Source: an optimization exercise on an open RTL-to-GDS flow (aim: small area and a short achievable clock period). Production flows keep margins and buffers that such runs may drop. Only simulation tests tie the RTL to the original design; equivalence was not proved. The series may have gaps, and a smaller design here may also do less where the tests do not look.

run_1/top_view.png
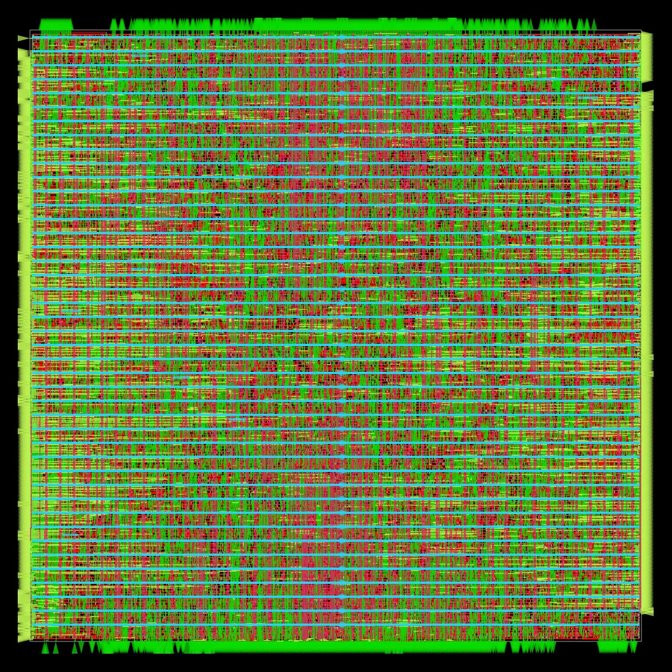
run_1/closeup.png
Window x 426 to 466, y 426 to 466 um. Cells in gray, sequential cells in the stronger gray; small squares are vias.
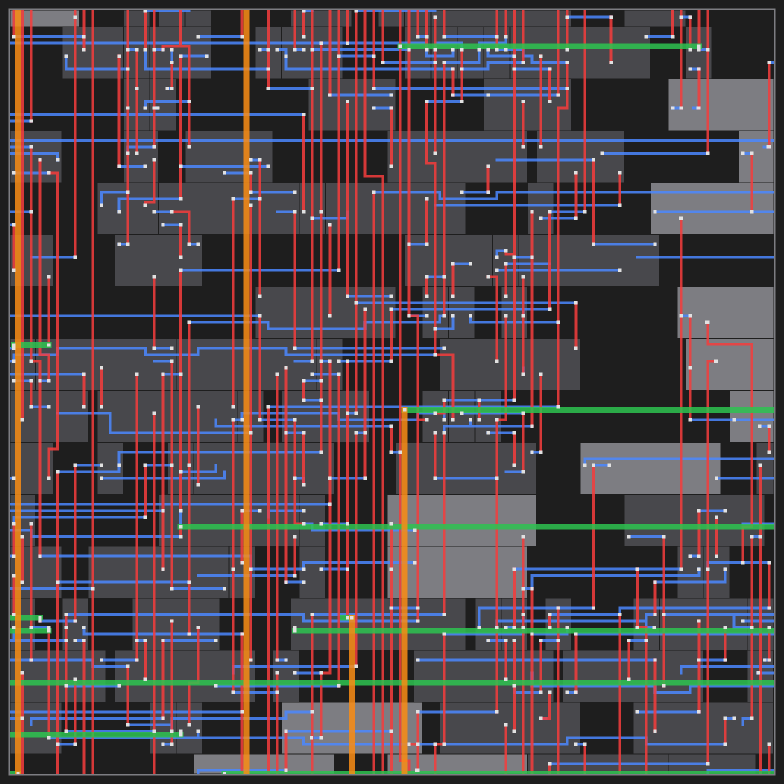
run_1/blocks.png
Other sequential cells in the stronger gray, the rest of the logic in the fainter gray.
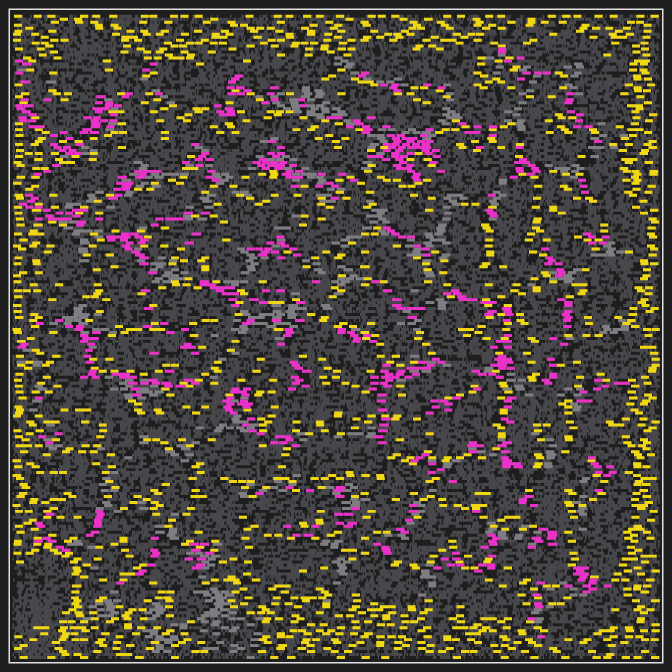
run_1/routed.png
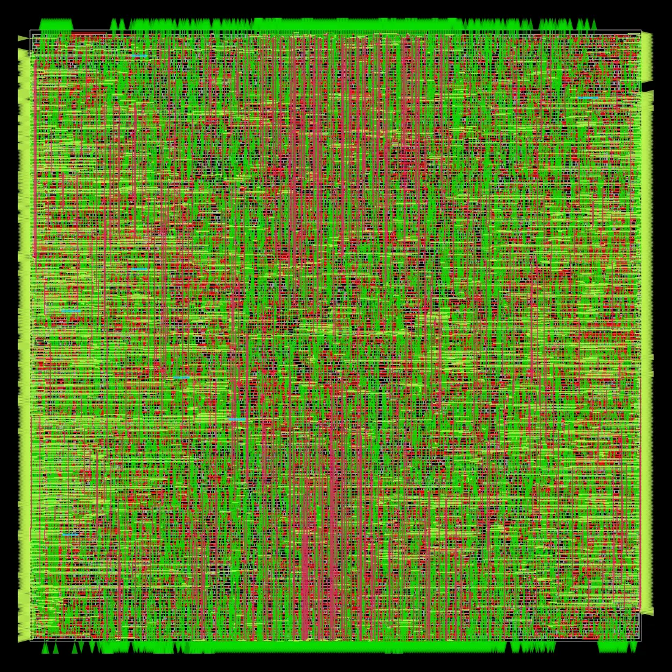
**flow/config.mk**
```make
export PLATFORM = sky130hd
export DESIGN_NAME = systolic_array
export DESIGN_NICKNAME = systolic_array
export VERILOG_FILES = /design/flow/design.v
export SDC_FILE = /design/flow/constraint.sdc
export NUM_CORES = 4
export LEC_CHECK = 0
export CAP_MARGIN = 20
export CORE_MARGIN = 2
export CORE_UTILIZATION = 60
export SLEW_MARGIN = 20
export SYNTH_HIERARCHICAL = 1
export SYNTH_MINIMUM_KEEP_SIZE = 0
```
**flow/constraint.sdc**
```tcl
create_clock -name core_clock -period 10.0 [get_ports {clk}]
set_input_delay 2.0000 -clock core_clock [delete_from_list [all_inputs] [get_ports {clk}]]
set_output_delay 2.0000 -clock core_clock [all_outputs]
set_load 0.01 [all_outputs]
```
**flow/design.v**
```verilog
`timescale 1ns/100ps
module mac_unit (
    input         clk,
    input         clr,
    input  [7:0]  xn,
    input  [7:0]  wn,
    output [23:0] acc
);
reg [15:0] acc_lo;
reg [7:0]  acc_hi;
reg        cy;
wire [7:0] u, t;
genvar k;
generate for (k = 1; k < 8; k = k + 1) begin : inc
    assign u[k] = &acc_hi[k-1:0];
    nand2_cell tn (cy, u[k], t[k]);
end endgenerate
assign u[0] = 1'b1;
assign t[0] = ~cy;
wire [7:0] hi = ~(acc_hi ^ t);
assign acc = {hi, acc_lo};
wire pp0_0 = ~(xn[0] | wn[0]);
wire pp0_1 = ~(xn[0] | wn[1]);
wire pp0_2 = ~(xn[0] | wn[2]);
wire pp0_3 = ~(xn[0] | wn[3]);
wire pp0_4 = ~(xn[0] | wn[4]);
wire pp0_5 = ~(xn[0] | wn[5]);
wire pp0_6 = ~(xn[0] | wn[6]);
wire pp0_7 = ~(xn[0] | wn[7]);
wire pp1_0 = ~(xn[1] | wn[0]);
wire pp1_1 = ~(xn[1] | wn[1]);
wire pp1_2 = ~(xn[1] | wn[2]);
wire pp1_3 = ~(xn[1] | wn[3]);
wire pp1_4 = ~(xn[1] | wn[4]);
wire pp1_5 = ~(xn[1] | wn[5]);
wire pp1_6 = ~(xn[1] | wn[6]);
wire pp1_7 = ~(xn[1] | wn[7]);
wire pp2_0 = ~(xn[2] | wn[0]);
wire pp2_1 = ~(xn[2] | wn[1]);
wire pp2_2 = ~(xn[2] | wn[2]);
wire pp2_3 = ~(xn[2] | wn[3]);
wire pp2_4 = ~(xn[2] | wn[4]);
wire pp2_5 = ~(xn[2] | wn[5]);
wire pp2_6 = ~(xn[2] | wn[6]);
wire pp2_7 = ~(xn[2] | wn[7]);
wire pp3_0 = ~(xn[3] | wn[0]);
wire pp3_1 = ~(xn[3] | wn[1]);
wire pp3_2 = ~(xn[3] | wn[2]);
wire pp3_3 = ~(xn[3] | wn[3]);
wire pp3_4 = ~(xn[3] | wn[4]);
wire pp3_5 = ~(xn[3] | wn[5]);
wire pp3_6 = ~(xn[3] | wn[6]);
wire pp3_7 = ~(xn[3] | wn[7]);
wire pp4_0 = ~(xn[4] | wn[0]);
wire pp4_1 = ~(xn[4] | wn[1]);
wire pp4_2 = ~(xn[4] | wn[2]);
wire pp4_3 = ~(xn[4] | wn[3]);
wire pp4_4 = ~(xn[4] | wn[4]);
wire pp4_5 = ~(xn[4] | wn[5]);
wire pp4_6 = ~(xn[4] | wn[6]);
wire pp4_7 = ~(xn[4] | wn[7]);
wire pp5_0 = ~(xn[5] | wn[0]);
wire pp5_1 = ~(xn[5] | wn[1]);
wire pp5_2 = ~(xn[5] | wn[2]);
wire pp5_3 = ~(xn[5] | wn[3]);
wire pp5_4 = ~(xn[5] | wn[4]);
wire pp5_5 = ~(xn[5] | wn[5]);
wire pp5_6 = ~(xn[5] | wn[6]);
wire pp5_7 = ~(xn[5] | wn[7]);
wire pp6_0 = ~(xn[6] | wn[0]);
wire pp6_1 = ~(xn[6] | wn[1]);
wire pp6_2 = ~(xn[6] | wn[2]);
wire pp6_3 = ~(xn[6] | wn[3]);
wire pp6_4 = ~(xn[6] | wn[4]);
wire pp6_5 = ~(xn[6] | wn[5]);
wire pp6_6 = ~(xn[6] | wn[6]);
wire pp6_7 = ~(xn[6] | wn[7]);
wire pp7_0 = ~(xn[7] | wn[0]);
wire pp7_1 = ~(xn[7] | wn[1]);
wire pp7_2 = ~(xn[7] | wn[2]);
wire pp7_3 = ~(xn[7] | wn[3]);
wire pp7_4 = ~(xn[7] | wn[4]);
wire pp7_5 = ~(xn[7] | wn[5]);
wire pp7_6 = ~(xn[7] | wn[6]);
wire pp7_7 = ~(xn[7] | wn[7]);
wire hs0, hc0;
ha_cell ha0 (acc_lo[5], pp0_5, hs0, hc0);
wire fs0, fc0;
fa_cell fa0 (acc_lo[6], pp0_6, pp1_5, fs0, fc0);
wire hs1, hc1;
ha_cell ha1 (pp2_4, pp3_3, hs1, hc1);
wire fs1, fc1;
fa_cell fa1 (acc_lo[7], pp0_7, pp1_6, fs1, fc1);
wire fs2, fc2;
fa_cell fa2 (pp2_5, pp3_4, pp4_3, fs2, fc2);
wire hs2, hc2;
ha_cell ha2 (pp5_2, pp6_1, hs2, hc2);
wire fs3, fc3;
fa_cell fa3 (acc_lo[8], pp1_7, pp2_6, fs3, fc3);
wire fs4, fc4;
fa_cell fa4 (pp3_5, pp4_4, pp5_3, fs4, fc4);
wire hs3, hc3;
ha_cell ha3 (pp6_2, pp7_1, hs3, hc3);
wire fs5, fc5;
fa_cell fa5 (acc_lo[9], pp2_7, pp3_6, fs5, fc5);
wire fs6, fc6;
fa_cell fa6 (pp4_5, pp5_4, pp6_3, fs6, fc6);
wire fs7, fc7;
fa_cell fa7 (acc_lo[10], pp3_7, pp4_6, fs7, fc7);
wire hs4, hc4;
ha_cell ha4 (acc_lo[3], pp0_3, hs4, hc4);
wire fs8, fc8;
fa_cell fa8 (acc_lo[4], pp0_4, pp1_3, fs8, fc8);
wire hs5, hc5;
ha_cell ha5 (pp2_2, pp3_1, hs5, hc5);
wire fs9, fc9;
fa_cell fa9 (pp1_4, pp2_3, pp3_2, fs9, fc9);
wire fs10, fc10;
fa_cell fa10 (pp4_1, pp5_0, hs0, fs10, fc10);
wire fs11, fc11;
fa_cell fa11 (pp4_2, pp5_1, pp6_0, fs11, fc11);
wire fs12, fc12;
fa_cell fa12 (hc0, hs1, fs0, fs12, fc12);
wire fs13, fc13;
fa_cell fa13 (pp7_0, hc1, hs2, fs13, fc13);
wire fs14, fc14;
fa_cell fa14 (fc0, fs1, fs2, fs14, fc14);
wire fs15, fc15;
fa_cell fa15 (hc2, hs3, fc1, fs15, fc15);
wire fs16, fc16;
fa_cell fa16 (fc2, fs3, fs4, fs16, fc16);
wire fs17, fc17;
fa_cell fa17 (pp7_2, hc3, fc3, fs17, fc17);
wire fs18, fc18;
fa_cell fa18 (fc4, fs5, fs6, fs18, fc18);
wire fs19, fc19;
fa_cell fa19 (pp5_5, pp6_4, pp7_3, fs19, fc19);
wire fs20, fc20;
fa_cell fa20 (fc5, fc6, fs7, fs20, fc20);
wire fs21, fc21;
fa_cell fa21 (acc_lo[11], pp4_7, pp5_6, fs21, fc21);
wire fs22, fc22;
fa_cell fa22 (pp6_5, pp7_4, fc7, fs22, fc22);
wire fs23, fc23;
fa_cell fa23 (acc_lo[12], pp5_7, pp6_6, fs23, fc23);
wire hs6, hc6;
ha_cell ha6 (acc_lo[2], pp0_2, hs6, hc6);
wire fs24, fc24;
fa_cell fa24 (pp1_2, pp2_1, pp3_0, fs24, fc24);
wire fs25, fc25;
fa_cell fa25 (pp4_0, hc4, hs5, fs25, fc25);
wire fs26, fc26;
fa_cell fa26 (hc5, fc8, fs9, fs26, fc26);
wire fs27, fc27;
fa_cell fa27 (fc9, fs11, fc10, fs27, fc27);
wire fs28, fc28;
fa_cell fa28 (fc11, fs13, fc12, fs28, fc28);
wire fs29, fc29;
fa_cell fa29 (fc13, fc14, fs15, fs29, fc29);
wire fs30, fc30;
fa_cell fa30 (fc15, fc16, fs17, fs30, fc30);
wire fs31, fc31;
fa_cell fa31 (fs19, fc17, fc18, fs31, fc31);
wire fs32, fc32;
fa_cell fa32 (fc19, fs21, fc20, fs32, fc32);
wire fs33, fc33;
fa_cell fa33 (pp7_5, fc21, fs23, fs33, fc33);
wire fs34, fc34;
fa_cell fa34 (acc_lo[13], pp6_7, pp7_6, fs34, fc34);
wire hs7, hc7;
ha_cell ha7 (acc_lo[1], pp0_1, hs7, hc7);
wire fs35, fc35;
fa_cell fa35 (pp1_1, pp2_0, hs6, fs35, fc35);
wire fs36, fc36;
fa_cell fa36 (hc6, hs4, fs24, fs36, fc36);
wire fs37, fc37;
fa_cell fa37 (fc24, fs8, fs25, fs37, fc37);
wire fs38, fc38;
fa_cell fa38 (fc25, fs10, fs26, fs38, fc38);
wire fs39, fc39;
fa_cell fa39 (fc26, fs12, fs27, fs39, fc39);
wire fs40, fc40;
fa_cell fa40 (fs14, fc27, fs28, fs40, fc40);
wire fs41, fc41;
fa_cell fa41 (fs16, fc28, fs29, fs41, fc41);
wire fs42, fc42;
fa_cell fa42 (fs18, fc29, fs30, fs42, fc42);
wire fs43, fc43;
fa_cell fa43 (fs20, fc30, fs31, fs43, fc43);
wire fs44, fc44;
fa_cell fa44 (fs22, fc31, fs32, fs44, fc44);
wire fs45, fc45;
fa_cell fa45 (fc22, fs33, fc32, fs45, fc45);
wire fs46, fc46;
fa_cell fa46 (fc23, fs34, fc33, fs46, fc46);
wire fs47, fc47;
fa_cell fa47 (acc_lo[14], pp7_7, fc34, fs47, fc47);
wire sumg0, sump0;
ha_cell sumha0 (acc_lo[0], pp0_0, sump0, sumg0);
wire sumg1, sump1;
ha_cell sumha1 (pp1_0, hs7, sump1, sumg1);
wire sumg2, sump2;
ha_cell sumha2 (hc7, fs35, sump2, sumg2);
wire sumg3, sump3;
ha_cell sumha3 (fc35, fs36, sump3, sumg3);
wire sumg4, sump4;
ha_cell sumha4 (fc36, fs37, sump4, sumg4);
wire sumg5, sump5;
ha_cell sumha5 (fc37, fs38, sump5, sumg5);
wire sumg6, sump6;
ha_cell sumha6 (fc38, fs39, sump6, sumg6);
wire sumg7, sump7;
ha_cell sumha7 (fc39, fs40, sump7, sumg7);
wire sumg8, sump8;
ha_cell sumha8 (fc40, fs41, sump8, sumg8);
wire sumg9, sump9;
ha_cell sumha9 (fc41, fs42, sump9, sumg9);
wire sumg10, sump10;
ha_cell sumha10 (fc42, fs43, sump10, sumg10);
wire sumg11, sump11;
ha_cell sumha11 (fc43, fs44, sump11, sumg11);
wire sumg12, sump12;
ha_cell sumha12 (fc44, fs45, sump12, sumg12);
wire sumg13, sump13;
ha_cell sumha13 (fs46, fc45, sump13, sumg13);
wire sumg14, sump14;
ha_cell sumha14 (fs47, fc46, sump14, sumg14);
wire sumg15, sump15;
ha_cell sumha15 (acc_lo[15], fc47, sump15, sumg15);
wire sumn0;
aoi21_cell sumn0_g (sump1, sumg0, sumg1, sumn0);
wire sumn1;
nand2_cell sumn1_p (sump1, sump0, sumn1);
wire sumn2;
aoi21_cell sumn2_g (sump3, sumg2, sumg3, sumn2);
wire sumn3;
nand2_cell sumn3_p (sump3, sump2, sumn3);
wire sumn4;
aoi21_cell sumn4_g (sump5, sumg4, sumg5, sumn4);
wire sumn5;
nand2_cell sumn5_p (sump5, sump4, sumn5);
wire sumn6;
aoi21_cell sumn6_g (sump7, sumg6, sumg7, sumn6);
wire sumn7;
nand2_cell sumn7_p (sump7, sump6, sumn7);
wire sumn8;
aoi21_cell sumn8_g (sump9, sumg8, sumg9, sumn8);
wire sumn9;
nand2_cell sumn9_p (sump9, sump8, sumn9);
wire sumn10;
aoi21_cell sumn10_g (sump11, sumg10, sumg11, sumn10);
wire sumn11;
nand2_cell sumn11_p (sump11, sump10, sumn11);
wire sumn12;
aoi21_cell sumn12_g (sump13, sumg12, sumg13, sumn12);
wire sumn13;
nand2_cell sumn13_p (sump13, sump12, sumn13);
wire sumn14;
aoi21_cell sumn14_g (sump15, sumg14, sumg15, sumn14);
wire sumn15;
nand2_cell sumn15_p (sump15, sump14, sumn15);
wire sumn16;
wire sumn17;
inv_cell sumn17_i (sumn0, sumn17);
aoi21_cell sumn16_g (sump2, sumn17, sumg2, sumn16);
wire sumn18;
wire sumn19;
inv_cell sumn19_i (sumn1, sumn19);
nand2_cell sumn18_p (sump2, sumn19, sumn18);
wire sumn20;
oai21_cell sumn20_g (sumn3, sumn0, sumn2, sumn20);
wire sumn21;
nor2_cell sumn21_p (sumn3, sumn1, sumn21);
wire sumn22;
wire sumn23;
inv_cell sumn23_i (sumn4, sumn23);
aoi21_cell sumn22_g (sump6, sumn23, sumg6, sumn22);
wire sumn24;
wire sumn25;
inv_cell sumn25_i (sumn5, sumn25);
nand2_cell sumn24_p (sump6, sumn25, sumn24);
wire sumn26;
oai21_cell sumn26_g (sumn7, sumn4, sumn6, sumn26);
wire sumn27;
nor2_cell sumn27_p (sumn7, sumn5, sumn27);
wire sumn28;
wire sumn29;
inv_cell sumn29_i (sumn8, sumn29);
aoi21_cell sumn28_g (sump10, sumn29, sumg10, sumn28);
wire sumn30;
wire sumn31;
inv_cell sumn31_i (sumn9, sumn31);
nand2_cell sumn30_p (sump10, sumn31, sumn30);
wire sumn32;
oai21_cell sumn32_g (sumn11, sumn8, sumn10, sumn32);
wire sumn33;
nor2_cell sumn33_p (sumn11, sumn9, sumn33);
wire sumn34;
wire sumn35;
inv_cell sumn35_i (sumn12, sumn35);
aoi21_cell sumn34_g (sump14, sumn35, sumg14, sumn34);
wire sumn36;
wire sumn37;
inv_cell sumn37_i (sumn13, sumn37);
nand2_cell sumn36_p (sump14, sumn37, sumn36);
wire sumn38;
oai21_cell sumn38_g (sumn15, sumn12, sumn14, sumn38);
wire sumn39;
nor2_cell sumn39_p (sumn15, sumn13, sumn39);
wire sumn40;
aoi21_cell sumn40_g (sump4, sumn20, sumg4, sumn40);
wire sumn41;
nand2_cell sumn41_p (sump4, sumn21, sumn41);
wire sumn42;
wire sumn43;
inv_cell sumn43_i (sumn20, sumn43);
oai21_cell sumn42_g (sumn5, sumn43, sumn4, sumn42);
wire sumn44;
wire sumn45;
inv_cell sumn45_i (sumn21, sumn45);
nor2_cell sumn44_p (sumn5, sumn45, sumn44);
wire sumn46;
oai21_cell sumn46_g (sumn24, sumn43, sumn22, sumn46);
wire sumn47;
nor2_cell sumn47_p (sumn24, sumn45, sumn47);
wire sumn48;
aoi21_cell sumn48_g (sumn27, sumn20, sumn26, sumn48);
wire sumn49;
nand2_cell sumn49_p (sumn27, sumn21, sumn49);
wire sumn50;
aoi21_cell sumn50_g (sump12, sumn32, sumg12, sumn50);
wire sumn51;
nand2_cell sumn51_p (sump12, sumn33, sumn51);
wire sumn52;
wire sumn53;
inv_cell sumn53_i (sumn32, sumn53);
oai21_cell sumn52_g (sumn13, sumn53, sumn12, sumn52);
wire sumn54;
wire sumn55;
inv_cell sumn55_i (sumn33, sumn55);
nor2_cell sumn54_p (sumn13, sumn55, sumn54);
wire sumn56;
oai21_cell sumn56_g (sumn36, sumn53, sumn34, sumn56);
wire sumn57;
nor2_cell sumn57_p (sumn36, sumn55, sumn57);
wire sumn58;
aoi21_cell sumn58_g (sumn39, sumn32, sumn38, sumn58);
wire sumn59;
nand2_cell sumn59_p (sumn39, sumn33, sumn59);
wire sumn60;
wire sumn61;
inv_cell sumn61_i (sumn48, sumn61);
aoi21_cell sumn60_g (sump8, sumn61, sumg8, sumn60);
wire sumn62;
wire sumn63;
inv_cell sumn63_i (sumn49, sumn63);
nand2_cell sumn62_p (sump8, sumn63, sumn62);
wire sumn64;
oai21_cell sumn64_g (sumn9, sumn48, sumn8, sumn64);
wire sumn65;
nor2_cell sumn65_p (sumn9, sumn49, sumn65);
wire sumn66;
oai21_cell sumn66_g (sumn30, sumn48, sumn28, sumn66);
wire sumn67;
nor2_cell sumn67_p (sumn30, sumn49, sumn67);
wire sumn68;
aoi21_cell sumn68_g (sumn33, sumn61, sumn32, sumn68);
wire sumn69;
nand2_cell sumn69_p (sumn33, sumn63, sumn69);
wire sumn70;
oai21_cell sumn70_g (sumn51, sumn48, sumn50, sumn70);
wire sumn71;
nor2_cell sumn71_p (sumn51, sumn49, sumn71);
wire sumn72;
aoi21_cell sumn72_g (sumn54, sumn61, sumn52, sumn72);
wire sumn73;
nand2_cell sumn73_p (sumn54, sumn63, sumn73);
wire sumn74;
aoi21_cell sumn74_g (sumn57, sumn61, sumn56, sumn74);
wire sumn75;
nand2_cell sumn75_p (sumn57, sumn63, sumn75);
wire sumn76;
oai21_cell sumn76_g (sumn59, sumn48, sumn58, sumn76);
wire sumn77;
nor2_cell sumn77_p (sumn59, sumn49, sumn77);
wire [16:0] sum = {sumn76, ~(sump15 ^ sumn74), ~(sump14 ^ sumn72), sump13 ^ sumn70, ~(sump12 ^ sumn68), sump11 ^ sumn66, sump10 ^ sumn64, ~(sump9 ^ sumn60), ~(sump8 ^ sumn48), sump7 ^ sumn46, sump6 ^ sumn42, ~(sump5 ^ sumn40), sump4 ^ sumn20, ~(sump3 ^ sumn16), ~(sump2 ^ sumn0), sump1 ^ sumg0, sump0};
always @(posedge clk) begin
    if (clr) begin
        acc_lo <= 16'd0;
        acc_hi <= 8'd0;
        cy     <= 1'b0;
    end else begin
        acc_lo <= sum[15:0];
        acc_hi <= hi;
        cy     <= sum[16];
    end
end
endmodule
module mac_unit0 (
    input         clk,
    input         clr,
    input  [7:0]  x,
    input  [7:0]  w,
    output [23:0] sum
);
wire [23:0] acc = sum;
reg r_sumg0, r_sump0, r_sumG0, r_sumP0, r_sumG12, r_sumP12, r_sumG13, r_sumP13, r_sumG24, r_sumP24, r_sumG25, r_sumP25, r_sumG26, r_sumP26, r_sumG27, r_sumP27, r_sumg8, r_sump8, r_sumG4, r_sumP4, r_sumG16, r_sumP16, r_sumG17, r_sumP17, r_sumG28, r_sumP28, r_sumG29, r_sumP29, r_sumG30, r_sumP30, r_sumG31, r_sumP31, r_acc16, r_sumP8, r_sumP20, r_sumP21, r_sumP32, r_sumP33, r_sumP34, r_sumP35, r_sump1, r_sump2, r_sump3, r_sump4, r_sump5, r_sump6, r_sump7, r_sump9, r_sump10, r_sump11, r_sump12, r_sump13, r_sump14, r_sump15, r_acc17, r_acc18, r_acc19, r_acc20, r_acc21, r_acc22, r_acc23;
wire pp0_0 = x[0] & w[0];
wire pp0_1 = x[0] & w[1];
wire pp0_2 = x[0] & w[2];
wire pp0_3 = x[0] & w[3];
wire pp0_4 = x[0] & w[4];
wire pp0_5 = x[0] & w[5];
wire pp0_6 = x[0] & w[6];
wire pp0_7 = x[0] & w[7];
wire pp1_0 = x[1] & w[0];
wire pp1_1 = x[1] & w[1];
wire pp1_2 = x[1] & w[2];
wire pp1_3 = x[1] & w[3];
wire pp1_4 = x[1] & w[4];
wire pp1_5 = x[1] & w[5];
wire pp1_6 = x[1] & w[6];
wire pp1_7 = x[1] & w[7];
wire pp2_0 = x[2] & w[0];
wire pp2_1 = x[2] & w[1];
wire pp2_2 = x[2] & w[2];
wire pp2_3 = x[2] & w[3];
wire pp2_4 = x[2] & w[4];
wire pp2_5 = x[2] & w[5];
wire pp2_6 = x[2] & w[6];
wire pp2_7 = x[2] & w[7];
wire pp3_0 = x[3] & w[0];
wire pp3_1 = x[3] & w[1];
wire pp3_2 = x[3] & w[2];
wire pp3_3 = x[3] & w[3];
wire pp3_4 = x[3] & w[4];
wire pp3_5 = x[3] & w[5];
wire pp3_6 = x[3] & w[6];
wire pp3_7 = x[3] & w[7];
wire pp4_0 = x[4] & w[0];
wire pp4_1 = x[4] & w[1];
wire pp4_2 = x[4] & w[2];
wire pp4_3 = x[4] & w[3];
wire pp4_4 = x[4] & w[4];
wire pp4_5 = x[4] & w[5];
wire pp4_6 = x[4] & w[6];
wire pp4_7 = x[4] & w[7];
wire pp5_0 = x[5] & w[0];
wire pp5_1 = x[5] & w[1];
wire pp5_2 = x[5] & w[2];
wire pp5_3 = x[5] & w[3];
wire pp5_4 = x[5] & w[4];
wire pp5_5 = x[5] & w[5];
wire pp5_6 = x[5] & w[6];
wire pp5_7 = x[5] & w[7];
wire pp6_0 = x[6] & w[0];
wire pp6_1 = x[6] & w[1];
wire pp6_2 = x[6] & w[2];
wire pp6_3 = x[6] & w[3];
wire pp6_4 = x[6] & w[4];
wire pp6_5 = x[6] & w[5];
wire pp6_6 = x[6] & w[6];
wire pp6_7 = x[6] & w[7];
wire pp7_0 = x[7] & w[0];
wire pp7_1 = x[7] & w[1];
wire pp7_2 = x[7] & w[2];
wire pp7_3 = x[7] & w[3];
wire pp7_4 = x[7] & w[4];
wire pp7_5 = x[7] & w[5];
wire pp7_6 = x[7] & w[6];
wire pp7_7 = x[7] & w[7];
wire hs0, hc0;
ha_cell ha0 (acc[5], pp0_5, hs0, hc0);
wire fs0, fc0;
fa_cell fa0 (acc[6], pp0_6, pp1_5, fs0, fc0);
wire hs1, hc1;
ha_cell ha1 (pp2_4, pp3_3, hs1, hc1);
wire fs1, fc1;
fa_cell fa1 (acc[7], pp0_7, pp1_6, fs1, fc1);
wire fs2, fc2;
fa_cell fa2 (pp2_5, pp3_4, pp4_3, fs2, fc2);
wire hs2, hc2;
ha_cell ha2 (pp5_2, pp6_1, hs2, hc2);
wire fs3, fc3;
fa_cell fa3 (acc[8], pp1_7, pp2_6, fs3, fc3);
wire fs4, fc4;
fa_cell fa4 (pp3_5, pp4_4, pp5_3, fs4, fc4);
wire hs3, hc3;
ha_cell ha3 (pp6_2, pp7_1, hs3, hc3);
wire fs5, fc5;
fa_cell fa5 (acc[9], pp2_7, pp3_6, fs5, fc5);
wire fs6, fc6;
fa_cell fa6 (pp4_5, pp5_4, pp6_3, fs6, fc6);
wire fs7, fc7;
fa_cell fa7 (acc[10], pp3_7, pp4_6, fs7, fc7);
wire hs4, hc4;
ha_cell ha4 (acc[3], pp0_3, hs4, hc4);
wire fs8, fc8;
fa_cell fa8 (acc[4], pp0_4, pp1_3, fs8, fc8);
wire hs5, hc5;
ha_cell ha5 (pp2_2, pp3_1, hs5, hc5);
wire fs9, fc9;
fa_cell fa9 (pp1_4, pp2_3, pp3_2, fs9, fc9);
wire fs10, fc10;
fa_cell fa10 (pp4_1, pp5_0, hs0, fs10, fc10);
wire fs11, fc11;
fa_cell fa11 (pp4_2, pp5_1, pp6_0, fs11, fc11);
wire fs12, fc12;
fa_cell fa12 (hc0, hs1, fs0, fs12, fc12);
wire fs13, fc13;
fa_cell fa13 (pp7_0, hc1, hs2, fs13, fc13);
wire fs14, fc14;
fa_cell fa14 (fc0, fs1, fs2, fs14, fc14);
wire fs15, fc15;
fa_cell fa15 (hc2, hs3, fc1, fs15, fc15);
wire fs16, fc16;
fa_cell fa16 (fc2, fs3, fs4, fs16, fc16);
wire fs17, fc17;
fa_cell fa17 (pp7_2, hc3, fc3, fs17, fc17);
wire fs18, fc18;
fa_cell fa18 (fc4, fs5, fs6, fs18, fc18);
wire fs19, fc19;
fa_cell fa19 (pp5_5, pp6_4, pp7_3, fs19, fc19);
wire fs20, fc20;
fa_cell fa20 (fc5, fc6, fs7, fs20, fc20);
wire fs21, fc21;
fa_cell fa21 (acc[11], pp4_7, pp5_6, fs21, fc21);
wire fs22, fc22;
fa_cell fa22 (pp6_5, pp7_4, fc7, fs22, fc22);
wire fs23, fc23;
fa_cell fa23 (acc[12], pp5_7, pp6_6, fs23, fc23);
wire hs6, hc6;
ha_cell ha6 (acc[2], pp0_2, hs6, hc6);
wire fs24, fc24;
fa_cell fa24 (pp1_2, pp2_1, pp3_0, fs24, fc24);
wire fs25, fc25;
fa_cell fa25 (pp4_0, hc4, hs5, fs25, fc25);
wire fs26, fc26;
fa_cell fa26 (hc5, fc8, fs9, fs26, fc26);
wire fs27, fc27;
fa_cell fa27 (fc9, fs11, fc10, fs27, fc27);
wire fs28, fc28;
fa_cell fa28 (fc11, fs13, fc12, fs28, fc28);
wire fs29, fc29;
fa_cell fa29 (fc13, fc14, fs15, fs29, fc29);
wire fs30, fc30;
fa_cell fa30 (fc15, fc16, fs17, fs30, fc30);
wire fs31, fc31;
fa_cell fa31 (fs19, fc17, fc18, fs31, fc31);
wire fs32, fc32;
fa_cell fa32 (fc19, fs21, fc20, fs32, fc32);
wire fs33, fc33;
fa_cell fa33 (pp7_5, fc21, fs23, fs33, fc33);
wire fs34, fc34;
fa_cell fa34 (acc[13], pp6_7, pp7_6, fs34, fc34);
wire hs7, hc7;
ha_cell ha7 (acc[1], pp0_1, hs7, hc7);
wire fs35, fc35;
fa_cell fa35 (pp1_1, pp2_0, hs6, fs35, fc35);
wire fs36, fc36;
fa_cell fa36 (hc6, hs4, fs24, fs36, fc36);
wire fs37, fc37;
fa_cell fa37 (fc24, fs8, fs25, fs37, fc37);
wire fs38, fc38;
fa_cell fa38 (fc25, fs10, fs26, fs38, fc38);
wire fs39, fc39;
fa_cell fa39 (fc26, fs12, fs27, fs39, fc39);
wire fs40, fc40;
fa_cell fa40 (fs14, fc27, fs28, fs40, fc40);
wire fs41, fc41;
fa_cell fa41 (fs16, fc28, fs29, fs41, fc41);
wire fs42, fc42;
fa_cell fa42 (fs18, fc29, fs30, fs42, fc42);
wire fs43, fc43;
fa_cell fa43 (fs20, fc30, fs31, fs43, fc43);
wire fs44, fc44;
fa_cell fa44 (fs22, fc31, fs32, fs44, fc44);
wire fs45, fc45;
fa_cell fa45 (fc22, fs33, fc32, fs45, fc45);
wire fs46, fc46;
fa_cell fa46 (fc23, fs34, fc33, fs46, fc46);
wire fs47, fc47;
fa_cell fa47 (acc[14], pp7_7, fc34, fs47, fc47);
wire sumg0 = acc[0] & pp0_0;
wire sump0 = acc[0] ^ pp0_0;
wire sumg1 = pp1_0 & hs7;
wire sump1 = pp1_0 ^ hs7;
wire sumg2 = hc7 & fs35;
wire sump2 = hc7 ^ fs35;
wire sumg3 = fc35 & fs36;
wire sump3 = fc35 ^ fs36;
wire sumg4 = fc36 & fs37;
wire sump4 = fc36 ^ fs37;
wire sumg5 = fc37 & fs38;
wire sump5 = fc37 ^ fs38;
wire sumg6 = fc38 & fs39;
wire sump6 = fc38 ^ fs39;
wire sumg7 = fc39 & fs40;
wire sump7 = fc39 ^ fs40;
wire sumg8 = fc40 & fs41;
wire sump8 = fc40 ^ fs41;
wire sumg9 = fc41 & fs42;
wire sump9 = fc41 ^ fs42;
wire sumg10 = fc42 & fs43;
wire sump10 = fc42 ^ fs43;
wire sumg11 = fc43 & fs44;
wire sump11 = fc43 ^ fs44;
wire sumg12 = fc44 & fs45;
wire sump12 = fc44 ^ fs45;
wire sumg13 = fs46 & fc45;
wire sump13 = fs46 ^ fc45;
wire sumg14 = fs47 & fc46;
wire sump14 = fs47 ^ fc46;
wire sumg15 = acc[15] & fc47;
wire sump15 = acc[15] ^ fc47;
wire sumG0 = sumg1 | (sump1 & sumg0);
wire sumP0 = sump1 & sump0;
wire sumG1 = sumg3 | (sump3 & sumg2);
wire sumP1 = sump3 & sump2;
wire sumG2 = sumg5 | (sump5 & sumg4);
wire sumP2 = sump5 & sump4;
wire sumG3 = sumg7 | (sump7 & sumg6);
wire sumP3 = sump7 & sump6;
wire sumG4 = sumg9 | (sump9 & sumg8);
wire sumP4 = sump9 & sump8;
wire sumG5 = sumg11 | (sump11 & sumg10);
wire sumP5 = sump11 & sump10;
wire sumG6 = sumg13 | (sump13 & sumg12);
wire sumP6 = sump13 & sump12;
wire sumG7 = sumg15 | (sump15 & sumg14);
wire sumP7 = sump15 & sump14;
wire sumP8 = acc[17] & acc[16];
wire sumP9 = acc[19] & acc[18];
wire sumP10 = acc[21] & acc[20];
wire sumP11 = acc[23] & acc[22];
wire sumG12 = sumg2 | (sump2 & sumG0);
wire sumP12 = sump2 & sumP0;
wire sumG13 = sumG1 | (sumP1 & sumG0);
wire sumP13 = sumP1 & sumP0;
wire sumG14 = sumg6 | (sump6 & sumG2);
wire sumP14 = sump6 & sumP2;
wire sumG15 = sumG3 | (sumP3 & sumG2);
wire sumP15 = sumP3 & sumP2;
wire sumG16 = sumg10 | (sump10 & sumG4);
wire sumP16 = sump10 & sumP4;
wire sumG17 = sumG5 | (sumP5 & sumG4);
wire sumP17 = sumP5 & sumP4;
wire sumG18 = sumg14 | (sump14 & sumG6);
wire sumP18 = sump14 & sumP6;
wire sumG19 = sumG7 | (sumP7 & sumG6);
wire sumP19 = sumP7 & sumP6;
wire sumP20 = acc[18] & sumP8;
wire sumP21 = sumP9 & sumP8;
wire sumP22 = acc[22] & sumP10;
wire sumP23 = sumP11 & sumP10;
wire sumG24 = sumg4 | (sump4 & sumG13);
wire sumP24 = sump4 & sumP13;
wire sumG25 = sumG2 | (sumP2 & sumG13);
wire sumP25 = sumP2 & sumP13;
wire sumG26 = sumG14 | (sumP14 & sumG13);
wire sumP26 = sumP14 & sumP13;
wire sumG27 = sumG15 | (sumP15 & sumG13);
wire sumP27 = sumP15 & sumP13;
wire sumG28 = sumg12 | (sump12 & sumG17);
wire sumP28 = sump12 & sumP17;
wire sumG29 = sumG6 | (sumP6 & sumG17);
wire sumP29 = sumP6 & sumP17;
wire sumG30 = sumG18 | (sumP18 & sumG17);
wire sumP30 = sumP18 & sumP17;
wire sumG31 = sumG19 | (sumP19 & sumG17);
wire sumP31 = sumP19 & sumP17;
wire sumP32 = acc[20] & sumP21;
wire sumP33 = sumP10 & sumP21;
wire sumP34 = sumP22 & sumP21;
wire sumP35 = sumP23 & sumP21;
always @(posedge clk) begin
    if (clr) begin
        r_sumg0 <= 1'b0;
        r_sump0 <= 1'b0;
        r_sumG0 <= 1'b0;
        r_sumP0 <= 1'b0;
        r_sumG12 <= 1'b0;
        r_sumP12 <= 1'b0;
        r_sumG13 <= 1'b0;
        r_sumP13 <= 1'b0;
        r_sumG24 <= 1'b0;
        r_sumP24 <= 1'b0;
        r_sumG25 <= 1'b0;
        r_sumP25 <= 1'b0;
        r_sumG26 <= 1'b0;
        r_sumP26 <= 1'b0;
        r_sumG27 <= 1'b0;
        r_sumP27 <= 1'b0;
        r_sumg8 <= 1'b0;
        r_sump8 <= 1'b0;
        r_sumG4 <= 1'b0;
        r_sumP4 <= 1'b0;
        r_sumG16 <= 1'b0;
        r_sumP16 <= 1'b0;
        r_sumG17 <= 1'b0;
        r_sumP17 <= 1'b0;
        r_sumG28 <= 1'b0;
        r_sumP28 <= 1'b0;
        r_sumG29 <= 1'b0;
        r_sumP29 <= 1'b0;
        r_sumG30 <= 1'b0;
        r_sumP30 <= 1'b0;
        r_sumG31 <= 1'b0;
        r_sumP31 <= 1'b0;
        r_acc16 <= 1'b0;
        r_sumP8 <= 1'b0;
        r_sumP20 <= 1'b0;
        r_sumP21 <= 1'b0;
        r_sumP32 <= 1'b0;
        r_sumP33 <= 1'b0;
        r_sumP34 <= 1'b0;
        r_sumP35 <= 1'b0;
        r_sump1 <= 1'b0;
        r_sump2 <= 1'b0;
        r_sump3 <= 1'b0;
        r_sump4 <= 1'b0;
        r_sump5 <= 1'b0;
        r_sump6 <= 1'b0;
        r_sump7 <= 1'b0;
        r_sump9 <= 1'b0;
        r_sump10 <= 1'b0;
        r_sump11 <= 1'b0;
        r_sump12 <= 1'b0;
        r_sump13 <= 1'b0;
        r_sump14 <= 1'b0;
        r_sump15 <= 1'b0;
        r_acc17 <= 1'b0;
        r_acc18 <= 1'b0;
        r_acc19 <= 1'b0;
        r_acc20 <= 1'b0;
        r_acc21 <= 1'b0;
        r_acc22 <= 1'b0;
        r_acc23 <= 1'b0;
    end else begin
        r_sumg0 <= sumg0;
        r_sump0 <= sump0;
        r_sumG0 <= sumG0;
        r_sumP0 <= sumP0;
        r_sumG12 <= sumG12;
        r_sumP12 <= sumP12;
        r_sumG13 <= sumG13;
        r_sumP13 <= sumP13;
        r_sumG24 <= sumG24;
        r_sumP24 <= sumP24;
        r_sumG25 <= sumG25;
        r_sumP25 <= sumP25;
        r_sumG26 <= sumG26;
        r_sumP26 <= sumP26;
        r_sumG27 <= sumG27;
        r_sumP27 <= sumP27;
        r_sumg8 <= sumg8;
        r_sump8 <= sump8;
        r_sumG4 <= sumG4;
        r_sumP4 <= sumP4;
        r_sumG16 <= sumG16;
        r_sumP16 <= sumP16;
        r_sumG17 <= sumG17;
        r_sumP17 <= sumP17;
        r_sumG28 <= sumG28;
        r_sumP28 <= sumP28;
        r_sumG29 <= sumG29;
        r_sumP29 <= sumP29;
        r_sumG30 <= sumG30;
        r_sumP30 <= sumP30;
        r_sumG31 <= sumG31;
        r_sumP31 <= sumP31;
        r_acc16 <= acc[16];
        r_sumP8 <= sumP8;
        r_sumP20 <= sumP20;
        r_sumP21 <= sumP21;
        r_sumP32 <= sumP32;
        r_sumP33 <= sumP33;
        r_sumP34 <= sumP34;
        r_sumP35 <= sumP35;
        r_sump1 <= sump1;
        r_sump2 <= sump2;
        r_sump3 <= sump3;
        r_sump4 <= sump4;
        r_sump5 <= sump5;
        r_sump6 <= sump6;
        r_sump7 <= sump7;
        r_sump9 <= sump9;
        r_sump10 <= sump10;
        r_sump11 <= sump11;
        r_sump12 <= sump12;
        r_sump13 <= sump13;
        r_sump14 <= sump14;
        r_sump15 <= sump15;
        r_acc17 <= acc[17];
        r_acc18 <= acc[18];
        r_acc19 <= acc[19];
        r_acc20 <= acc[20];
        r_acc21 <= acc[21];
        r_acc22 <= acc[22];
        r_acc23 <= acc[23];
    end
end
wire sumG36 = r_sumg8 | (r_sump8 & r_sumG27);
wire sumP36 = r_sump8 & r_sumP27;
wire sumG37 = r_sumG4 | (r_sumP4 & r_sumG27);
wire sumP37 = r_sumP4 & r_sumP27;
wire sumG38 = r_sumG16 | (r_sumP16 & r_sumG27);
wire sumP38 = r_sumP16 & r_sumP27;
wire sumG39 = r_sumG17 | (r_sumP17 & r_sumG27);
wire sumP39 = r_sumP17 & r_sumP27;
wire sumG40 = r_sumG28 | (r_sumP28 & r_sumG27);
wire sumP40 = r_sumP28 & r_sumP27;
wire sumG41 = r_sumG29 | (r_sumP29 & r_sumG27);
wire sumP41 = r_sumP29 & r_sumP27;
wire sumG42 = r_sumG30 | (r_sumP30 & r_sumG27);
wire sumP42 = r_sumP30 & r_sumP27;
wire sumG43 = r_sumG31 | (r_sumP31 & r_sumG27);
wire sumP43 = r_sumP31 & r_sumP27;
wire sumG44 = r_acc16 & sumG43;
wire sumP44 = r_acc16 & sumP43;
wire sumG45 = r_sumP8 & sumG43;
wire sumP45 = r_sumP8 & sumP43;
wire sumG46 = r_sumP20 & sumG43;
wire sumP46 = r_sumP20 & sumP43;
wire sumG47 = r_sumP21 & sumG43;
wire sumP47 = r_sumP21 & sumP43;
wire sumG48 = r_sumP32 & sumG43;
wire sumP48 = r_sumP32 & sumP43;
wire sumG49 = r_sumP33 & sumG43;
wire sumP49 = r_sumP33 & sumP43;
wire sumG50 = r_sumP34 & sumG43;
wire sumP50 = r_sumP34 & sumP43;
wire sumG51 = r_sumP35 & sumG43;
wire sumP51 = r_sumP35 & sumP43;
assign sum = {r_acc23 ^ sumG50, r_acc22 ^ sumG49, r_acc21 ^ sumG48, r_acc20 ^ sumG47, r_acc19 ^ sumG46, r_acc18 ^ sumG45, r_acc17 ^ sumG44, r_acc16 ^ sumG43, r_sump15 ^ sumG42, r_sump14 ^ sumG41, r_sump13 ^ sumG40, r_sump12 ^ sumG39, r_sump11 ^ sumG38, r_sump10 ^ sumG37, r_sump9 ^ sumG36, r_sump8 ^ r_sumG27, r_sump7 ^ r_sumG26, r_sump6 ^ r_sumG25, r_sump5 ^ r_sumG24, r_sump4 ^ r_sumG13, r_sump3 ^ r_sumG12, r_sump2 ^ r_sumG0, r_sump1 ^ r_sumg0, r_sump0};
endmodule
module fa_cell (input a, input b, input c, output s, output co);
assign s = a ^ b ^ c;
assign co = (a & b) | (a & c) | (b & c);
endmodule
module ha_cell (input a, input b, output s, output co);
assign s = a ^ b;
assign co = a & b;
endmodule
module aoi21_cell (input a1, input a2, input b1, output y);
assign y = ~((a1 & a2) | b1);
endmodule
module oai21_cell (input a1, input a2, input b1, output y);
assign y = ~((a1 | a2) & b1);
endmodule
module nand2_cell (input a, input b, output y);
assign y = ~(a & b);
endmodule
module nor2_cell (input a, input b, output y);
assign y = ~(a | b);
endmodule
module inv_cell (input a, output y);
assign y = ~a;
endmodule
`timescale 1ns/100ps
module systolic_array #(
    parameter NUM_ROW = 8,
    parameter NUM_COL = 8,
    parameter IN_WORD_SIZE = 8,
    parameter OUT_WORD_SIZE = 24
)(
    input                                           clk,
    input                                           rst,
    input      [NUM_COL*IN_WORD_SIZE-1:0]           top_inputs,
    input      [NUM_ROW*IN_WORD_SIZE-1:0]           left_inputs,
    output reg                                      compute_done,
    output reg [OUT_WORD_SIZE-1:0]                  cycles_count,
    output     [0:OUT_WORD_SIZE*NUM_ROW*NUM_COL-1]  pe_register_vals
);
localparam W = IN_WORD_SIZE;
localparam ND = NUM_ROW + NUM_COL - 2;    
always @(posedge clk) begin
    if (rst)
        cycles_count <= 0;
    else
        cycles_count <= cycles_count + 1;
end
always @(posedge clk) begin
    if (rst)
        compute_done <= 1'b0;
    else if (cycles_count == 22)
        compute_done <= 1'b1;
end
reg [ND-1:0] rst_hist;
always @(posedge clk)
    rst_hist <= {rst_hist[ND-2:0] | {(ND-1){rst}}, rst};
wire [ND:0] clr = {rst_hist | {ND{rst}}, rst};
genvar i, j;
generate
for (i = 0; i < NUM_ROW; i = i + 1) begin : row
    localparam N = i + NUM_COL - 1;
    reg  [W*N-1:0] dl;
    wire [W*(N+1)-1:0] st = {dl, ~left_inputs[W*i +: W]};
    always @(posedge clk)
        dl <= st[W*N-1:0];
end
for (j = 0; j < NUM_COL; j = j + 1) begin : col
    localparam N = j + NUM_ROW - 1;
    reg  [W*N-1:0] dl;
    wire [W*(N+1)-1:0] st = {dl, ~top_inputs[W*j +: W]};
    always @(posedge clk)
        dl <= st[W*N-1:0];
end
for (i = 0; i < NUM_ROW; i = i + 1) begin : pr
    for (j = 0; j < NUM_COL; j = j + 1) begin : pc
        if (i + j == 0) begin : g0
            mac_unit0 pe (
                .clk (clk),
                .clr (clr[0]),
                .x   (left_inputs[0 +: W]),
                .w   (top_inputs[0 +: W]),
                .sum (pe_register_vals[0 +: OUT_WORD_SIZE])
            );
        end else begin : g
            mac_unit pe (
                .clk (clk),
                .clr (clr[i+j]),
                .xn  (row[i].st[W*(i+j) +: W]),
                .wn  (col[j].st[W*(i+j) +: W]),
                .acc (pe_register_vals[OUT_WORD_SIZE*(NUM_COL*i+j) +: OUT_WORD_SIZE])
            );
        end
    end
end
endgenerate
endmodule
```
**flow/flow/run.sh**
```bash
#!/bin/bash
set -euo pipefail
cd "$(dirname "$0")/.."
bash standard.sh "BUFFER_PORTS_ARGS=-buffer_cell sky130_fd_sc_hd__buf_1" \
    SETUP_SLACK_MARGIN=6 TNS_END_PERCENT=5 finish > orfs_make.log 2>&1
```
**flow/standard.sh**
```bash
#!/bin/bash
# synth_recipe.tcl (not shown) runs the flow's synth.tcl, then flattens the netlist and writes it again
# the make line also repeats each setting of config.mk as NAME=value (left out here)
make -C /OpenROAD-flow-scripts/flow DESIGN_CONFIG=/design/flow/config.mk WORK_HOME=/design/flow/orfs CLKGATE_MAP_FILE= SYNTH_SCRIPT=/design/flow/synth_recipe.tcl "${@:-finish}"
```
==> out/metrics.csv, run 1 <==
stage,metric,value,unit
route,vias per inst,5.497,
yosys,post-synth top area share,29.38,%
timing,Final Max Slew Viols,0,
grt,pin count of the biggest net entering global routing,143,
yosys,syn_nets,25610,
grt,grt ovf,0,
critical_path,CP cell instances,buf_2 > and2_1 > fa_2 > fa_2 > fa_2 > fa_1 > ha_2 > nor2b_1 > and2_1 > and3_4 > and3_1,
yosys,dominant cells by area after synthesis,"fa_1, dfxtp_1, nor2_1",
critical_path,"most used cell, CP",fa_2,
critical_path,Worst EP required,10.83,ns
cells_and_area,Inverters,836,
yosys,Synth top cells by count,"nor2_1, fa_1, dfxtp_1",
cells_and_area,"Largest area class, layout",multi-input gates,
route,via total after detailed routing,147400,
timing,skew final,0.05250,ns
yosys,Synth Area in XOR/XNOR,6.189,%
critical_path,Crit path max-delay family,adder cells,
timing,worst hold-check slack,0.2910,ns
cts,H-tree Lvls,5,
critical_path,Worst R2R Start,row[7].dl[98]$_DFF_P_,
route,DRT Pass-1 Iters,5,
cells_and_area,share of cells above drive strength 1,13.84,%
critical_path,Worst path depth,11,
job,max-cap check violation count,0,
timing,unrepaired setup endpoints after global routing,yes,
critical_path,end of the critical path,pr[0].pc[0].g0.pe.r_sumP29$_SDFF_PP0_,
yosys,"count leader, synth",nor2_1,
cells_and_area,Top Registers,"pr.pc.g.pe.acc_lo x1008, col.dl x672, row.dl x672",
cells_and_area,multi-input combinational cell count,15870,
critical_path,crit path max-delay cell type,fa_2,
critical_path,Worst Setup Start Kind,input port,
yosys,Yosys reg bits,3011,
hold_path,worst hold path class,reg2reg,
critical_path,WP data arrival,5.15,ns
cells_and_area,sequential share of cell area,26.34,%
timing,Tightest Pin Transition,1.102,ns
run_status,status,no timing/DRC/antenna violations,
route,# DRC,0,
yosys,Post-Syn Area,209300,um2
cells_and_area,Signal buf overhead,3.434,%
timing,"Hold Vio Cnt, Final",0,
yosys,Netlist cell types,49,
timing,slew margin rel.,26.53,%
yosys,Ys Warns,9,
hold_path,Hold Path Stages,0,
route,DRT iter0 DRCs,8858,
cells_and_area,Post-layout nets,26680,
cells_and_area,"commonest cells after routing, fill and taps aside","nor2_1, fa_1, dfxtp_1",
cells_and_area,Multi-input gate area,143000,um2
timing,post-route minimum period,4.317,ns
grt,initial antenna violation count,30,
cells_and_area,seq_cells,3011,
route,Wirelength per Cell,23.22,um
place,DP Area,217100,um2
cells_and_area,clock buf count,441,
critical_path,Worst setup EP type,register,
cells_and_area,ANT cells,12,
critical_path,depth of the worst register-to-register path,13,
yosys,share of flip-flops with an asynchronous set or reset,0,%
cells_and_area,Top reg by flops,pr.pc.g.pe.acc_lo,
critical_path,R2R Setup Slk,5.76,ns
cells_and_area,Largest register FFs,1008,
floorplan,die span in x,594.6,um
cts,insertion delay to the later sink of the worst-skew pair,0.96,ns
cts,PostCTS Resize Cnt,304,
timing,Final Cycle Share,43.17,%
cts,Num CTS Buffers,343,
yosys,Post-Synth Simple-Gate Area,15.55,%
cts,cts hold-fix bufs,0,
critical_path,CP Class,in2reg,
floorplan,Tap Count,4578,
yosys,synthesized instance count,20860,
yosys,post-synthesis compound-gate area fraction,7.237,%
critical_path,critical path peak fanout,9,
floorplan,IO Pins,1691,
cells_and_area,Filler cells,28000,
place,Final HPWL DP,503100,um
cts,clock sink count,3011,
yosys,Post-synth top flop,dfxtp_1,
grt,first-pass GRT wire length,943300,um
yosys,dominant cell type by area after synthesis,fa_1,
floorplan,initial core utilization,60.36,%
timing,Setup TNS,0,ns
cts,CTS tree,built,
cts,clock buffer depth,4,
cells_and_area,multi-input combinational area share,61.32,%
cells_and_area,"commonest non-fill, non-tap cell in the layout",nor2_1,
yosys,sequential fraction of the synthesis area,28.80,%
critical_path,origin of the worst setup path,left_inputs[0],
yosys,largest family of logic cells by synthesized area,adder cells,
cts,Clock Pin Slew Worst Setup and Hold Paths,0.06,ns
grt,GRT Overall Usage,35.29,%
grt,number of global-route vias before repair,153000,
yosys,Post-synth EDFFs,0,
place,GP Congestion,0.9365,
yosys,mux cell area share after synthesis,0,%
cells_and_area,P&R area growth vs syn,11.46,%
cells_and_area,Layout clock area frac,5.089,%
critical_path,crit-path max cell delay,0.56,ns
hold_path,hold_sp,col[2].dl[4]$_DFF_P_,
timing,# setup viols final,0,
route,Antenna Nets Post-Route,0,
place,Port Buf Inserts,1690,
cts,setup bufs post-CTS,96,
cells_and_area,Seq. cell area,61440,um2
critical_path,r2r endpoint,pr[7].pc[6].g.pe.acc_lo[15]$_SDFF_PP0_,
yosys,post-synthesis adder-cell area fraction,38.59,%
cts,Clock Root Buffer,clkbuf_16,
hold_path,Worst Hold End,col[2].dl[12]$_DFF_P_,
yosys,Mean Syn Cell Area,10.03,um2
floorplan,CORE AREA,346700,um2
cells_and_area,post-route cell area,233300,um2
critical_path,"Buf+Inv Stages, Crit Path",1,
cells_and_area,count of non-CTS buffers in the layout,1873,
timing,Fmax achieved,231.6,MHz
Notes on top_view.png above:
Cell Rows: 216
total wire length: 622500 um
Core Util, Final: 67.27%
chip height: 594.6 um
Die Area: 353600 um2

Notes on closeup.png above:
legend:
  green:
    layer: M3
  blue:
    layer: M1
  orange:
    layer: M4
  red:
    layer: M2
sequential cells in the window: 8
cells with their middle in the window: 86
netlist names of flops here include: `row.dl` (4), `col.dl` (3)
most frequent: nor2_1 (35), fa_1 (22), ha_1 (10)

Notes on blocks.png above:
legend:
  yellow:
    scope: `pr`
    flops: 1628
    where: all over the die
  magenta:
    scope: `row`
    flops: 672
    where: all over the die

Notes on routed.png above:
DR WL met2: 289900 um
met3 wire len: 53330 um

-- run 1: metal layers --
metal  vias to the layer above  wire, um  part of all wire (%)  GRT usage (%)
li1                      67670         -                     -              -
met5                         -       100                 0.016              0
met2                      4528    289900                    47          57.20
met4                        14     47300                   7.6          22.18
met1                     73990    231800                    37          41.28
met3                      1176     53330                   8.6          10.17
-- run 1: per-module statistics from Yosys (local to each module, per instance) --
module          times used  cells
oai21_cell             756      1
mac_unit0                1    275
fa_cell               3072      1
nor2_cell              315      1
mac_unit                63    161
ha_cell               1520      1
nand2_cell            1197      1
aoi21_cell            1260      1
systolic_array           1   1632
inv_cell               693      1
-- run 1: per-stage QoR --
stage,instances,worst slack (ns)
after floorplan,20860,5.059
after global placement,26000,4.510
after detailed placement,26000,4.547
after CTS,26730,5.612
after global routing,26800,5.622
final,26810,5.683
run_1/port_trees.png
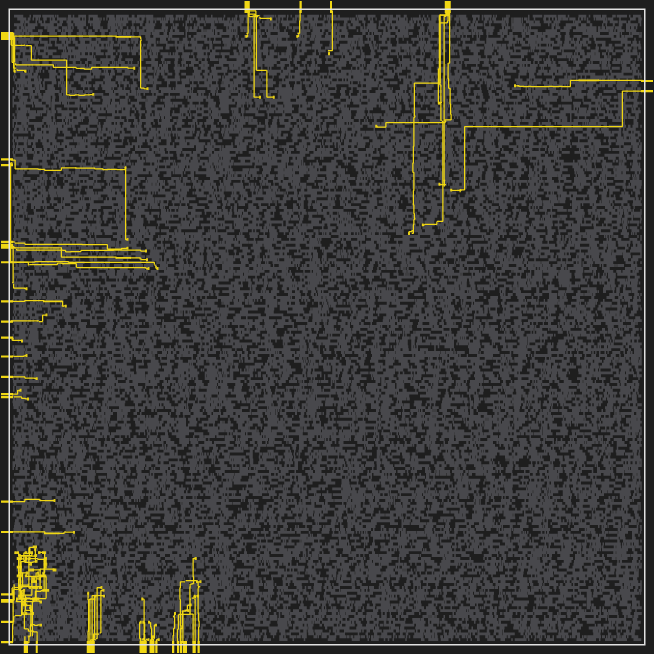

==> run 2: too many edits to list; what changed since run 1 <==
flow/design.v: 931 -> 1061 lines; modules unchanged: 9
  mac_unit0: edited, 438 -> 568 lines
run_2/port_trees.png
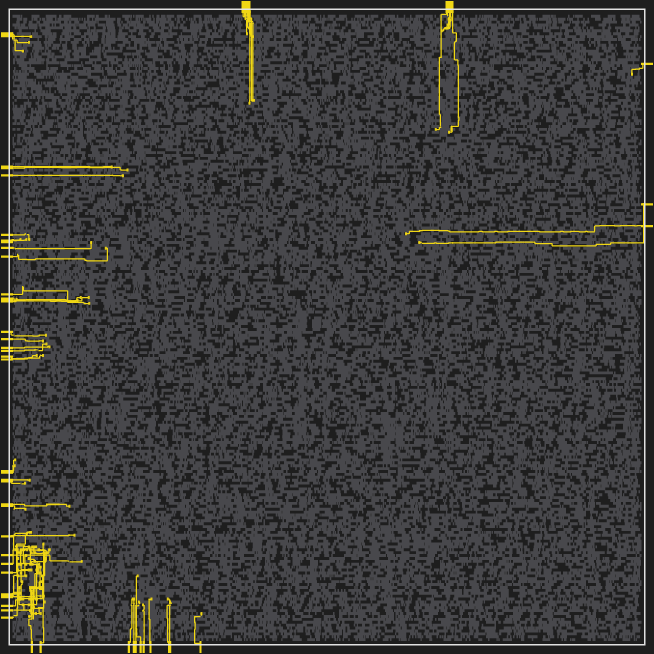
legend:
  yellow:
    port: `top_inputs`
    direction: input
    end_cells: 128
    buffers: 66
    wire: 4090 um
Port Buf Inserts: 1690
IO Pins: 1691

run_2/pinout.png
Bar = 200 um. Pins as bars across the die edge, other pins in gray.
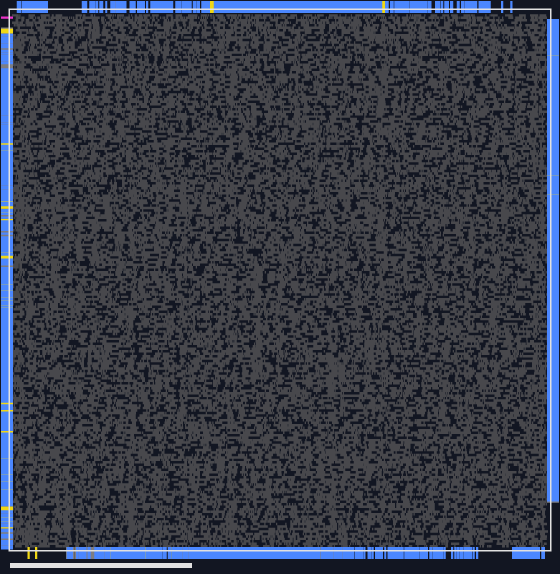
legend:
  blue:
    port: `pe_register_vals`
    pins: 1536
    direction: output
    edge: 402 north, 399 south, 387 east, 348 west
  magenta:
    port: `clk`
    pins: 1
    direction: input
    edge: west
  yellow:
    port: `top_inputs`
    pins: 64
    direction: input
    edge: 37 west, 13 north, 11 south, 3 east
all pins by edge: 454 south, 423 west, 423 north, 391 east
chip height: 594.8 um
die span in x: 594.8 um

==> run 2 against run 1 <==
- still clean
- routed wire length fell by 0.26%
- sequential share of layout area barely moved
- hold slack improved by 0.027 ns
- utilization barely moved
- critical path depth fell by 6
- worst setup slack improved by 0.013 ns
==> out/metrics.csv, run 2 <==
stage,metric,value,unit
critical_path,crit-path max cell delay,0.33,ns
timing,# setup viols final,0,
place,GP Congestion,0.9471,
cts,CTS tree,built,
yosys,Synth top cells by count,"nor2_1, fa_1, dfxtp_1",
yosys,Yosys reg bits,3011,
place,Setup WS pre-CTS,4.554,ns
grt,met2 Usage GRT,56.88,%
timing,skew final,0.03581,ns
grt,number of global-route vias before repair,154000,
floorplan,Cell Rows,216,
timing,Final Max Slew Viols,0,
timing,Final WS setup,5.696,ns
critical_path,Worst setup EP type,output pin,
cells_and_area,P&R area growth vs syn,11.43,%
hold_path,worst hold path class,reg2reg,
cts,Num CTS Buffers,336,
route,DRT iter0 DRCs,8922,
yosys,sequential fraction of the synthesis area,28.78,%
yosys,"count leader, synth",nor2_1,
critical_path,Worst R2R Start,row[1].dl[33]$_DFF_P_,
cts,clock sink count,3011,
critical_path,crit path max-delay cell type,dfxtp_2,
critical_path,WP data arrival,2.30,ns
route,total wire length,620900,um
yosys,Post-synth EDFFs,0,
route,vias per inst,5.492,
cts,setup bufs post-CTS,58,
yosys,post-synth top area share,29.37,%
critical_path,CP cell instances,and4_4 > and4_4 > nand2_4 > xnor2_4 > buf_6,
job,max-cap check violation count,0,
cells_and_area,Top Registers,"pr.pc.g.pe.acc_lo x1008, col.dl x672, row.dl x672",
critical_path,R2R Setup Slk,5.79,ns
cells_and_area,"commonest non-fill, non-tap cell in the layout",nor2_1,
yosys,Netlist cell types,39,
cells_and_area,Largest register FFs,1008,
yosys,dominant cells by area after synthesis,"fa_1, dfxtp_1, nor2_1",
cells_and_area,Top reg by flops,pr.pc.g.pe.acc_lo,
cells_and_area,"Core Util, Final",67.30,%
critical_path,origin of the worst setup path,pr[3].pc[4].g.pe.acc_hi[3]$_SDFF_PP0_,
route,# DRC,0,
critical_path,"most used cell, CP",and4_4,
run_status,status,no timing/DRC/antenna violations,
timing,Final Cycle Share,43.04,%
critical_path,depth of the worst register-to-register path,13,
grt,initial antenna violation count,39,
critical_path,r2r endpoint,pr[1].pc[4].g.pe.acc_lo[14]$_SDFF_PP0_,
grt,GRT Overall Usage,35.23,%
route,via total after detailed routing,147100,
cells_and_area,Multi-input gate area,143300,um2
grt,first-pass GRT wire length,945200,um
cells_and_area,Post-layout nets,26660,
yosys,synthesized instance count,20890,
timing,post-route minimum period,4.304,ns
route,DRT Pass-1 Iters,6,
timing,slew margin rel.,30.95,%
place,placed cells,26030,
cts,Clock Pin Slew Worst Setup and Hold Paths,0.06,ns
critical_path,critical path peak fanout,3,
timing,unrepaired setup endpoints after global routing,yes,
grt,Top Usage Layer GRT,met2,
hold_path,hold_sp,col[7].dl[4]$_DFF_P_,
critical_path,Worst path depth,5,
critical_path,Crit path max-delay family,simple AND/OR/NAND/NOR gates,
timing,Tightest Pin Transition,1.036,ns
cells_and_area,Filler cells,27820,
critical_path,Worst EP required,8.00,ns
hold_path,Hold Path Stages,0,
critical_path,"Buf+Inv Stages, Crit Path",1,
floorplan,CORE AREA,346700,um2
yosys,Ys Warns,9,
timing,Setup TNS,0,ns
yosys,Post-synth top flop,dfxtp_1,
cells_and_area,Non-Filler Instances,26790,
cells_and_area,post-route cell area,233400,um2
run_2/closeup.png
Window x 426 to 466, y 426 to 466 um. Cells in gray, sequential cells in the stronger gray; small squares are vias.
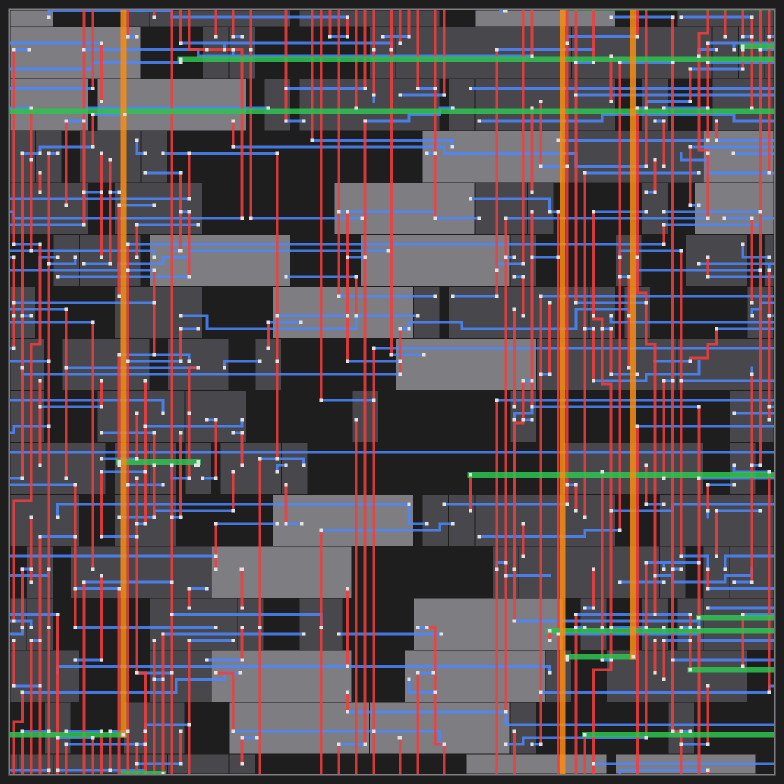
legend:
  green:
    layer: M3
  blue:
    layer: M1
  orange:
    layer: M4
  red:
    layer: M2
netlist names of flops here include: `pr.pc.g.pe.acc_lo` (8), `row.dl` (6), `col.dl` (3)
cells with their middle in the window: 97
most frequent: nor2_1 (32), fa_1 (15), dfxtp_1 (15)
sequential cells in the window: 18

run_2/routed.png
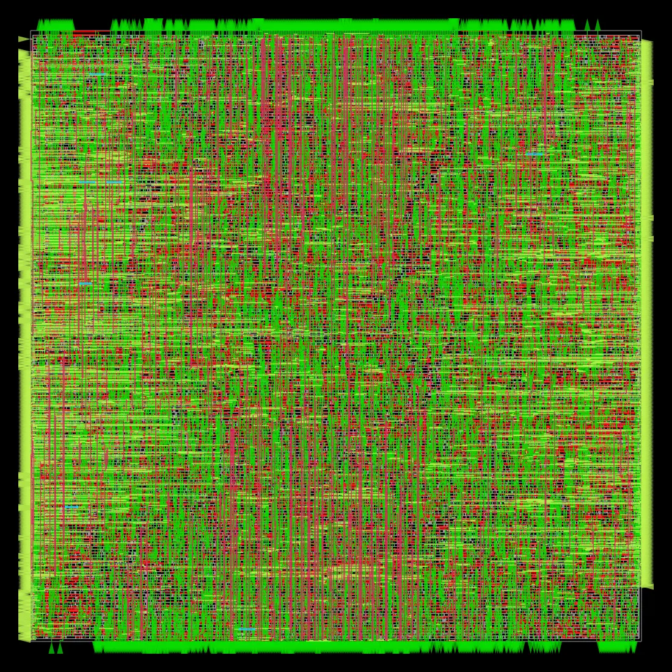
met3 wire len: 54650 um
Wirelength per Cell: 23.17 um

[run 2: changes by cell type after synthesis, sizes merged, moves of 4 or more]
cell    before   now
or2         14    29
nor2      5329  5319
o21ai      770   776
inv        835   841
a211oi       4     0
and3       133   127
xnor2      896   900
nand2     1215  1225
nor2b      655   668
[run 2: cell families (layout without fill, tap and decap cells)]
kind of cell	Yosys count	in the layout	share of synthesized area [%]
AOI/OAI and AO/OA	2067	2067	7.237
DFF	3011	3011	28.78
xor gates and xnor gates	1485	1485	6.210
and+or+nand+nor	7725	7725	15.57
adders and majority gates	4610	4610	38.55
other	0	19	0
buffers and inverters	1987	3298	3.646
[run 2: layout make-up]
class                   instances  area share [%]
repair buffers               1844           3.338
clock inverters               184           1.076
diodes                         19         0.02037
flip-flops and latches       3011           26.34
multi-input cells           15890           61.41
well taps                    4578           2.455
clock buffers                 429           3.999
inverters                     841           1.355
[run 2: routing by layer]
layer | routed length [um] | vias to the layer above
li1 | - | 67620
met5 | 89 | -
met1 | 232800 | 74060
met4 | 45090 | 14
met3 | 54650 | 1157
met2 | 288300 | 4296
run_2/blocks.png
Other sequential cells in the stronger gray, the rest of the logic in the fainter gray.
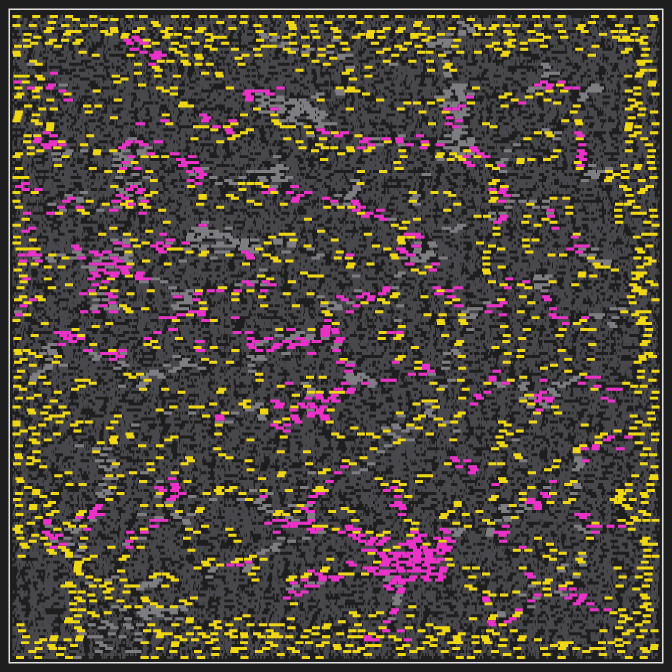

--- run 3 (diff from run 2) ---
--- a/flow/config.mk
+++ b/flow/config.mk
@@ -8,6 +8,8 @@
 export CAP_MARGIN = 20
 export CORE_MARGIN = 2
 export CORE_UTILIZATION = 60
+export CTS_CLUSTER_DIAMETER = 100
+export CTS_CLUSTER_SIZE = 20
 export SLEW_MARGIN = 20
 export SYNTH_HIERARCHICAL = 1
 export SYNTH_MINIMUM_KEEP_SIZE = 0
run_3/blocks.png
Other sequential cells in the stronger gray, the rest of the logic in the fainter gray.
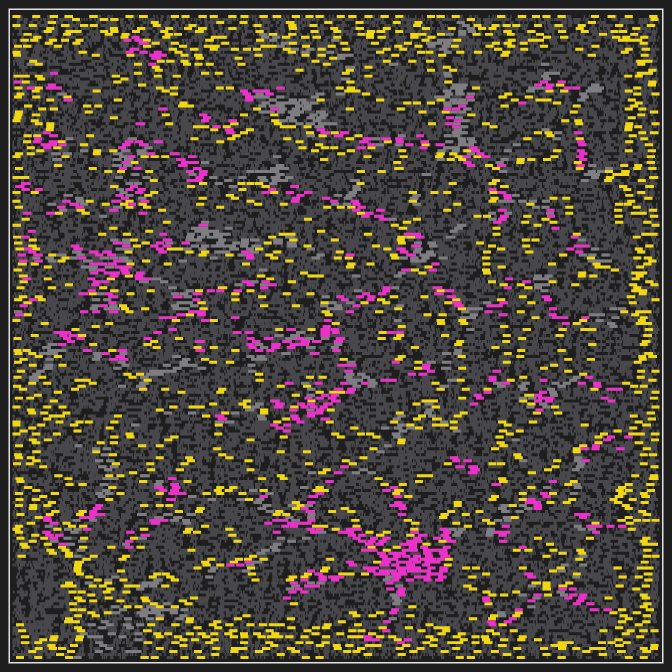
legend:
  magenta:
    scope: `row`
    flops: 672
    where: all over the die
  yellow:
    scope: `pr`
    flops: 1628
    where: all over the die

run_3/routed.png
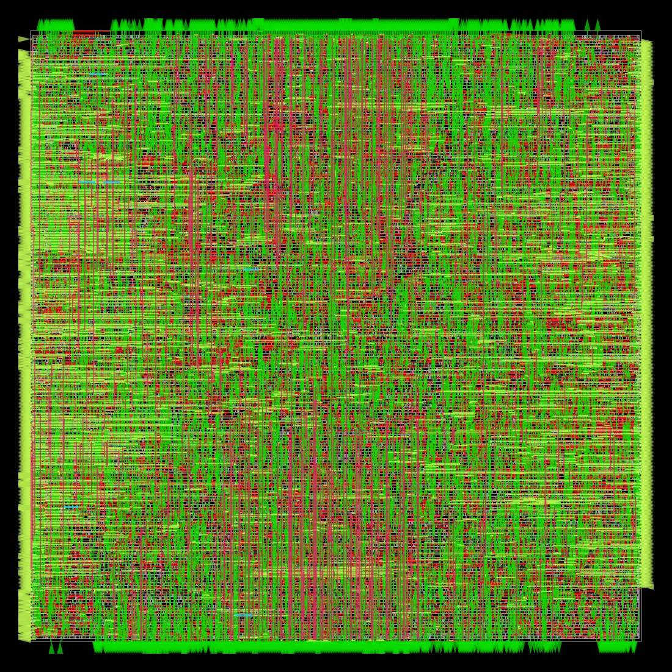
Wirelength per Cell: 23.27 um
top routing layer used: met5

==> run 3 against run 2 <==
- still clean on timing, DRC and antenna
- non-clock buffer count down 3
- synthesized cell count stayed put
- area after synthesis unchanged
- critical path type unchanged
- sequential share of layout area rose by 0.83 points
- clock skew barely moved
- critical path depth did not move
- global-route usage fell by 0.31 points
==> out/metrics.csv, run 3 <==
stage,metric,value,unit
run_status,status,no timing/DRC/antenna violations,
critical_path,depth of the worst register-to-register path,13,
grt,GRT Overall Usage,34.92,%
critical_path,r2r endpoint,pr[1].pc[4].g.pe.acc_lo[14]$_SDFF_PP0_,
job,max-cap check violation count,0,
hold_path,Hold Path Stages,0,
yosys,mux cell area share after synthesis,0,%
cts,Clock Pin Slew Worst Setup and Hold Paths,0.08,ns
cts,cts hold-fix bufs,0,
yosys,post-synthesis compound-gate area fraction,7.237,%
yosys,Yosys reg bits,3011,
grt,grt ovf,0,
yosys,Post-synth top flop,dfxtp_1,
timing,worst hold-check slack,0.3157,ns
critical_path,crit-path max cell delay,0.34,ns
hold_path,Worst Hold End,col[5].dl[36]$_DFF_P_,
route,via total after detailed routing,145800,
critical_path,CP Class,reg2out,
critical_path,R2R Setup Slk,5.79,ns
timing,post-route minimum period,4.313,ns
cts,H-tree Lvls,4,
cts,insertion delay to the later sink of the worst-skew pair,0.95,ns
yosys,share of flip-flops with an asynchronous set or reset,0,%
timing,Setup TNS,0,ns
cts,Clock Root Buffer,clkbuf_16,
yosys,"count leader, synth",nor2_1,
cells_and_area,"commonest cells after routing, fill and taps aside","nor2_1, fa_1, dfxtp_1",
critical_path,Worst Setup Start Kind,register,
yosys,Synth Area in XOR/XNOR,6.210,%
critical_path,crit path max-delay cell type,dfxtp_2,
timing,Final WS setup,5.687,ns
place,Port Buf Inserts,1690,
cts,Num CTS Buffers,181,
yosys,syn_nets,25630,
timing,slew margin rel.,31.83,%
critical_path,"most used cell, CP",and4_4,
cells_and_area,"commonest non-fill, non-tap cell in the layout",nor2_1,
critical_path,critical path peak fanout,3,
place,GP Congestion,0.9471,
yosys,Netlist cell types,39,
floorplan,chip height,594.8,um
cells_and_area,Non-Filler Instances,26410,
cells_and_area,Largest register FFs,1008,
cells_and_area,Top reg by flops,pr.pc.g.pe.acc_lo,
cts,clock buffer depth,4,
floorplan,IO Pins,1691,
grt,pin count of the biggest net entering global routing,80,
cts,PostCTS Resize Cnt,273,
yosys,largest family of logic cells by synthesized area,adder cells,
yosys,post-synthesis adder-cell area fraction,38.55,%
yosys,post-synth top area share,29.37,%
yosys,Ys Warns,9,
yosys,synthesized instance count,20890,
timing,Tightest Pin Transition,1.023,ns
yosys,sequential fraction of the synthesis area,28.78,%
grt,initial antenna violation count,34,
place,Final HPWL DP,500000,um
cells_and_area,post-route cell area,226600,um2
grt,number of global-route vias before repair,151800,
critical_path,WP data arrival,2.31,ns
grt,first-pass GRT wire length,936200,um
route,Antenna Nets Post-Route,0,
cells_and_area,Top Registers,"pr.pc.g.pe.acc_lo x1008, col.dl x672, row.dl x672",
floorplan,initial core utilization,60.40,%
timing,# setup viols final,0,
yosys,dominant cells by area after synthesis,"fa_1, dfxtp_1, nor2_1",
cells_and_area,P&R area growth vs syn,8.213,%
critical_path,origin of the worst setup path,pr[3].pc[4].g.pe.acc_hi[3]$_SDFF_PP0_,
route,vias per inst,5.519,
yosys,Post-Synth Simple-Gate Area,15.57,%
cells_and_area,"Core Util, Final",65.36,%
cells_and_area,share of cells above drive strength 1,12.81,%
timing,unrepaired setup endpoints after global routing,yes,
hold_path,worst hold path class,reg2reg,
route,DRT iter0 DRCs,8762,
place,DP Area,217300,um2
critical_path,Worst EP required,8.00,ns
timing,Fmax achieved,231.8,MHz
critical_path,CP cell instances,and4_4 > and4_4 > nand2_4 > xnor2_4 > buf_8,
timing,skew final,0.03609,ns
critical_path,Worst setup EP type,output pin,
cells_and_area,Filler cells,28610,
timing,Final Cycle Share,43.13,%
yosys,Post-Syn Area,209400,um2
place,placed cells,26030,
yosys,Mean Syn Cell Area,10.03,um2
timing,Final Max Slew Viols,0,
place,Setup WS pre-CTS,4.554,ns
yosys,Synth top cells by count,"nor2_1, fa_1, dfxtp_1",
critical_path,Worst R2R Start,row[1].dl[36]$_DFF_P_,
floorplan,Cell Rows,216,
floorplan,CORE AREA,346700,um2
route,total wire length,614800,um
floorplan,Die Area,353800,um2
floorplan,die span in x,594.8,um
cells_and_area,Post-layout nets,26500,
timing,"Hold Vio Cnt, Final",0,
route,DRT Pass-1 Iters,6,
yosys,Post-synth EDFFs,0,
yosys,dominant cell type by area after synthesis,fa_1,
hold_path,hold_sp,col[5].dl[28]$_DFF_P_,
route,# DRC,0,
cts,clock sink count,3011,
critical_path,end of the critical path,pe_register_vals[672],
cts,setup bufs post-CTS,50,
run_3/pinout.png
Bar = 200 um. Pins as bars across the die edge, other pins in gray.
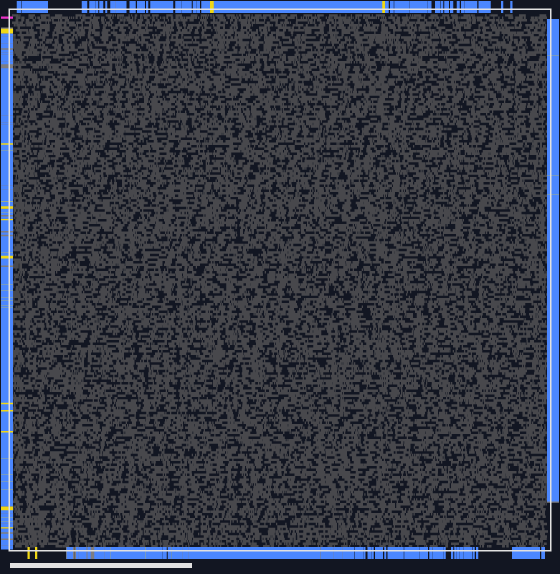
legend:
  yellow:
    port: `top_inputs`
    pins: 64
    direction: input
    edge: 37 west, 13 north, 11 south, 3 east
  magenta:
    port: `clk`
    pins: 1
    direction: input
    edge: west
  blue:
    port: `pe_register_vals`
    pins: 1536
    direction: output
    edge: 402 north, 399 south, 387 east, 348 west
all pins by edge: 454 south, 423 west, 423 north, 391 east

run_3/port_trees.png
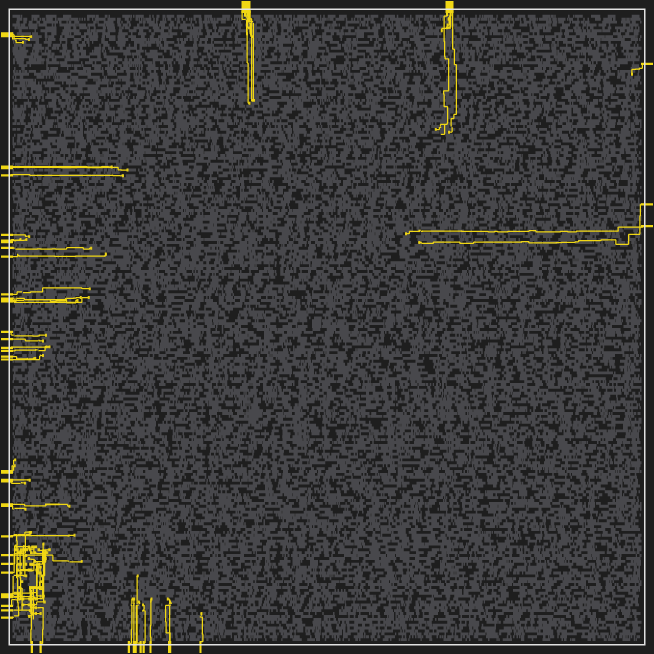
legend:
  yellow:
    port: `top_inputs`
    direction: input
    end_cells: 128
    buffers: 66
    wire: 4040 um

[run 3: worst max-delay path, delay by kind of cell, from the launching register on]
family,cells,cell delay (ns)
buf+inv,1,0.18
xor+xnor,1,0.21
flops,1,0.34
simple gates,3,0.63
[run 3: layout make-up]
| cell class | instances | area [um2] | area share (%) |
|---|---|---|---|
| Multi-Input combinational cell | 15890 | 143200 | 63.19 |
| Antenna cell | 25 | 62.56 | 0.02760 |
| Clock inverter | 37 | 440.4 | 0.1943 |
| Clock buffer | 193 | 4677 | 2.064 |
| Timing Repair Buffer | 1841 | 7764 | 3.426 |
| Sequential cell | 3011 | 61590 | 27.18 |
| Tap cell | 4578 | 5728 | 2.528 |
| Inverter | 841 | 3162 | 1.395 |
[run 3: layer usage]
layer	vias up	part of all wire (%)	global-route usage, %
li1	67050	-	-
met1	73520	38	41.13
met2	4200	47	56.76
met3	988	8.8	10.50
met4	12	7.0	20.13
met5	-	0.013	0
run_3/top_view.png
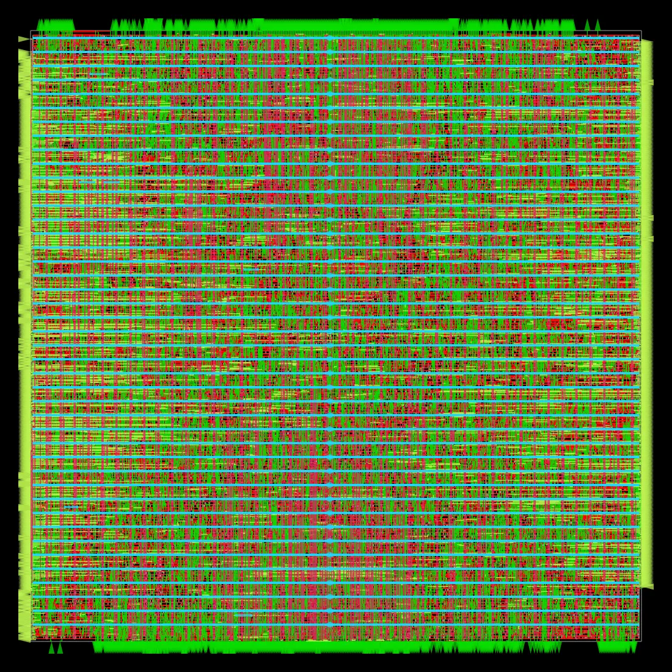

--- run 4 (diff from run 3) ---
--- a/flow/design.v
+++ b/flow/design.v
@@ -6,18 +6,18 @@
     input  [7:0]  wn,
     output [23:0] acc
 );
-reg [15:0] acc_lo;
-reg [7:0]  acc_hi;
+reg [19:0] acc_lo;
+reg [3:0]  acc_hi;
 reg        cy;
-wire [7:0] u, t;
+wire [3:0] u, t;
 genvar k;
-generate for (k = 1; k < 8; k = k + 1) begin : inc
+generate for (k = 1; k < 4; k = k + 1) begin : inc
     assign u[k] = &acc_hi[k-1:0];
     nand2_cell tn (cy, u[k], t[k]);
 end endgenerate
 assign u[0] = 1'b1;
 assign t[0] = ~cy;
-wire [7:0] hi = ~(acc_hi ^ t);
+wire [3:0] hi = ~(acc_hi ^ t);
 assign acc = {hi, acc_lo};
 wire pp0_0 = ~(xn[0] | wn[0]);
 wire pp0_1 = ~(xn[0] | wn[1]);
@@ -260,139 +260,169 @@
 wire sumn15;
 nand2_cell sumn15_p (sump15, sump14, sumn15);
 wire sumn16;
+nand2_cell sumn16_p (acc_lo[17], acc_lo[16], sumn16);
 wire sumn17;
-inv_cell sumn17_i (sumn0, sumn17);
-aoi21_cell sumn16_g (sump2, sumn17, sumg2, sumn16);
+nand2_cell sumn17_p (acc_lo[19], acc_lo[18], sumn17);
 wire sumn18;
 wire sumn19;
-inv_cell sumn19_i (sumn1, sumn19);
-nand2_cell sumn18_p (sump2, sumn19, sumn18);
+inv_cell sumn19_i (sumn0, sumn19);
+aoi21_cell sumn18_g (sump2, sumn19, sumg2, sumn18);
 wire sumn20;
-oai21_cell sumn20_g (sumn3, sumn0, sumn2, sumn20);
 wire sumn21;
-nor2_cell sumn21_p (sumn3, sumn1, sumn21);
+inv_cell sumn21_i (sumn1, sumn21);
+nand2_cell sumn20_p (sump2, sumn21, sumn20);
 wire sumn22;
+oai21_cell sumn22_g (sumn3, sumn0, sumn2, sumn22);
 wire sumn23;
-inv_cell sumn23_i (sumn4, sumn23);
-aoi21_cell sumn22_g (sump6, sumn23, sumg6, sumn22);
+nor2_cell sumn23_p (sumn3, sumn1, sumn23);
 wire sumn24;
 wire sumn25;
-inv_cell sumn25_i (sumn5, sumn25);
-nand2_cell sumn24_p (sump6, sumn25, sumn24);
+inv_cell sumn25_i (sumn4, sumn25);
+aoi21_cell sumn24_g (sump6, sumn25, sumg6, sumn24);
 wire sumn26;
-oai21_cell sumn26_g (sumn7, sumn4, sumn6, sumn26);
 wire sumn27;
-nor2_cell sumn27_p (sumn7, sumn5, sumn27);
+inv_cell sumn27_i (sumn5, sumn27);
+nand2_cell sumn26_p (sump6, sumn27, sumn26);
 wire sumn28;
+oai21_cell sumn28_g (sumn7, sumn4, sumn6, sumn28);
 wire sumn29;
-inv_cell sumn29_i (sumn8, sumn29);
-aoi21_cell sumn28_g (sump10, sumn29, sumg10, sumn28);
+nor2_cell sumn29_p (sumn7, sumn5, sumn29);
 wire sumn30;
 wire sumn31;
-inv_cell sumn31_i (sumn9, sumn31);
-nand2_cell sumn30_p (sump10, sumn31, sumn30);
+inv_cell sumn31_i (sumn8, sumn31);
+aoi21_cell sumn30_g (sump10, sumn31, sumg10, sumn30);
 wire sumn32;
-oai21_cell sumn32_g (sumn11, sumn8, sumn10, sumn32);
 wire sumn33;
-nor2_cell sumn33_p (sumn11, sumn9, sumn33);
+inv_cell sumn33_i (sumn9, sumn33);
+nand2_cell sumn32_p (sump10, sumn33, sumn32);
 wire sumn34;
+oai21_cell sumn34_g (sumn11, sumn8, sumn10, sumn34);
 wire sumn35;
-inv_cell sumn35_i (sumn12, sumn35);
-aoi21_cell sumn34_g (sump14, sumn35, sumg14, sumn34);
+nor2_cell sumn35_p (sumn11, sumn9, sumn35);
 wire sumn36;
 wire sumn37;
-inv_cell sumn37_i (sumn13, sumn37);
-nand2_cell sumn36_p (sump14, sumn37, sumn36);
+inv_cell sumn37_i (sumn12, sumn37);
+aoi21_cell sumn36_g (sump14, sumn37, sumg14, sumn36);
 wire sumn38;
-oai21_cell sumn38_g (sumn15, sumn12, sumn14, sumn38);
 wire sumn39;
-nor2_cell sumn39_p (sumn15, sumn13, sumn39);
+inv_cell sumn39_i (sumn13, sumn39);
+nand2_cell sumn38_p (sump14, sumn39, sumn38);
 wire sumn40;
-aoi21_cell sumn40_g (sump4, sumn20, sumg4, sumn40);
+oai21_cell sumn40_g (sumn15, sumn12, sumn14, sumn40);
 wire sumn41;
-nand2_cell sumn41_p (sump4, sumn21, sumn41);
+nor2_cell sumn41_p (sumn15, sumn13, sumn41);
 wire sumn42;
 wire sumn43;
-inv_cell sumn43_i (sumn20, sumn43);
-oai21_cell sumn42_g (sumn5, sumn43, sumn4, sumn42);
+inv_cell sumn43_i (sumn16, sumn43);
+nand2_cell sumn42_p (acc_lo[18], sumn43, sumn42);
 wire sumn44;
+nor2_cell sumn44_p (sumn17, sumn16, sumn44);
 wire sumn45;
-inv_cell sumn45_i (sumn21, sumn45);
-nor2_cell sumn44_p (sumn5, sumn45, sumn44);
+aoi21_cell sumn45_g (sump4, sumn22, sumg4, sumn45);
 wire sumn46;
-oai21_cell sumn46_g (sumn24, sumn43, sumn22, sumn46);
+nand2_cell sumn46_p (sump4, sumn23, sumn46);
 wire sumn47;
-nor2_cell sumn47_p (sumn24, sumn45, sumn47);
 wire sumn48;
-aoi21_cell sumn48_g (sumn27, sumn20, sumn26, sumn48);
+inv_cell sumn48_i (sumn22, sumn48);
+oai21_cell sumn47_g (sumn5, sumn48, sumn4, sumn47);
 wire sumn49;
-nand2_cell sumn49_p (sumn27, sumn21, sumn49);
 wire sumn50;
-aoi21_cell sumn50_g (sump12, sumn32, sumg12, sumn50);
+inv_cell sumn50_i (sumn23, sumn50);
+nor2_cell sumn49_p (sumn5, sumn50, sumn49);
 wire sumn51;
-nand2_cell sumn51_p (sump12, sumn33, sumn51);
+oai21_cell sumn51_g (sumn26, sumn48, sumn24, sumn51);
 wire sumn52;
+nor2_cell sumn52_p (sumn26, sumn50, sumn52);
 wire sumn53;
-inv_cell sumn53_i (sumn32, sumn53);
-oai21_cell sumn52_g (sumn13, sumn53, sumn12, sumn52);
+aoi21_cell sumn53_g (sumn29, sumn22, sumn28, sumn53);
 wire sumn54;
+nand2_cell sumn54_p (sumn29, sumn23, sumn54);
 wire sumn55;
-inv_cell sumn55_i (sumn33, sumn55);
-nor2_cell sumn54_p (sumn13, sumn55, sumn54);
+aoi21_cell sumn55_g (sump12, sumn34, sumg12, sumn55);
 wire sumn56;
-oai21_cell sumn56_g (sumn36, sumn53, sumn34, sumn56);
+nand2_cell sumn56_p (sump12, sumn35, sumn56);
 wire sumn57;
-nor2_cell sumn57_p (sumn36, sumn55, sumn57);
 wire sumn58;
-aoi21_cell sumn58_g (sumn39, sumn32, sumn38, sumn58);
+inv_cell sumn58_i (sumn34, sumn58);
+oai21_cell sumn57_g (sumn13, sumn58, sumn12, sumn57);
 wire sumn59;
-nand2_cell sumn59_p (sumn39, sumn33, sumn59);
 wire sumn60;
+inv_cell sumn60_i (sumn35, sumn60);
+nor2_cell sumn59_p (sumn13, sumn60, sumn59);
 wire sumn61;
-inv_cell sumn61_i (sumn48, sumn61);
-aoi21_cell sumn60_g (sump8, sumn61, sumg8, sumn60);
+oai21_cell sumn61_g (sumn38, sumn58, sumn36, sumn61);
 wire sumn62;
+nor2_cell sumn62_p (sumn38, sumn60, sumn62);
 wire sumn63;
-inv_cell sumn63_i (sumn49, sumn63);
-nand2_cell sumn62_p (sump8, sumn63, sumn62);
+aoi21_cell sumn63_g (sumn41, sumn34, sumn40, sumn63);
 wire sumn64;
-oai21_cell sumn64_g (sumn9, sumn48, sumn8, sumn64);
+nand2_cell sumn64_p (sumn41, sumn35, sumn64);
 wire sumn65;
-nor2_cell sumn65_p (sumn9, sumn49, sumn65);
 wire sumn66;
-oai21_cell sumn66_g (sumn30, sumn48, sumn28, sumn66);
+inv_cell sumn66_i (sumn53, sumn66);
+aoi21_cell sumn65_g (sump8, sumn66, sumg8, sumn65);
 wire sumn67;
-nor2_cell sumn67_p (sumn30, sumn49, sumn67);
 wire sumn68;
-aoi21_cell sumn68_g (sumn33, sumn61, sumn32, sumn68);
+inv_cell sumn68_i (sumn54, sumn68);
+nand2_cell sumn67_p (sump8, sumn68, sumn67);
 wire sumn69;
-nand2_cell sumn69_p (sumn33, sumn63, sumn69);
+oai21_cell sumn69_g (sumn9, sumn53, sumn8, sumn69);
 wire sumn70;
-oai21_cell sumn70_g (sumn51, sumn48, sumn50, sumn70);
+nor2_cell sumn70_p (sumn9, sumn54, sumn70);
 wire sumn71;
-nor2_cell sumn71_p (sumn51, sumn49, sumn71);
+oai21_cell sumn71_g (sumn32, sumn53, sumn30, sumn71);
 wire sumn72;
-aoi21_cell sumn72_g (sumn54, sumn61, sumn52, sumn72);
+nor2_cell sumn72_p (sumn32, sumn54, sumn72);
 wire sumn73;
-nand2_cell sumn73_p (sumn54, sumn63, sumn73);
+aoi21_cell sumn73_g (sumn35, sumn66, sumn34, sumn73);
 wire sumn74;
-aoi21_cell sumn74_g (sumn57, sumn61, sumn56, sumn74);
+nand2_cell sumn74_p (sumn35, sumn68, sumn74);
 wire sumn75;
-nand2_cell sumn75_p (sumn57, sumn63, sumn75);
+oai21_cell sumn75_g (sumn56, sumn53, sumn55, sumn75);
 wire sumn76;
-oai21_cell sumn76_g (sumn59, sumn48, sumn58, sumn76);
+nor2_cell sumn76_p (sumn56, sumn54, sumn76);
 wire sumn77;
-nor2_cell sumn77_p (sumn59, sumn49, sumn77);
-wire [16:0] sum = {sumn76, ~(sump15 ^ sumn74), ~(sump14 ^ sumn72), sump13 ^ sumn70, ~(sump12 ^ sumn68), sump11 ^ sumn66, sump10 ^ sumn64, ~(sump9 ^ sumn60), ~(sump8 ^ sumn48), sump7 ^ sumn46, sump6 ^ sumn42, ~(sump5 ^ sumn40), sump4 ^ sumn20, ~(sump3 ^ sumn16), ~(sump2 ^ sumn0), sump1 ^ sumg0, sump0};
+aoi21_cell sumn77_g (sumn59, sumn66, sumn57, sumn77);
+wire sumn78;
+nand2_cell sumn78_p (sumn59, sumn68, sumn78);
+wire sumn79;
+aoi21_cell sumn79_g (sumn62, sumn66, sumn61, sumn79);
+wire sumn80;
+nand2_cell sumn80_p (sumn62, sumn68, sumn80);
+wire sumn81;
+oai21_cell sumn81_g (sumn64, sumn53, sumn63, sumn81);
+wire sumn82;
+nor2_cell sumn82_p (sumn64, sumn54, sumn82);
+wire sumn83;
+nand2_cell sumn83_g (acc_lo[16], sumn81, sumn83);
+wire sumn84;
+nand2_cell sumn84_p (acc_lo[16], sumn82, sumn84);
+wire sumn85;
+wire sumn86;
+inv_cell sumn86_i (sumn81, sumn86);
+nor2_cell sumn85_g (sumn16, sumn86, sumn85);
+wire sumn87;
+wire sumn88;
+inv_cell sumn88_i (sumn82, sumn88);
+nor2_cell sumn87_p (sumn16, sumn88, sumn87);
+wire sumn89;
+nor2_cell sumn89_g (sumn42, sumn86, sumn89);
+wire sumn90;
+nor2_cell sumn90_p (sumn42, sumn88, sumn90);
+wire sumn91;
+nand2_cell sumn91_g (sumn44, sumn81, sumn91);
+wire sumn92;
+nand2_cell sumn92_p (sumn44, sumn82, sumn92);
+wire [20:0] sum = {~sumn91, acc_lo[19] ^ sumn89, acc_lo[18] ^ sumn85, ~(acc_lo[17] ^ sumn83), acc_lo[16] ^ sumn81, ~(sump15 ^ sumn79), ~(sump14 ^ sumn77), sump13 ^ sumn75, ~(sump12 ^ sumn73), sump11 ^ sumn71, sump10 ^ sumn69, ~(sump9 ^ sumn65), ~(sump8 ^ sumn53), sump7 ^ sumn51, sump6 ^ sumn47, ~(sump5 ^ sumn45), sump4 ^ sumn22, ~(sump3 ^ sumn18), ~(sump2 ^ sumn0), sump1 ^ sumg0, sump0};
 always @(posedge clk) begin
     if (clr) begin
-        acc_lo <= 16'd0;
-        acc_hi <= 8'd0;
+        acc_lo <= 0;
+        acc_hi <= 0;
         cy     <= 1'b0;
     end else begin
-        acc_lo <= sum[15:0];
+        acc_lo <= sum[19:0];
         acc_hi <= hi;
-        cy     <= sum[16];
+        cy     <= sum[20];
     end
 end
 endmodule
run_4/top_view.png
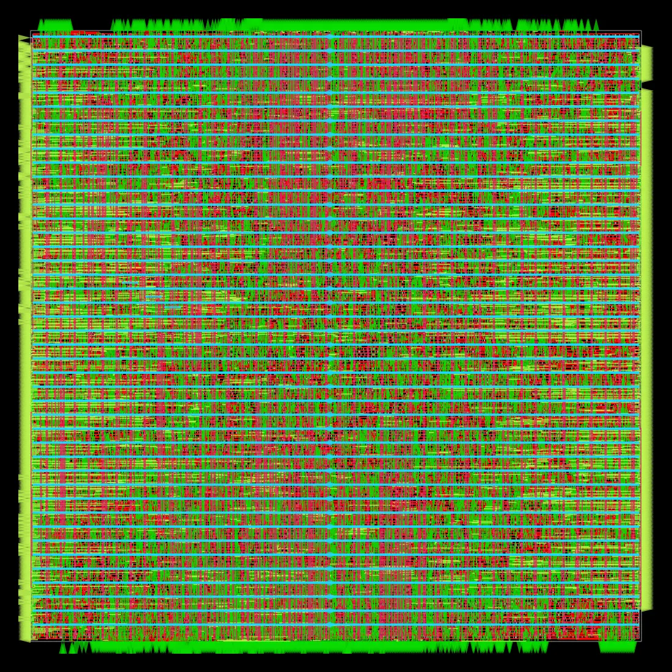
total wire length: 615100 um
Die Area: 352200 um2

run_4/blocks.png
Other sequential cells in the stronger gray, the rest of the logic in the fainter gray.
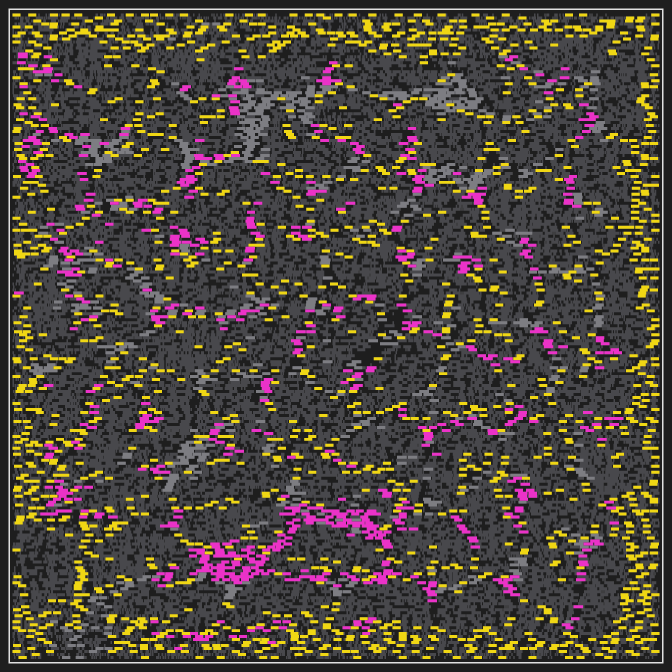
legend:
  magenta:
    scope: `row`
    flops: 672
    where: all over the die
  yellow:
    scope: `pr`
    flops: 1628
    where: all over the die

run_4/closeup.png
Window x 425 to 465, y 425 to 465 um. Cells in gray, sequential cells in the stronger gray; small squares are vias.
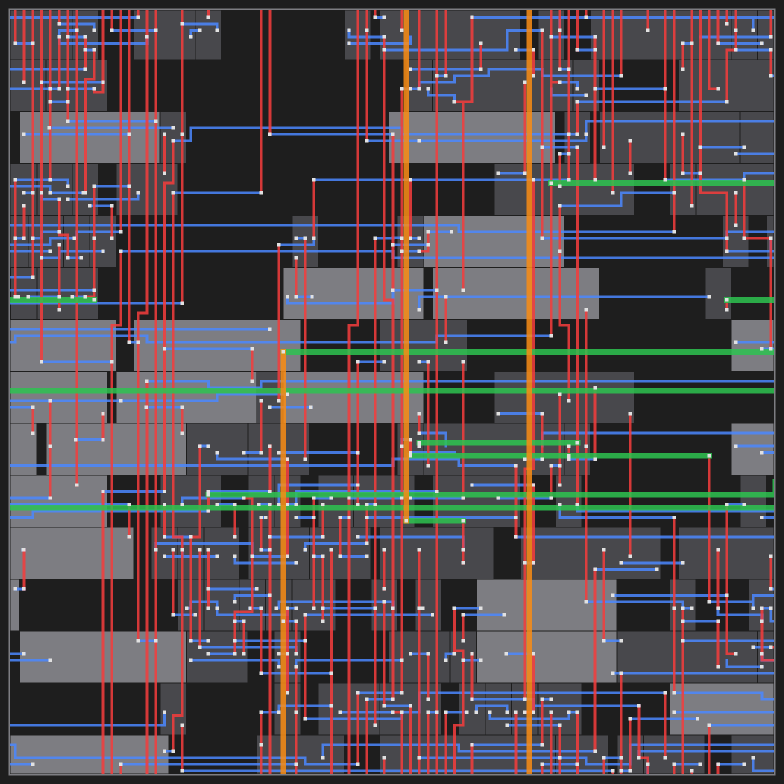
legend:
  orange:
    layer: M4
  green:
    layer: M3
  blue:
    layer: M1
  red:
    layer: M2
cells with their middle in the window: 103
most frequent: nor2_1 (23), fa_1 (12), dfxtp_1 (12)
sequential cells in the window: 18
netlist names of flops here include: `col.dl` (8), `pr.pc.g.pe.acc_lo` (8), `row.dl` (2)

run_4/port_trees.png
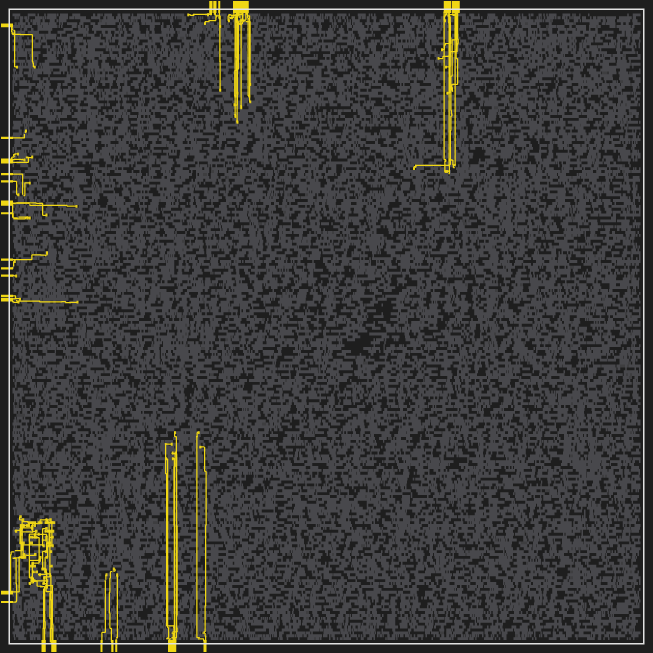
legend:
  yellow:
    port: `top_inputs`
    direction: input
    end_cells: 128
    buffers: 64
    wire: 5440 um

==> run 4 against run 3 <==
- the layout now fails its checks (antenna rules)
- hold slack better by 0.0018 ns
- critical endpoint is now pr[0].pc[0].g0.pe.r_sumn68$_SDFF_PP1_
- sequential share of layout area hardly changed
- synthesized cell count is 0.60% higher
- worst setup slack better by 0.037 ns
- die area is 0.45% lower
- utilization is 1.3 points higher
==> out/metrics.csv, run 4 <==
stage,metric,value,unit
cts,Num CTS Buffers,179,
critical_path,depth of the worst register-to-register path,14,
cts,setup bufs post-CTS,47,
cts,PostCTS Resize Cnt,1202,
run_status,SO Viols,antenna rules,
timing,unrepaired setup endpoints after global routing,yes,
yosys,post-synthesis adder-cell area fraction,38.73,%
yosys,syn_nets,25750,
critical_path,crit path max-delay cell type,fa_1,
cells_and_area,Filler cells,28210,
cells_and_area,multi-input combinational area share,62.76,%
cells_and_area,"commonest cells after routing, fill and taps aside","nor2_1, fa_1, dfxtp_1",
timing,Final Max Slew Viols,0,
yosys,mux cell area share after synthesis,0,%
run_status,status,finished with violations,
cells_and_area,share of cells above drive strength 1,16.36,%
grt,grt ovf,0,
cells_and_area,Seq. cell area,62590,um2
timing,skew final,0.04944,ns
grt,GRT Overall Usage,34.82,%
floorplan,Cell Rows,216,
critical_path,Worst path depth,11,
floorplan,CORE AREA,345900,um2
grt,Top Usage Layer GRT,met2,
cells_and_area,"Core Util, Final",66.66,%
cells_and_area,Largest register FFs,1260,
grt,GRT met1 Usage,41.94,%
floorplan,IO Pins,1691,
hold_path,hold_sp,col[6].dl[35]$_DFF_P_,
route,DR WL met2,285300,um
place,placed cells,26160,
hold_path,Worst Hold End,col[6].dl[43]$_DFF_P_,
cts,cts hold-fix bufs,0,
critical_path,Worst EP required,10.82,ns
yosys,Post-synth top flop,dfxtp_1,
route,DRT Pass-1 Iters,6,
yosys,post-synth top area share,29.50,%
cells_and_area,Top Registers,"pr.pc.g.pe.acc_lo x1260, col.dl x672, row.dl x672",
place,Final HPWL DP,498100,um
place,Setup WS pre-CTS,4.556,ns
cells_and_area,sequential share of cell area,27.14,%
cts,Clock Root Buffer,clkbuf_16,
route,vias per inst,5.476,
critical_path,CP cell instances,buf_6 > and2_4 > fa_1 > fa_2 > fa_1 > fa_1 > ha_4 > nand2_4 > o21ai_4 > a21oi_2 > or2_1,
route,Wirelength per Cell,23.07,um
timing,Setup TNS,0,ns
yosys,share of flip-flops with an asynchronous set or reset,0,%
cells_and_area,seq_cells,3011,
yosys,Post-Synth Simple-Gate Area,14.81,%
route,met3 wire len,51420,um
yosys,Mean Syn Cell Area,9.922,um2
cells_and_area,"commonest non-fill, non-tap cell in the layout",nor2_1,
yosys,Ys Warns,9,
yosys,Post-Syn Area,208500,um2
critical_path,WP data arrival,5.09,ns
critical_path,r2r endpoint,pr[3].pc[0].g.pe.acc_lo[18]$_SDFF_PP0_,
hold_path,Hold Path Stages,0,
timing,Tightest Pin Transition,1.084,ns
yosys,Synth Area in XOR/XNOR,6.239,%
cells_and_area,Inverters,967,
timing,Fmax achieved,233.8,MHz
route,via total after detailed routing,146000,
cells_and_area,Layout clock area frac,2.207,%
route,Antenna Nets Post-Route,1,
timing,post-route minimum period,4.276,ns
critical_path,origin of the worst setup path,left_inputs[4],
grt,pin count of the biggest net entering global routing,80,
yosys,dominant cells by area after synthesis,"fa_1, dfxtp_1, nor2_1",
cells_and_area,Top reg by flops,pr.pc.g.pe.acc_lo,
place,GP Congestion,0.9623,
cells_and_area,"Largest area class, layout",multi-input gates,
grt,first-pass GRT wire length,930700,um
critical_path,Worst Setup Start Kind,input port,
place,Port Buf Inserts,1690,
cells_and_area,Post-layout nets,26760,
yosys,post-synthesis compound-gate area fraction,7.270,%
cells_and_area,Multi-input gate area,144700,um2
floorplan,initial core utilization,60.27,%
timing,"Hold Vio Cnt, Final",0,
yosys,Post-synth EDFFs,0,
yosys,Yosys reg bits,3011,
route,top routing layer used,met5,
critical_path,Worst setup EP type,register,
[run 4: cell types whose count changed after synthesis]
cell,before,now
nor2_1,5319,5823
nand2_1,1225,1288
nor2b_1,668,290
and3_1,63,0
xor2_1,585,648
and4_4,63,0
and2b_2,0,63
xnor2_1,900,837
and4_1,66,3
buf_2,130,4
buf_4,2,128
inv_1,841,967
and2_1,127,64
[run 4: through the flow]
| step | hold WS [ns] | cell area, um2 |
|---|---|---|
| 5_1_grt | 0.3236 | 230600 |
| 4_1_cts | 0.3183 | 224400 |
| 3_5_place_dp | 0.3121 | 216000 |
| 3_3_place_gp | 0.3098 | 216000 |
| 2_1_floorplan | 0.3096 | 208500 |
| 6_report | 0.3175 | 230600 |
run_4/pinout.png
Bar = 200 um. Pins as bars across the die edge, other pins in gray.
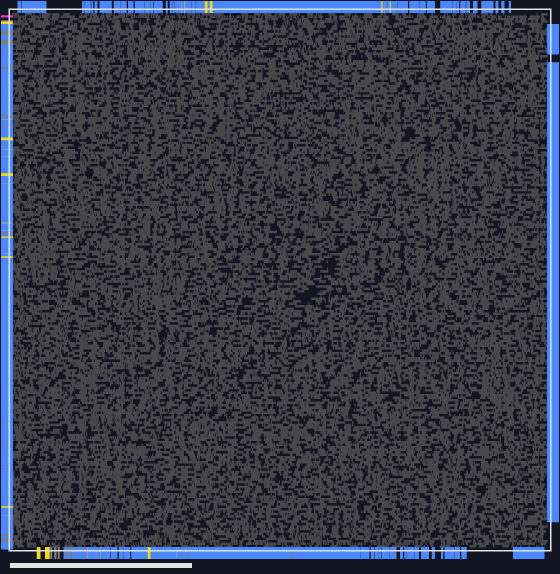

==> run 5: too many edits to list; what changed since run 4 <==
flow/design.v: 1091 -> 1109 lines; modules unchanged: 9
  mac_unit: edited, 427 -> 445 lines
--- a/flow/config.mk
+++ b/flow/config.mk
@@ -9,6 +9,4 @@
 export CORE_MARGIN = 2
 export CORE_UTILIZATION = 60
-export CTS_CLUSTER_DIAMETER = 100
-export CTS_CLUSTER_SIZE = 20
 export SLEW_MARGIN = 20
 export SYNTH_HIERARCHICAL = 1
run_5/pinout.png
Bar = 200 um. Pins as bars across the die edge, other pins in gray.
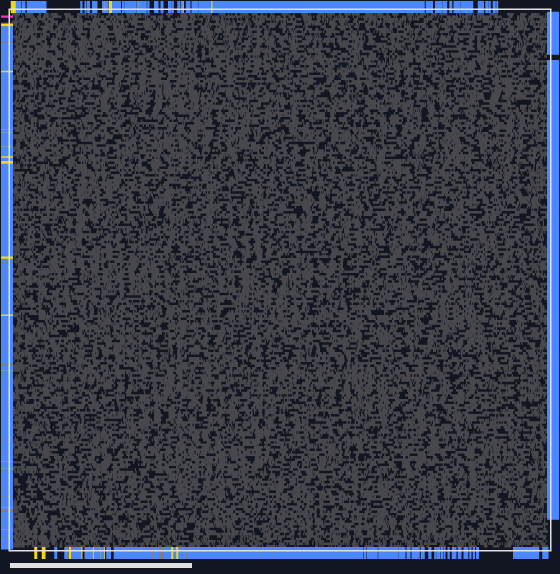
legend:
  yellow:
    port: `top_inputs`
    pins: 64
    direction: input
    edge: 22 south, 22 north, 20 west
  magenta:
    port: `clk`
    pins: 1
    direction: input
    edge: west
  blue:
    port: `pe_register_vals`
    pins: 1536
    direction: output
    edge: 405 east, 391 north, 375 south, 365 west

run_5/closeup.png
Window x 425 to 465, y 425 to 465 um. Cells in gray, sequential cells in the stronger gray; small squares are vias.
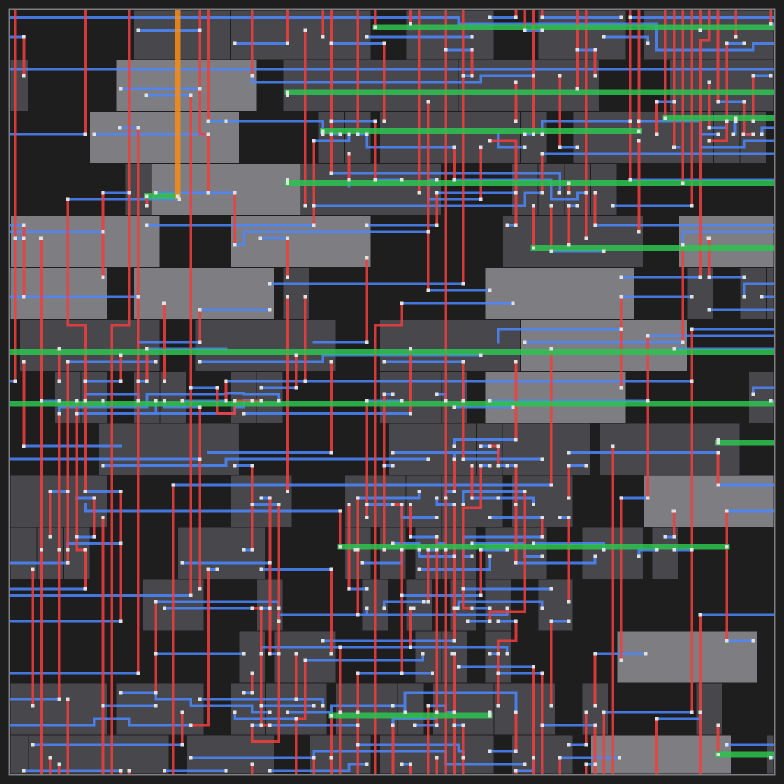
legend:
  red:
    layer: M2
  orange:
    layer: M4
  blue:
    layer: M1
  green:
    layer: M3
most frequent: nor2_1 (23), fa_1 (15), a21oi_2 (10)
sequential cells in the window: 14
cells with their middle in the window: 98
netlist names of flops here include: `pr.pc.g.pe.acc` (8), `row.dl` (6)

==> run 5 against run 4 <==
- now clean on timing, DRC and antenna
- routed wire length is 0.48% higher
- sequential share of layout area decreased by 1.2 points
- via count increased by 1.6%
- clock-buffer cell count up 259
- utilization increased by 1.8 points
- maximum frequency is 1.7% higher
- critical endpoint unchanged
- area after synthesis about the same
==> out/metrics.csv, run 5 <==
stage,metric,value,unit
cells_and_area,Seq. cell area,61390,um2
route,via total after detailed routing,148300,
floorplan,Tap Count,4578,
cts,H-tree Lvls,5,
yosys,mux cell area share after synthesis,0,%
route,# DRC,0,
run_status,status,no timing/DRC/antenna violations,
cells_and_area,Top Registers,"pr.pc.g.pe.acc x1512, col.dl x672, row.dl x672",
critical_path,Worst R2R Start,row[6].dl[58]$_DFF_P_,
yosys,Post-synth EDFFs,0,
yosys,"count leader, synth",nor2_1,
grt,first-pass GRT wire length,936200,um
timing,skew final,0.06554,ns
grt,Top Usage Layer GRT,met2,
yosys,synthesized instance count,21200,
grt,grt ovf,0,
critical_path,CP cell instances,buf_4 > and2_1 > fa_1 > fa_2 > fa_1 > fa_1 > ha_4 > nand2_4 > o21ai_4 > a21oi_2 > or2_1,
critical_path,origin of the worst setup path,left_inputs[3],
hold_path,worst hold path class,reg2reg,
yosys,Post-Synth Simple-Gate Area,14.42,%
timing,Setup TNS,0,ns
floorplan,initial core utilization,60.26,%
yosys,Mean Syn Cell Area,9.841,um2
grt,initial antenna violation count,36,
timing,# setup viols final,0,
critical_path,critical path peak fanout,9,
timing,Fmax achieved,237.8,MHz
place,GP Congestion,0.9611,
yosys,Netlist cell types,36,
cells_and_area,Top reg by flops,pr.pc.g.pe.acc,
floorplan,Cell Rows,216,
timing,worst hold-check slack,0.3158,ns
place,Final HPWL DP,491600,um
hold_path,Worst Hold End,row[6].dl[29]$_DFF_P_,
cells_and_area,"Largest area class, layout",multi-input gates,
critical_path,CP Class,in2reg,
timing,unrepaired setup endpoints after global routing,yes,
cells_and_area,Filler cells,27540,
route,met3 wire len,55140,um
yosys,syn_nets,25940,
hold_path,Hold Path Stages,0,
route,total wire length,618000,um
place,placed cells,26350,
cts,CTS tree,built,
cells_and_area,Post-layout nets,27200,
route,Antenna Nets Post-Route,0,
critical_path,R2R Setup Slk,5.86,ns
cells_and_area,ANT cells,17,
critical_path,Worst EP required,10.81,ns
yosys,Yosys reg bits,2948,
grt,number of global-route vias before repair,153200,
grt,met3 usage,10.85,%
critical_path,Worst setup EP type,register,
yosys,dominant cells by area after synthesis,"fa_1, dfxtp_1, nor2_1",
yosys,dominant cell type by area after synthesis,fa_1,
floorplan,IO Pins,1691,
run_5/port_trees.png
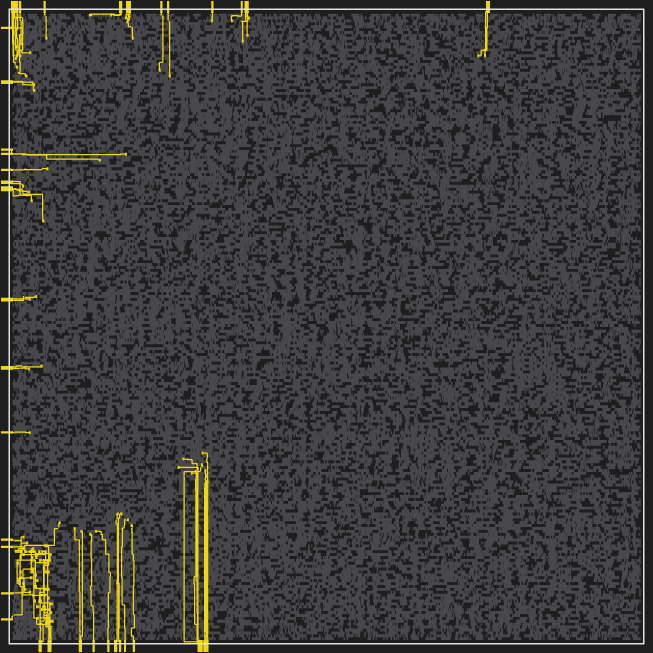
legend:
  yellow:
    port: `top_inputs`
    direction: input
    end_cells: 128
    buffers: 66
    wire: 4740 um

run_5/blocks.png
Other sequential cells in the stronger gray, the rest of the logic in the fainter gray.
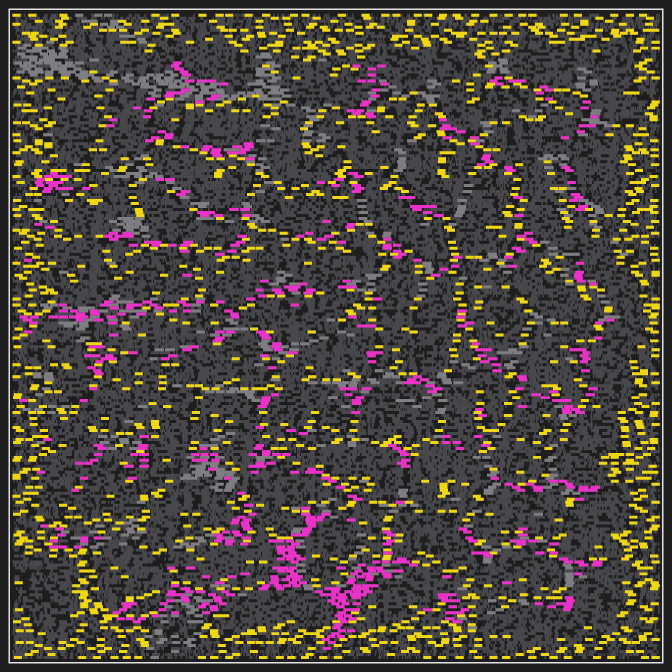
legend:
  yellow:
    scope: `pr`
    flops: 1565
    where: all over the die
  magenta:
    scope: `row`
    flops: 672
    where: all over the die
not colored: 711
Die Area: 352500 um2
Non-Filler Instances: 27330
Core Util, Final: 68.41%

[run 5: stage by stage]
stage	utilization, %	cell area (um2)
after floorplan	-	208700
after global placement	61.94	214400
after detailed placement	61.94	214400
after CTS	66.58	230500
after global routing	68.40	236800
final	68.41	236800
[run 5: worst max path at each step]
stage	slack, ns	to	cells past startpoint
2_1_floorplan	5.09	pr[0].pc[0].g0.pe.r_sumn60$_SDFF_PP1_	10
3_3_place_gp	4.51	pr[0].pc[0].g0.pe.r_sumn66$_SDFF_PP0_	12
3_5_place_dp	4.47	pr[0].pc[0].g0.pe.r_sumn66$_SDFF_PP0_	12
4_1_cts	5.81	pr[0].pc[0].g0.pe.r_sumn62$_SDFF_PP0_	12
5_1_grt	5.69	pr[6].pc[3].g.pe.acc[19]$_SDFF_PP0_	14
6_report	5.80	pr[0].pc[0].g0.pe.r_sumn68$_SDFF_PP1_	11
[run 5: critical path: cells and delay by family]
kind	cells	cell delay, ns
buf+inv	1	0.15
simple gates	3	0.43
fa+ha+maj	5	2.13
compound gates	2	0.29
run_5/top_view.png
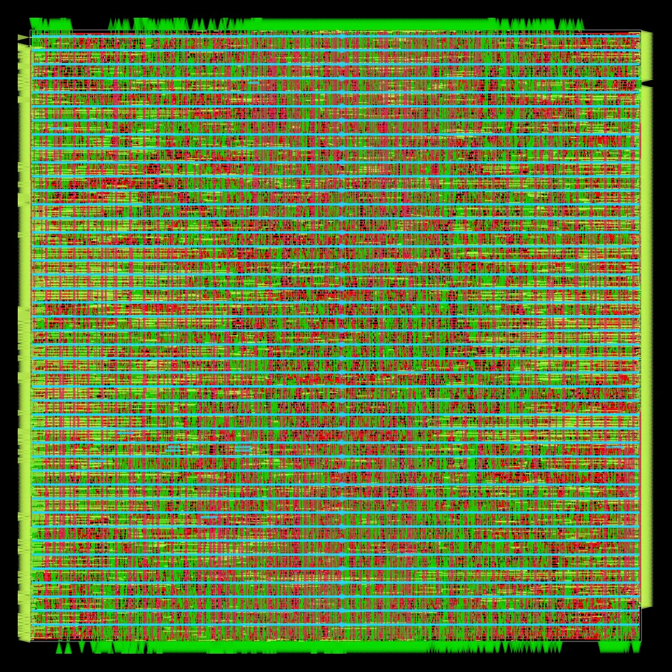

--- run 6 (diff from run 5) ---
--- a/flow/config.mk
+++ b/flow/config.mk
@@ -8,6 +8,8 @@
 export CAP_MARGIN = 20
 export CORE_MARGIN = 2
 export CORE_UTILIZATION = 60
+export CTS_CLUSTER_DIAMETER = 100
+export CTS_CLUSTER_SIZE = 20
 export SLEW_MARGIN = 20
 export SYNTH_HIERARCHICAL = 1
 export SYNTH_MINIMUM_KEEP_SIZE = 0
run_6/top_view.png
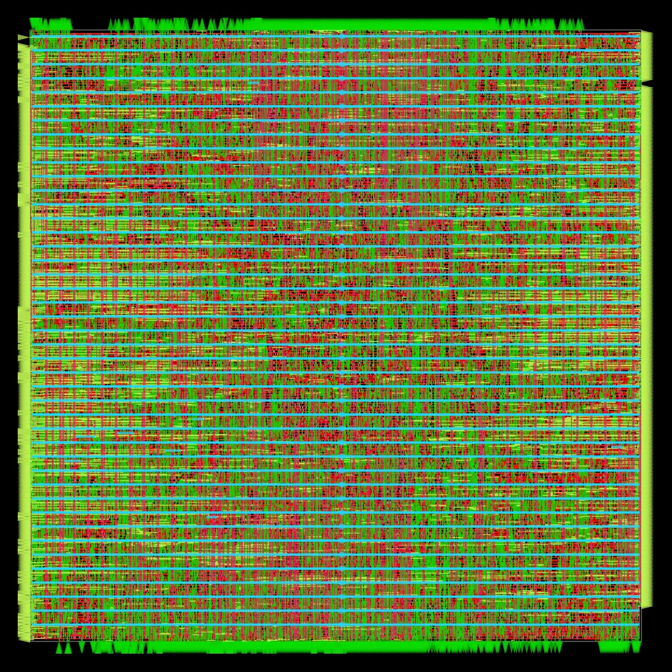
total wire length: 613400 um
Non-Filler Instances: 27000
die span in x: 593.7 um

run_6/pinout.png
Bar = 200 um. Pins as bars across the die edge, other pins in gray.
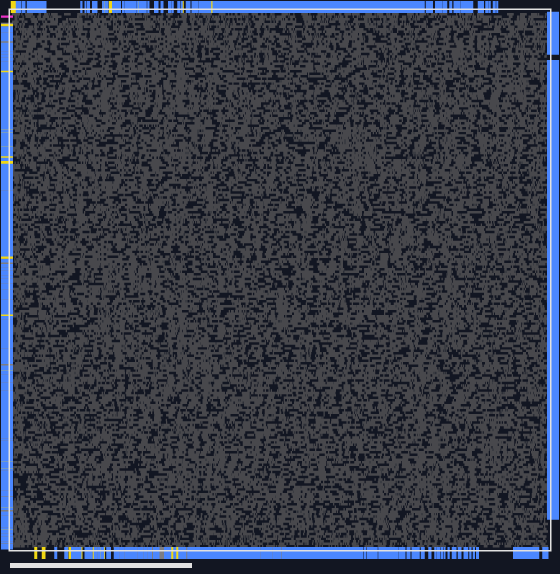
legend:
  blue:
    port: `pe_register_vals`
    pins: 1536
    direction: output
    edge: 405 east, 391 north, 375 south, 365 west
  magenta:
    port: `clk`
    pins: 1
    direction: input
    edge: west
  yellow:
    port: `top_inputs`
    pins: 64
    direction: input
    edge: 22 south, 22 north, 20 west
all pins by edge: 447 south, 426 west, 413 north, 405 east

==> run 6 against run 5 <==
- still clean
- non-clock buffer count is 66 higher
- clock skew grew 0.0080 ns
- critical path type unchanged
==> out/metrics.csv, run 6 <==
stage,metric,value,unit
critical_path,Worst EP required,10.86,ns
floorplan,Cell Rows,216,
critical_path,crit path max-delay cell type,fa_1,
timing,Fmax achieved,237.7,MHz
timing,Tightest Pin Transition,1.060,ns
place,DP Area,214400,um2
cts,Num CTS Buffers,176,
yosys,Ys Warns,9,
timing,post-route minimum period,4.207,ns
place,Port Buf Inserts,1690,
floorplan,CORE AREA,346200,um2
job,max-cap check violation count,0,
yosys,post-synthesis compound-gate area fraction,7.265,%
route,Antenna Nets Post-Route,0,
timing,slew margin rel.,29.31,%
critical_path,"Buf+Inv Stages, Crit Path",2,
grt,GRT Overall Usage,34.58,%
yosys,sequential fraction of the synthesis area,28.29,%
cells_and_area,"Core Util, Final",66.80,%
yosys,synthesized instance count,21200,
yosys,Post-synth EDFFs,0,
cells_and_area,P&R area growth vs syn,10.85,%
cts,Clock Root Buffer,clkbuf_16,
timing,worst hold-check slack,0.2992,ns
hold_path,hold_sp,col[2].dl[4]$_DFF_P_,
critical_path,WP data arrival,5.07,ns
cts,insertion delay to the later sink of the worst-skew pair,0.96,ns
cells_and_area,"commonest cells after routing, fill and taps aside","nor2_1, fa_1, dfxtp_1",
critical_path,critical path peak fanout,9,
timing,Final Cycle Share,42.07,%
route,DRT Pass-1 Iters,5,
grt,number of global-route vias before repair,150900,
cells_and_area,Top Registers,"pr.pc.g.pe.acc x1512, col.dl x672, row.dl x672",
critical_path,Worst Setup Start Kind,input port,
yosys,Synth Area in XOR/XNOR,6.234,%
critical_path,Worst R2R Start,row[1].dl[2]$_DFF_P_,
timing,skew final,0.07351,ns
yosys,Post-synth top flop,dfxtp_1,
cells_and_area,Seq. cell area,61510,um2
grt,grt ovf,0,
cts,setup bufs post-CTS,120,
cts,cts hold-fix bufs,0,
yosys,post-synth top area share,29.48,%
cts,PostCTS Resize Cnt,1344,
critical_path,Crit path max-delay family,adder cells,
place,Final HPWL DP,491600,um
cells_and_area,Multi-input gate area,144900,um2
timing,# setup viols final,0,
route,vias per inst,5.445,
floorplan,initial core utilization,60.26,%
timing,Setup TNS,0,ns
critical_path,crit-path max cell delay,0.56,ns
yosys,Post-Syn Area,208600,um2
route,# DRC,0,
timing,"Hold Vio Cnt, Final",0,
yosys,"count leader, synth",nor2_1,
grt,first-pass GRT wire length,926900,um
place,placed cells,26350,
yosys,largest family of logic cells by synthesized area,adder cells,
yosys,Mean Syn Cell Area,9.841,um2
cts,Clock Pin Slew Worst Setup and Hold Paths,0.08,ns
critical_path,origin of the worst setup path,top_inputs[7],
grt,pin count of the biggest net entering global routing,82,
hold_path,worst hold path class,reg2reg,
cells_and_area,Post-layout nets,27110,
floorplan,Die Area,352500,um2
yosys,Post-Synth Simple-Gate Area,14.42,%
cells_and_area,Largest register FFs,1512,
route,DRT iter0 DRCs,9584,
yosys,Synth top cells by count,"nor2_1, fa_1, dfxtp_1",
critical_path,Worst setup EP type,register,
yosys,Netlist cell types,36,
cells_and_area,Top reg by flops,pr.pc.g.pe.acc,
place,GP Congestion,0.9611,
yosys,post-synthesis adder-cell area fraction,38.70,%
yosys,syn_nets,25940,
route,top routing layer used,met5,
grt,initial antenna violation count,36,
yosys,dominant cell type by area after synthesis,fa_1,
run_status,status,no timing/DRC/antenna violations,
yosys,dominant cells by area after synthesis,"fa_1, dfxtp_1, nor2_1",
yosys,share of flip-flops with an asynchronous set or reset,0,%
cts,CTS tree,built,
cts,clock buffer depth,4,
yosys,mux cell area share after synthesis,0,%
yosys,Yosys reg bits,2948,
timing,Final Max Slew Viols,0,
cells_and_area,share of cells above drive strength 1,16.78,%
place,Setup WS pre-CTS,4.469,ns
cells_and_area,"commonest non-fill, non-tap cell in the layout",nor2_1,
floorplan,IO Pins,1691,
critical_path,CP Class,in2reg,
cts,clock sink count,2948,
cts,H-tree Lvls,4,
timing,Final WS setup,5.793,ns
cells_and_area,post-route cell area,231300,um2
cells_and_area,Filler cells,28160,
critical_path,CP cell instances,buf_2 > and2_4 > fa_2 > fa_2 > fa_1 > fa_1 > ha_4 > a21oi_4 > o21ai_4 > inv_2 > o21ai_1 > nor2b_1,
timing,unrepaired setup endpoints after global routing,yes,
run_6/routed.png
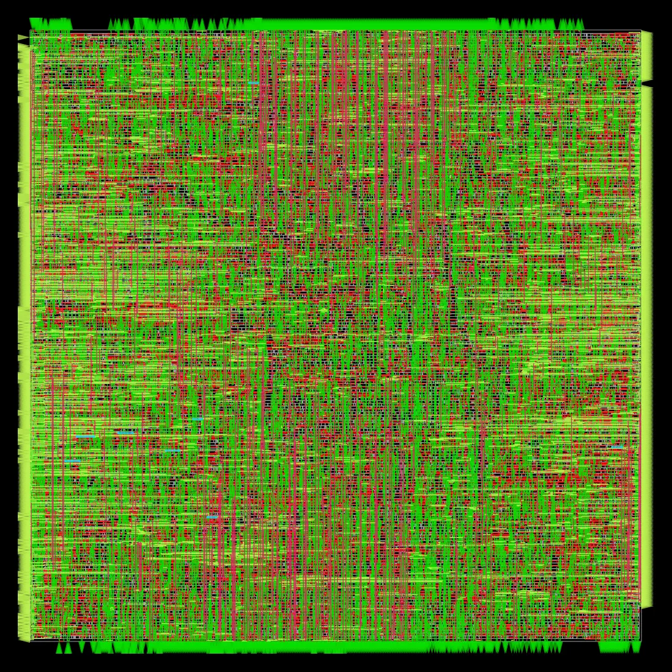
Wirelength per Cell: 22.72 um
DR WL met2: 280500 um
WL met1: 238800 um
via total after detailed routing: 147000
met3 wire len: 53260 um

run_6/port_trees.png
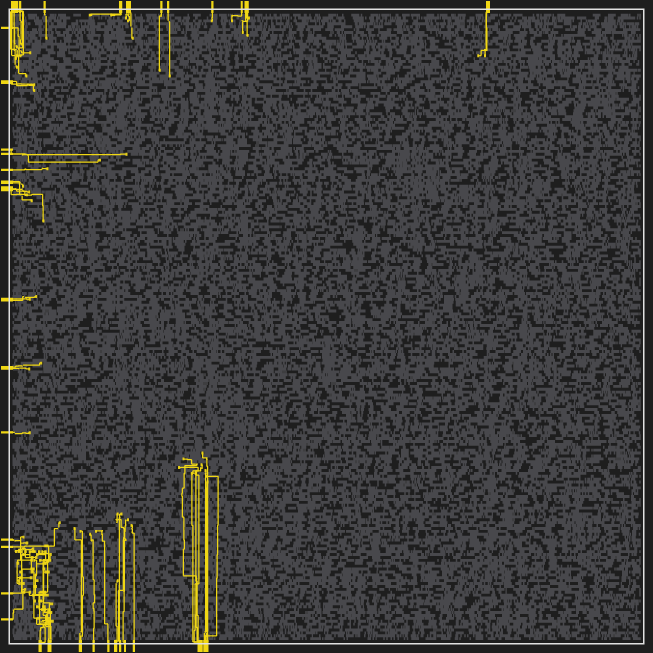
legend:
  yellow:
    port: `top_inputs`
    direction: input
    end_cells: 128
    buffers: 64
    wire: 4800 um

## run 6: cell counts after synthesis
No cell type changed its count.
## run 6: cell type report
cell class | count | share of cell area [%]
flip-flops and latches | 2948 | 26.60
well taps | 4578 | 2.477
multi-input cells | 16010 | 62.66
clock buffers | 186 | 1.957
inverters | 1093 | 1.774
repair buffers | 2137 | 4.327
clock inverters | 31 | 0.1845
diodes | 17 | 0.01840
## run 6: path summary, 6_finish.rpt
kind / depth (start not counted) / slack, ns / endpoint
setup / recovery: 12 / 5.79 / pr[0].pc[0].g0.pe.r_sumn66$_SDFF_PP0_
hold reg to reg: 0 / 0.30 / col[2].dl[12]$_DFF_P_
hold / removal: 0 / 0.30 / col[2].dl[12]$_DFF_P_
setup reg to reg: 14 / 5.90 / pr[1].pc[0].g.pe.acc[19]$_SDFF_PP0_
## run 6: worst reg2reg max path, delay by kind of cell, from the launching register on
family          cells  cell delay [ns]
flops               1             0.47
buf+inv             1             0.11
xor+xnor            1             0.13
fa+ha+maj           5             2.26
compound gates      1             0.22
simple gates        6             0.76
## run 6: layer usage
layer,GRT usage (%),up-vias
li1,-,67920
met1,42.75,73800
met2,54.67,4319
met3,9.839,979
met4,19.22,16
met5,0,-

[separate check: timing with driven ports]
Ports are ideal in the flow. The routed layouts listed here were re-timed in OpenROAD. Step 1 sets driving cells, clkbuf_16 on the clock port and buf_2 on the other inputs (assumed; they add their load-dependent delay and slew). Step 2 also shifts input and output timing later by t, the mid clock arrival at the registers, as if the neighbouring blocks saw the same clock. Three values: no drivers, after step 1, after step 2; two values: the first two.
| run | shift t [ns] | slack for setup (ns) | worst register clock-pin slew, ns |
|---|---|---|---|
| run 1 | 1.056 | 5.683 / 5.578 / 4.707 | 0.07 / 0.07 |
| run 2 | 1.073 | 5.696 / 5.572 / 4.787 | 0.07 / 0.07 |
| run 3 | 1.059 | 5.687 / 5.564 / 4.800 | 0.10 / 0.10 |
| run 4 | 1.050 | 5.724 / 5.742 / 4.760 | 0.09 / 0.09 |
| run 5 | 1.063 | 5.795 / 5.731 / 4.828 | 0.08 / 0.08 |
| run 6 | 1.054 | 5.793 / 5.729 / 4.830 | 0.09 / 0.09 |
The setup slack of run 1, which loses most, moves by -0.105 ns with the drivers and by -0.976 ns with both steps.
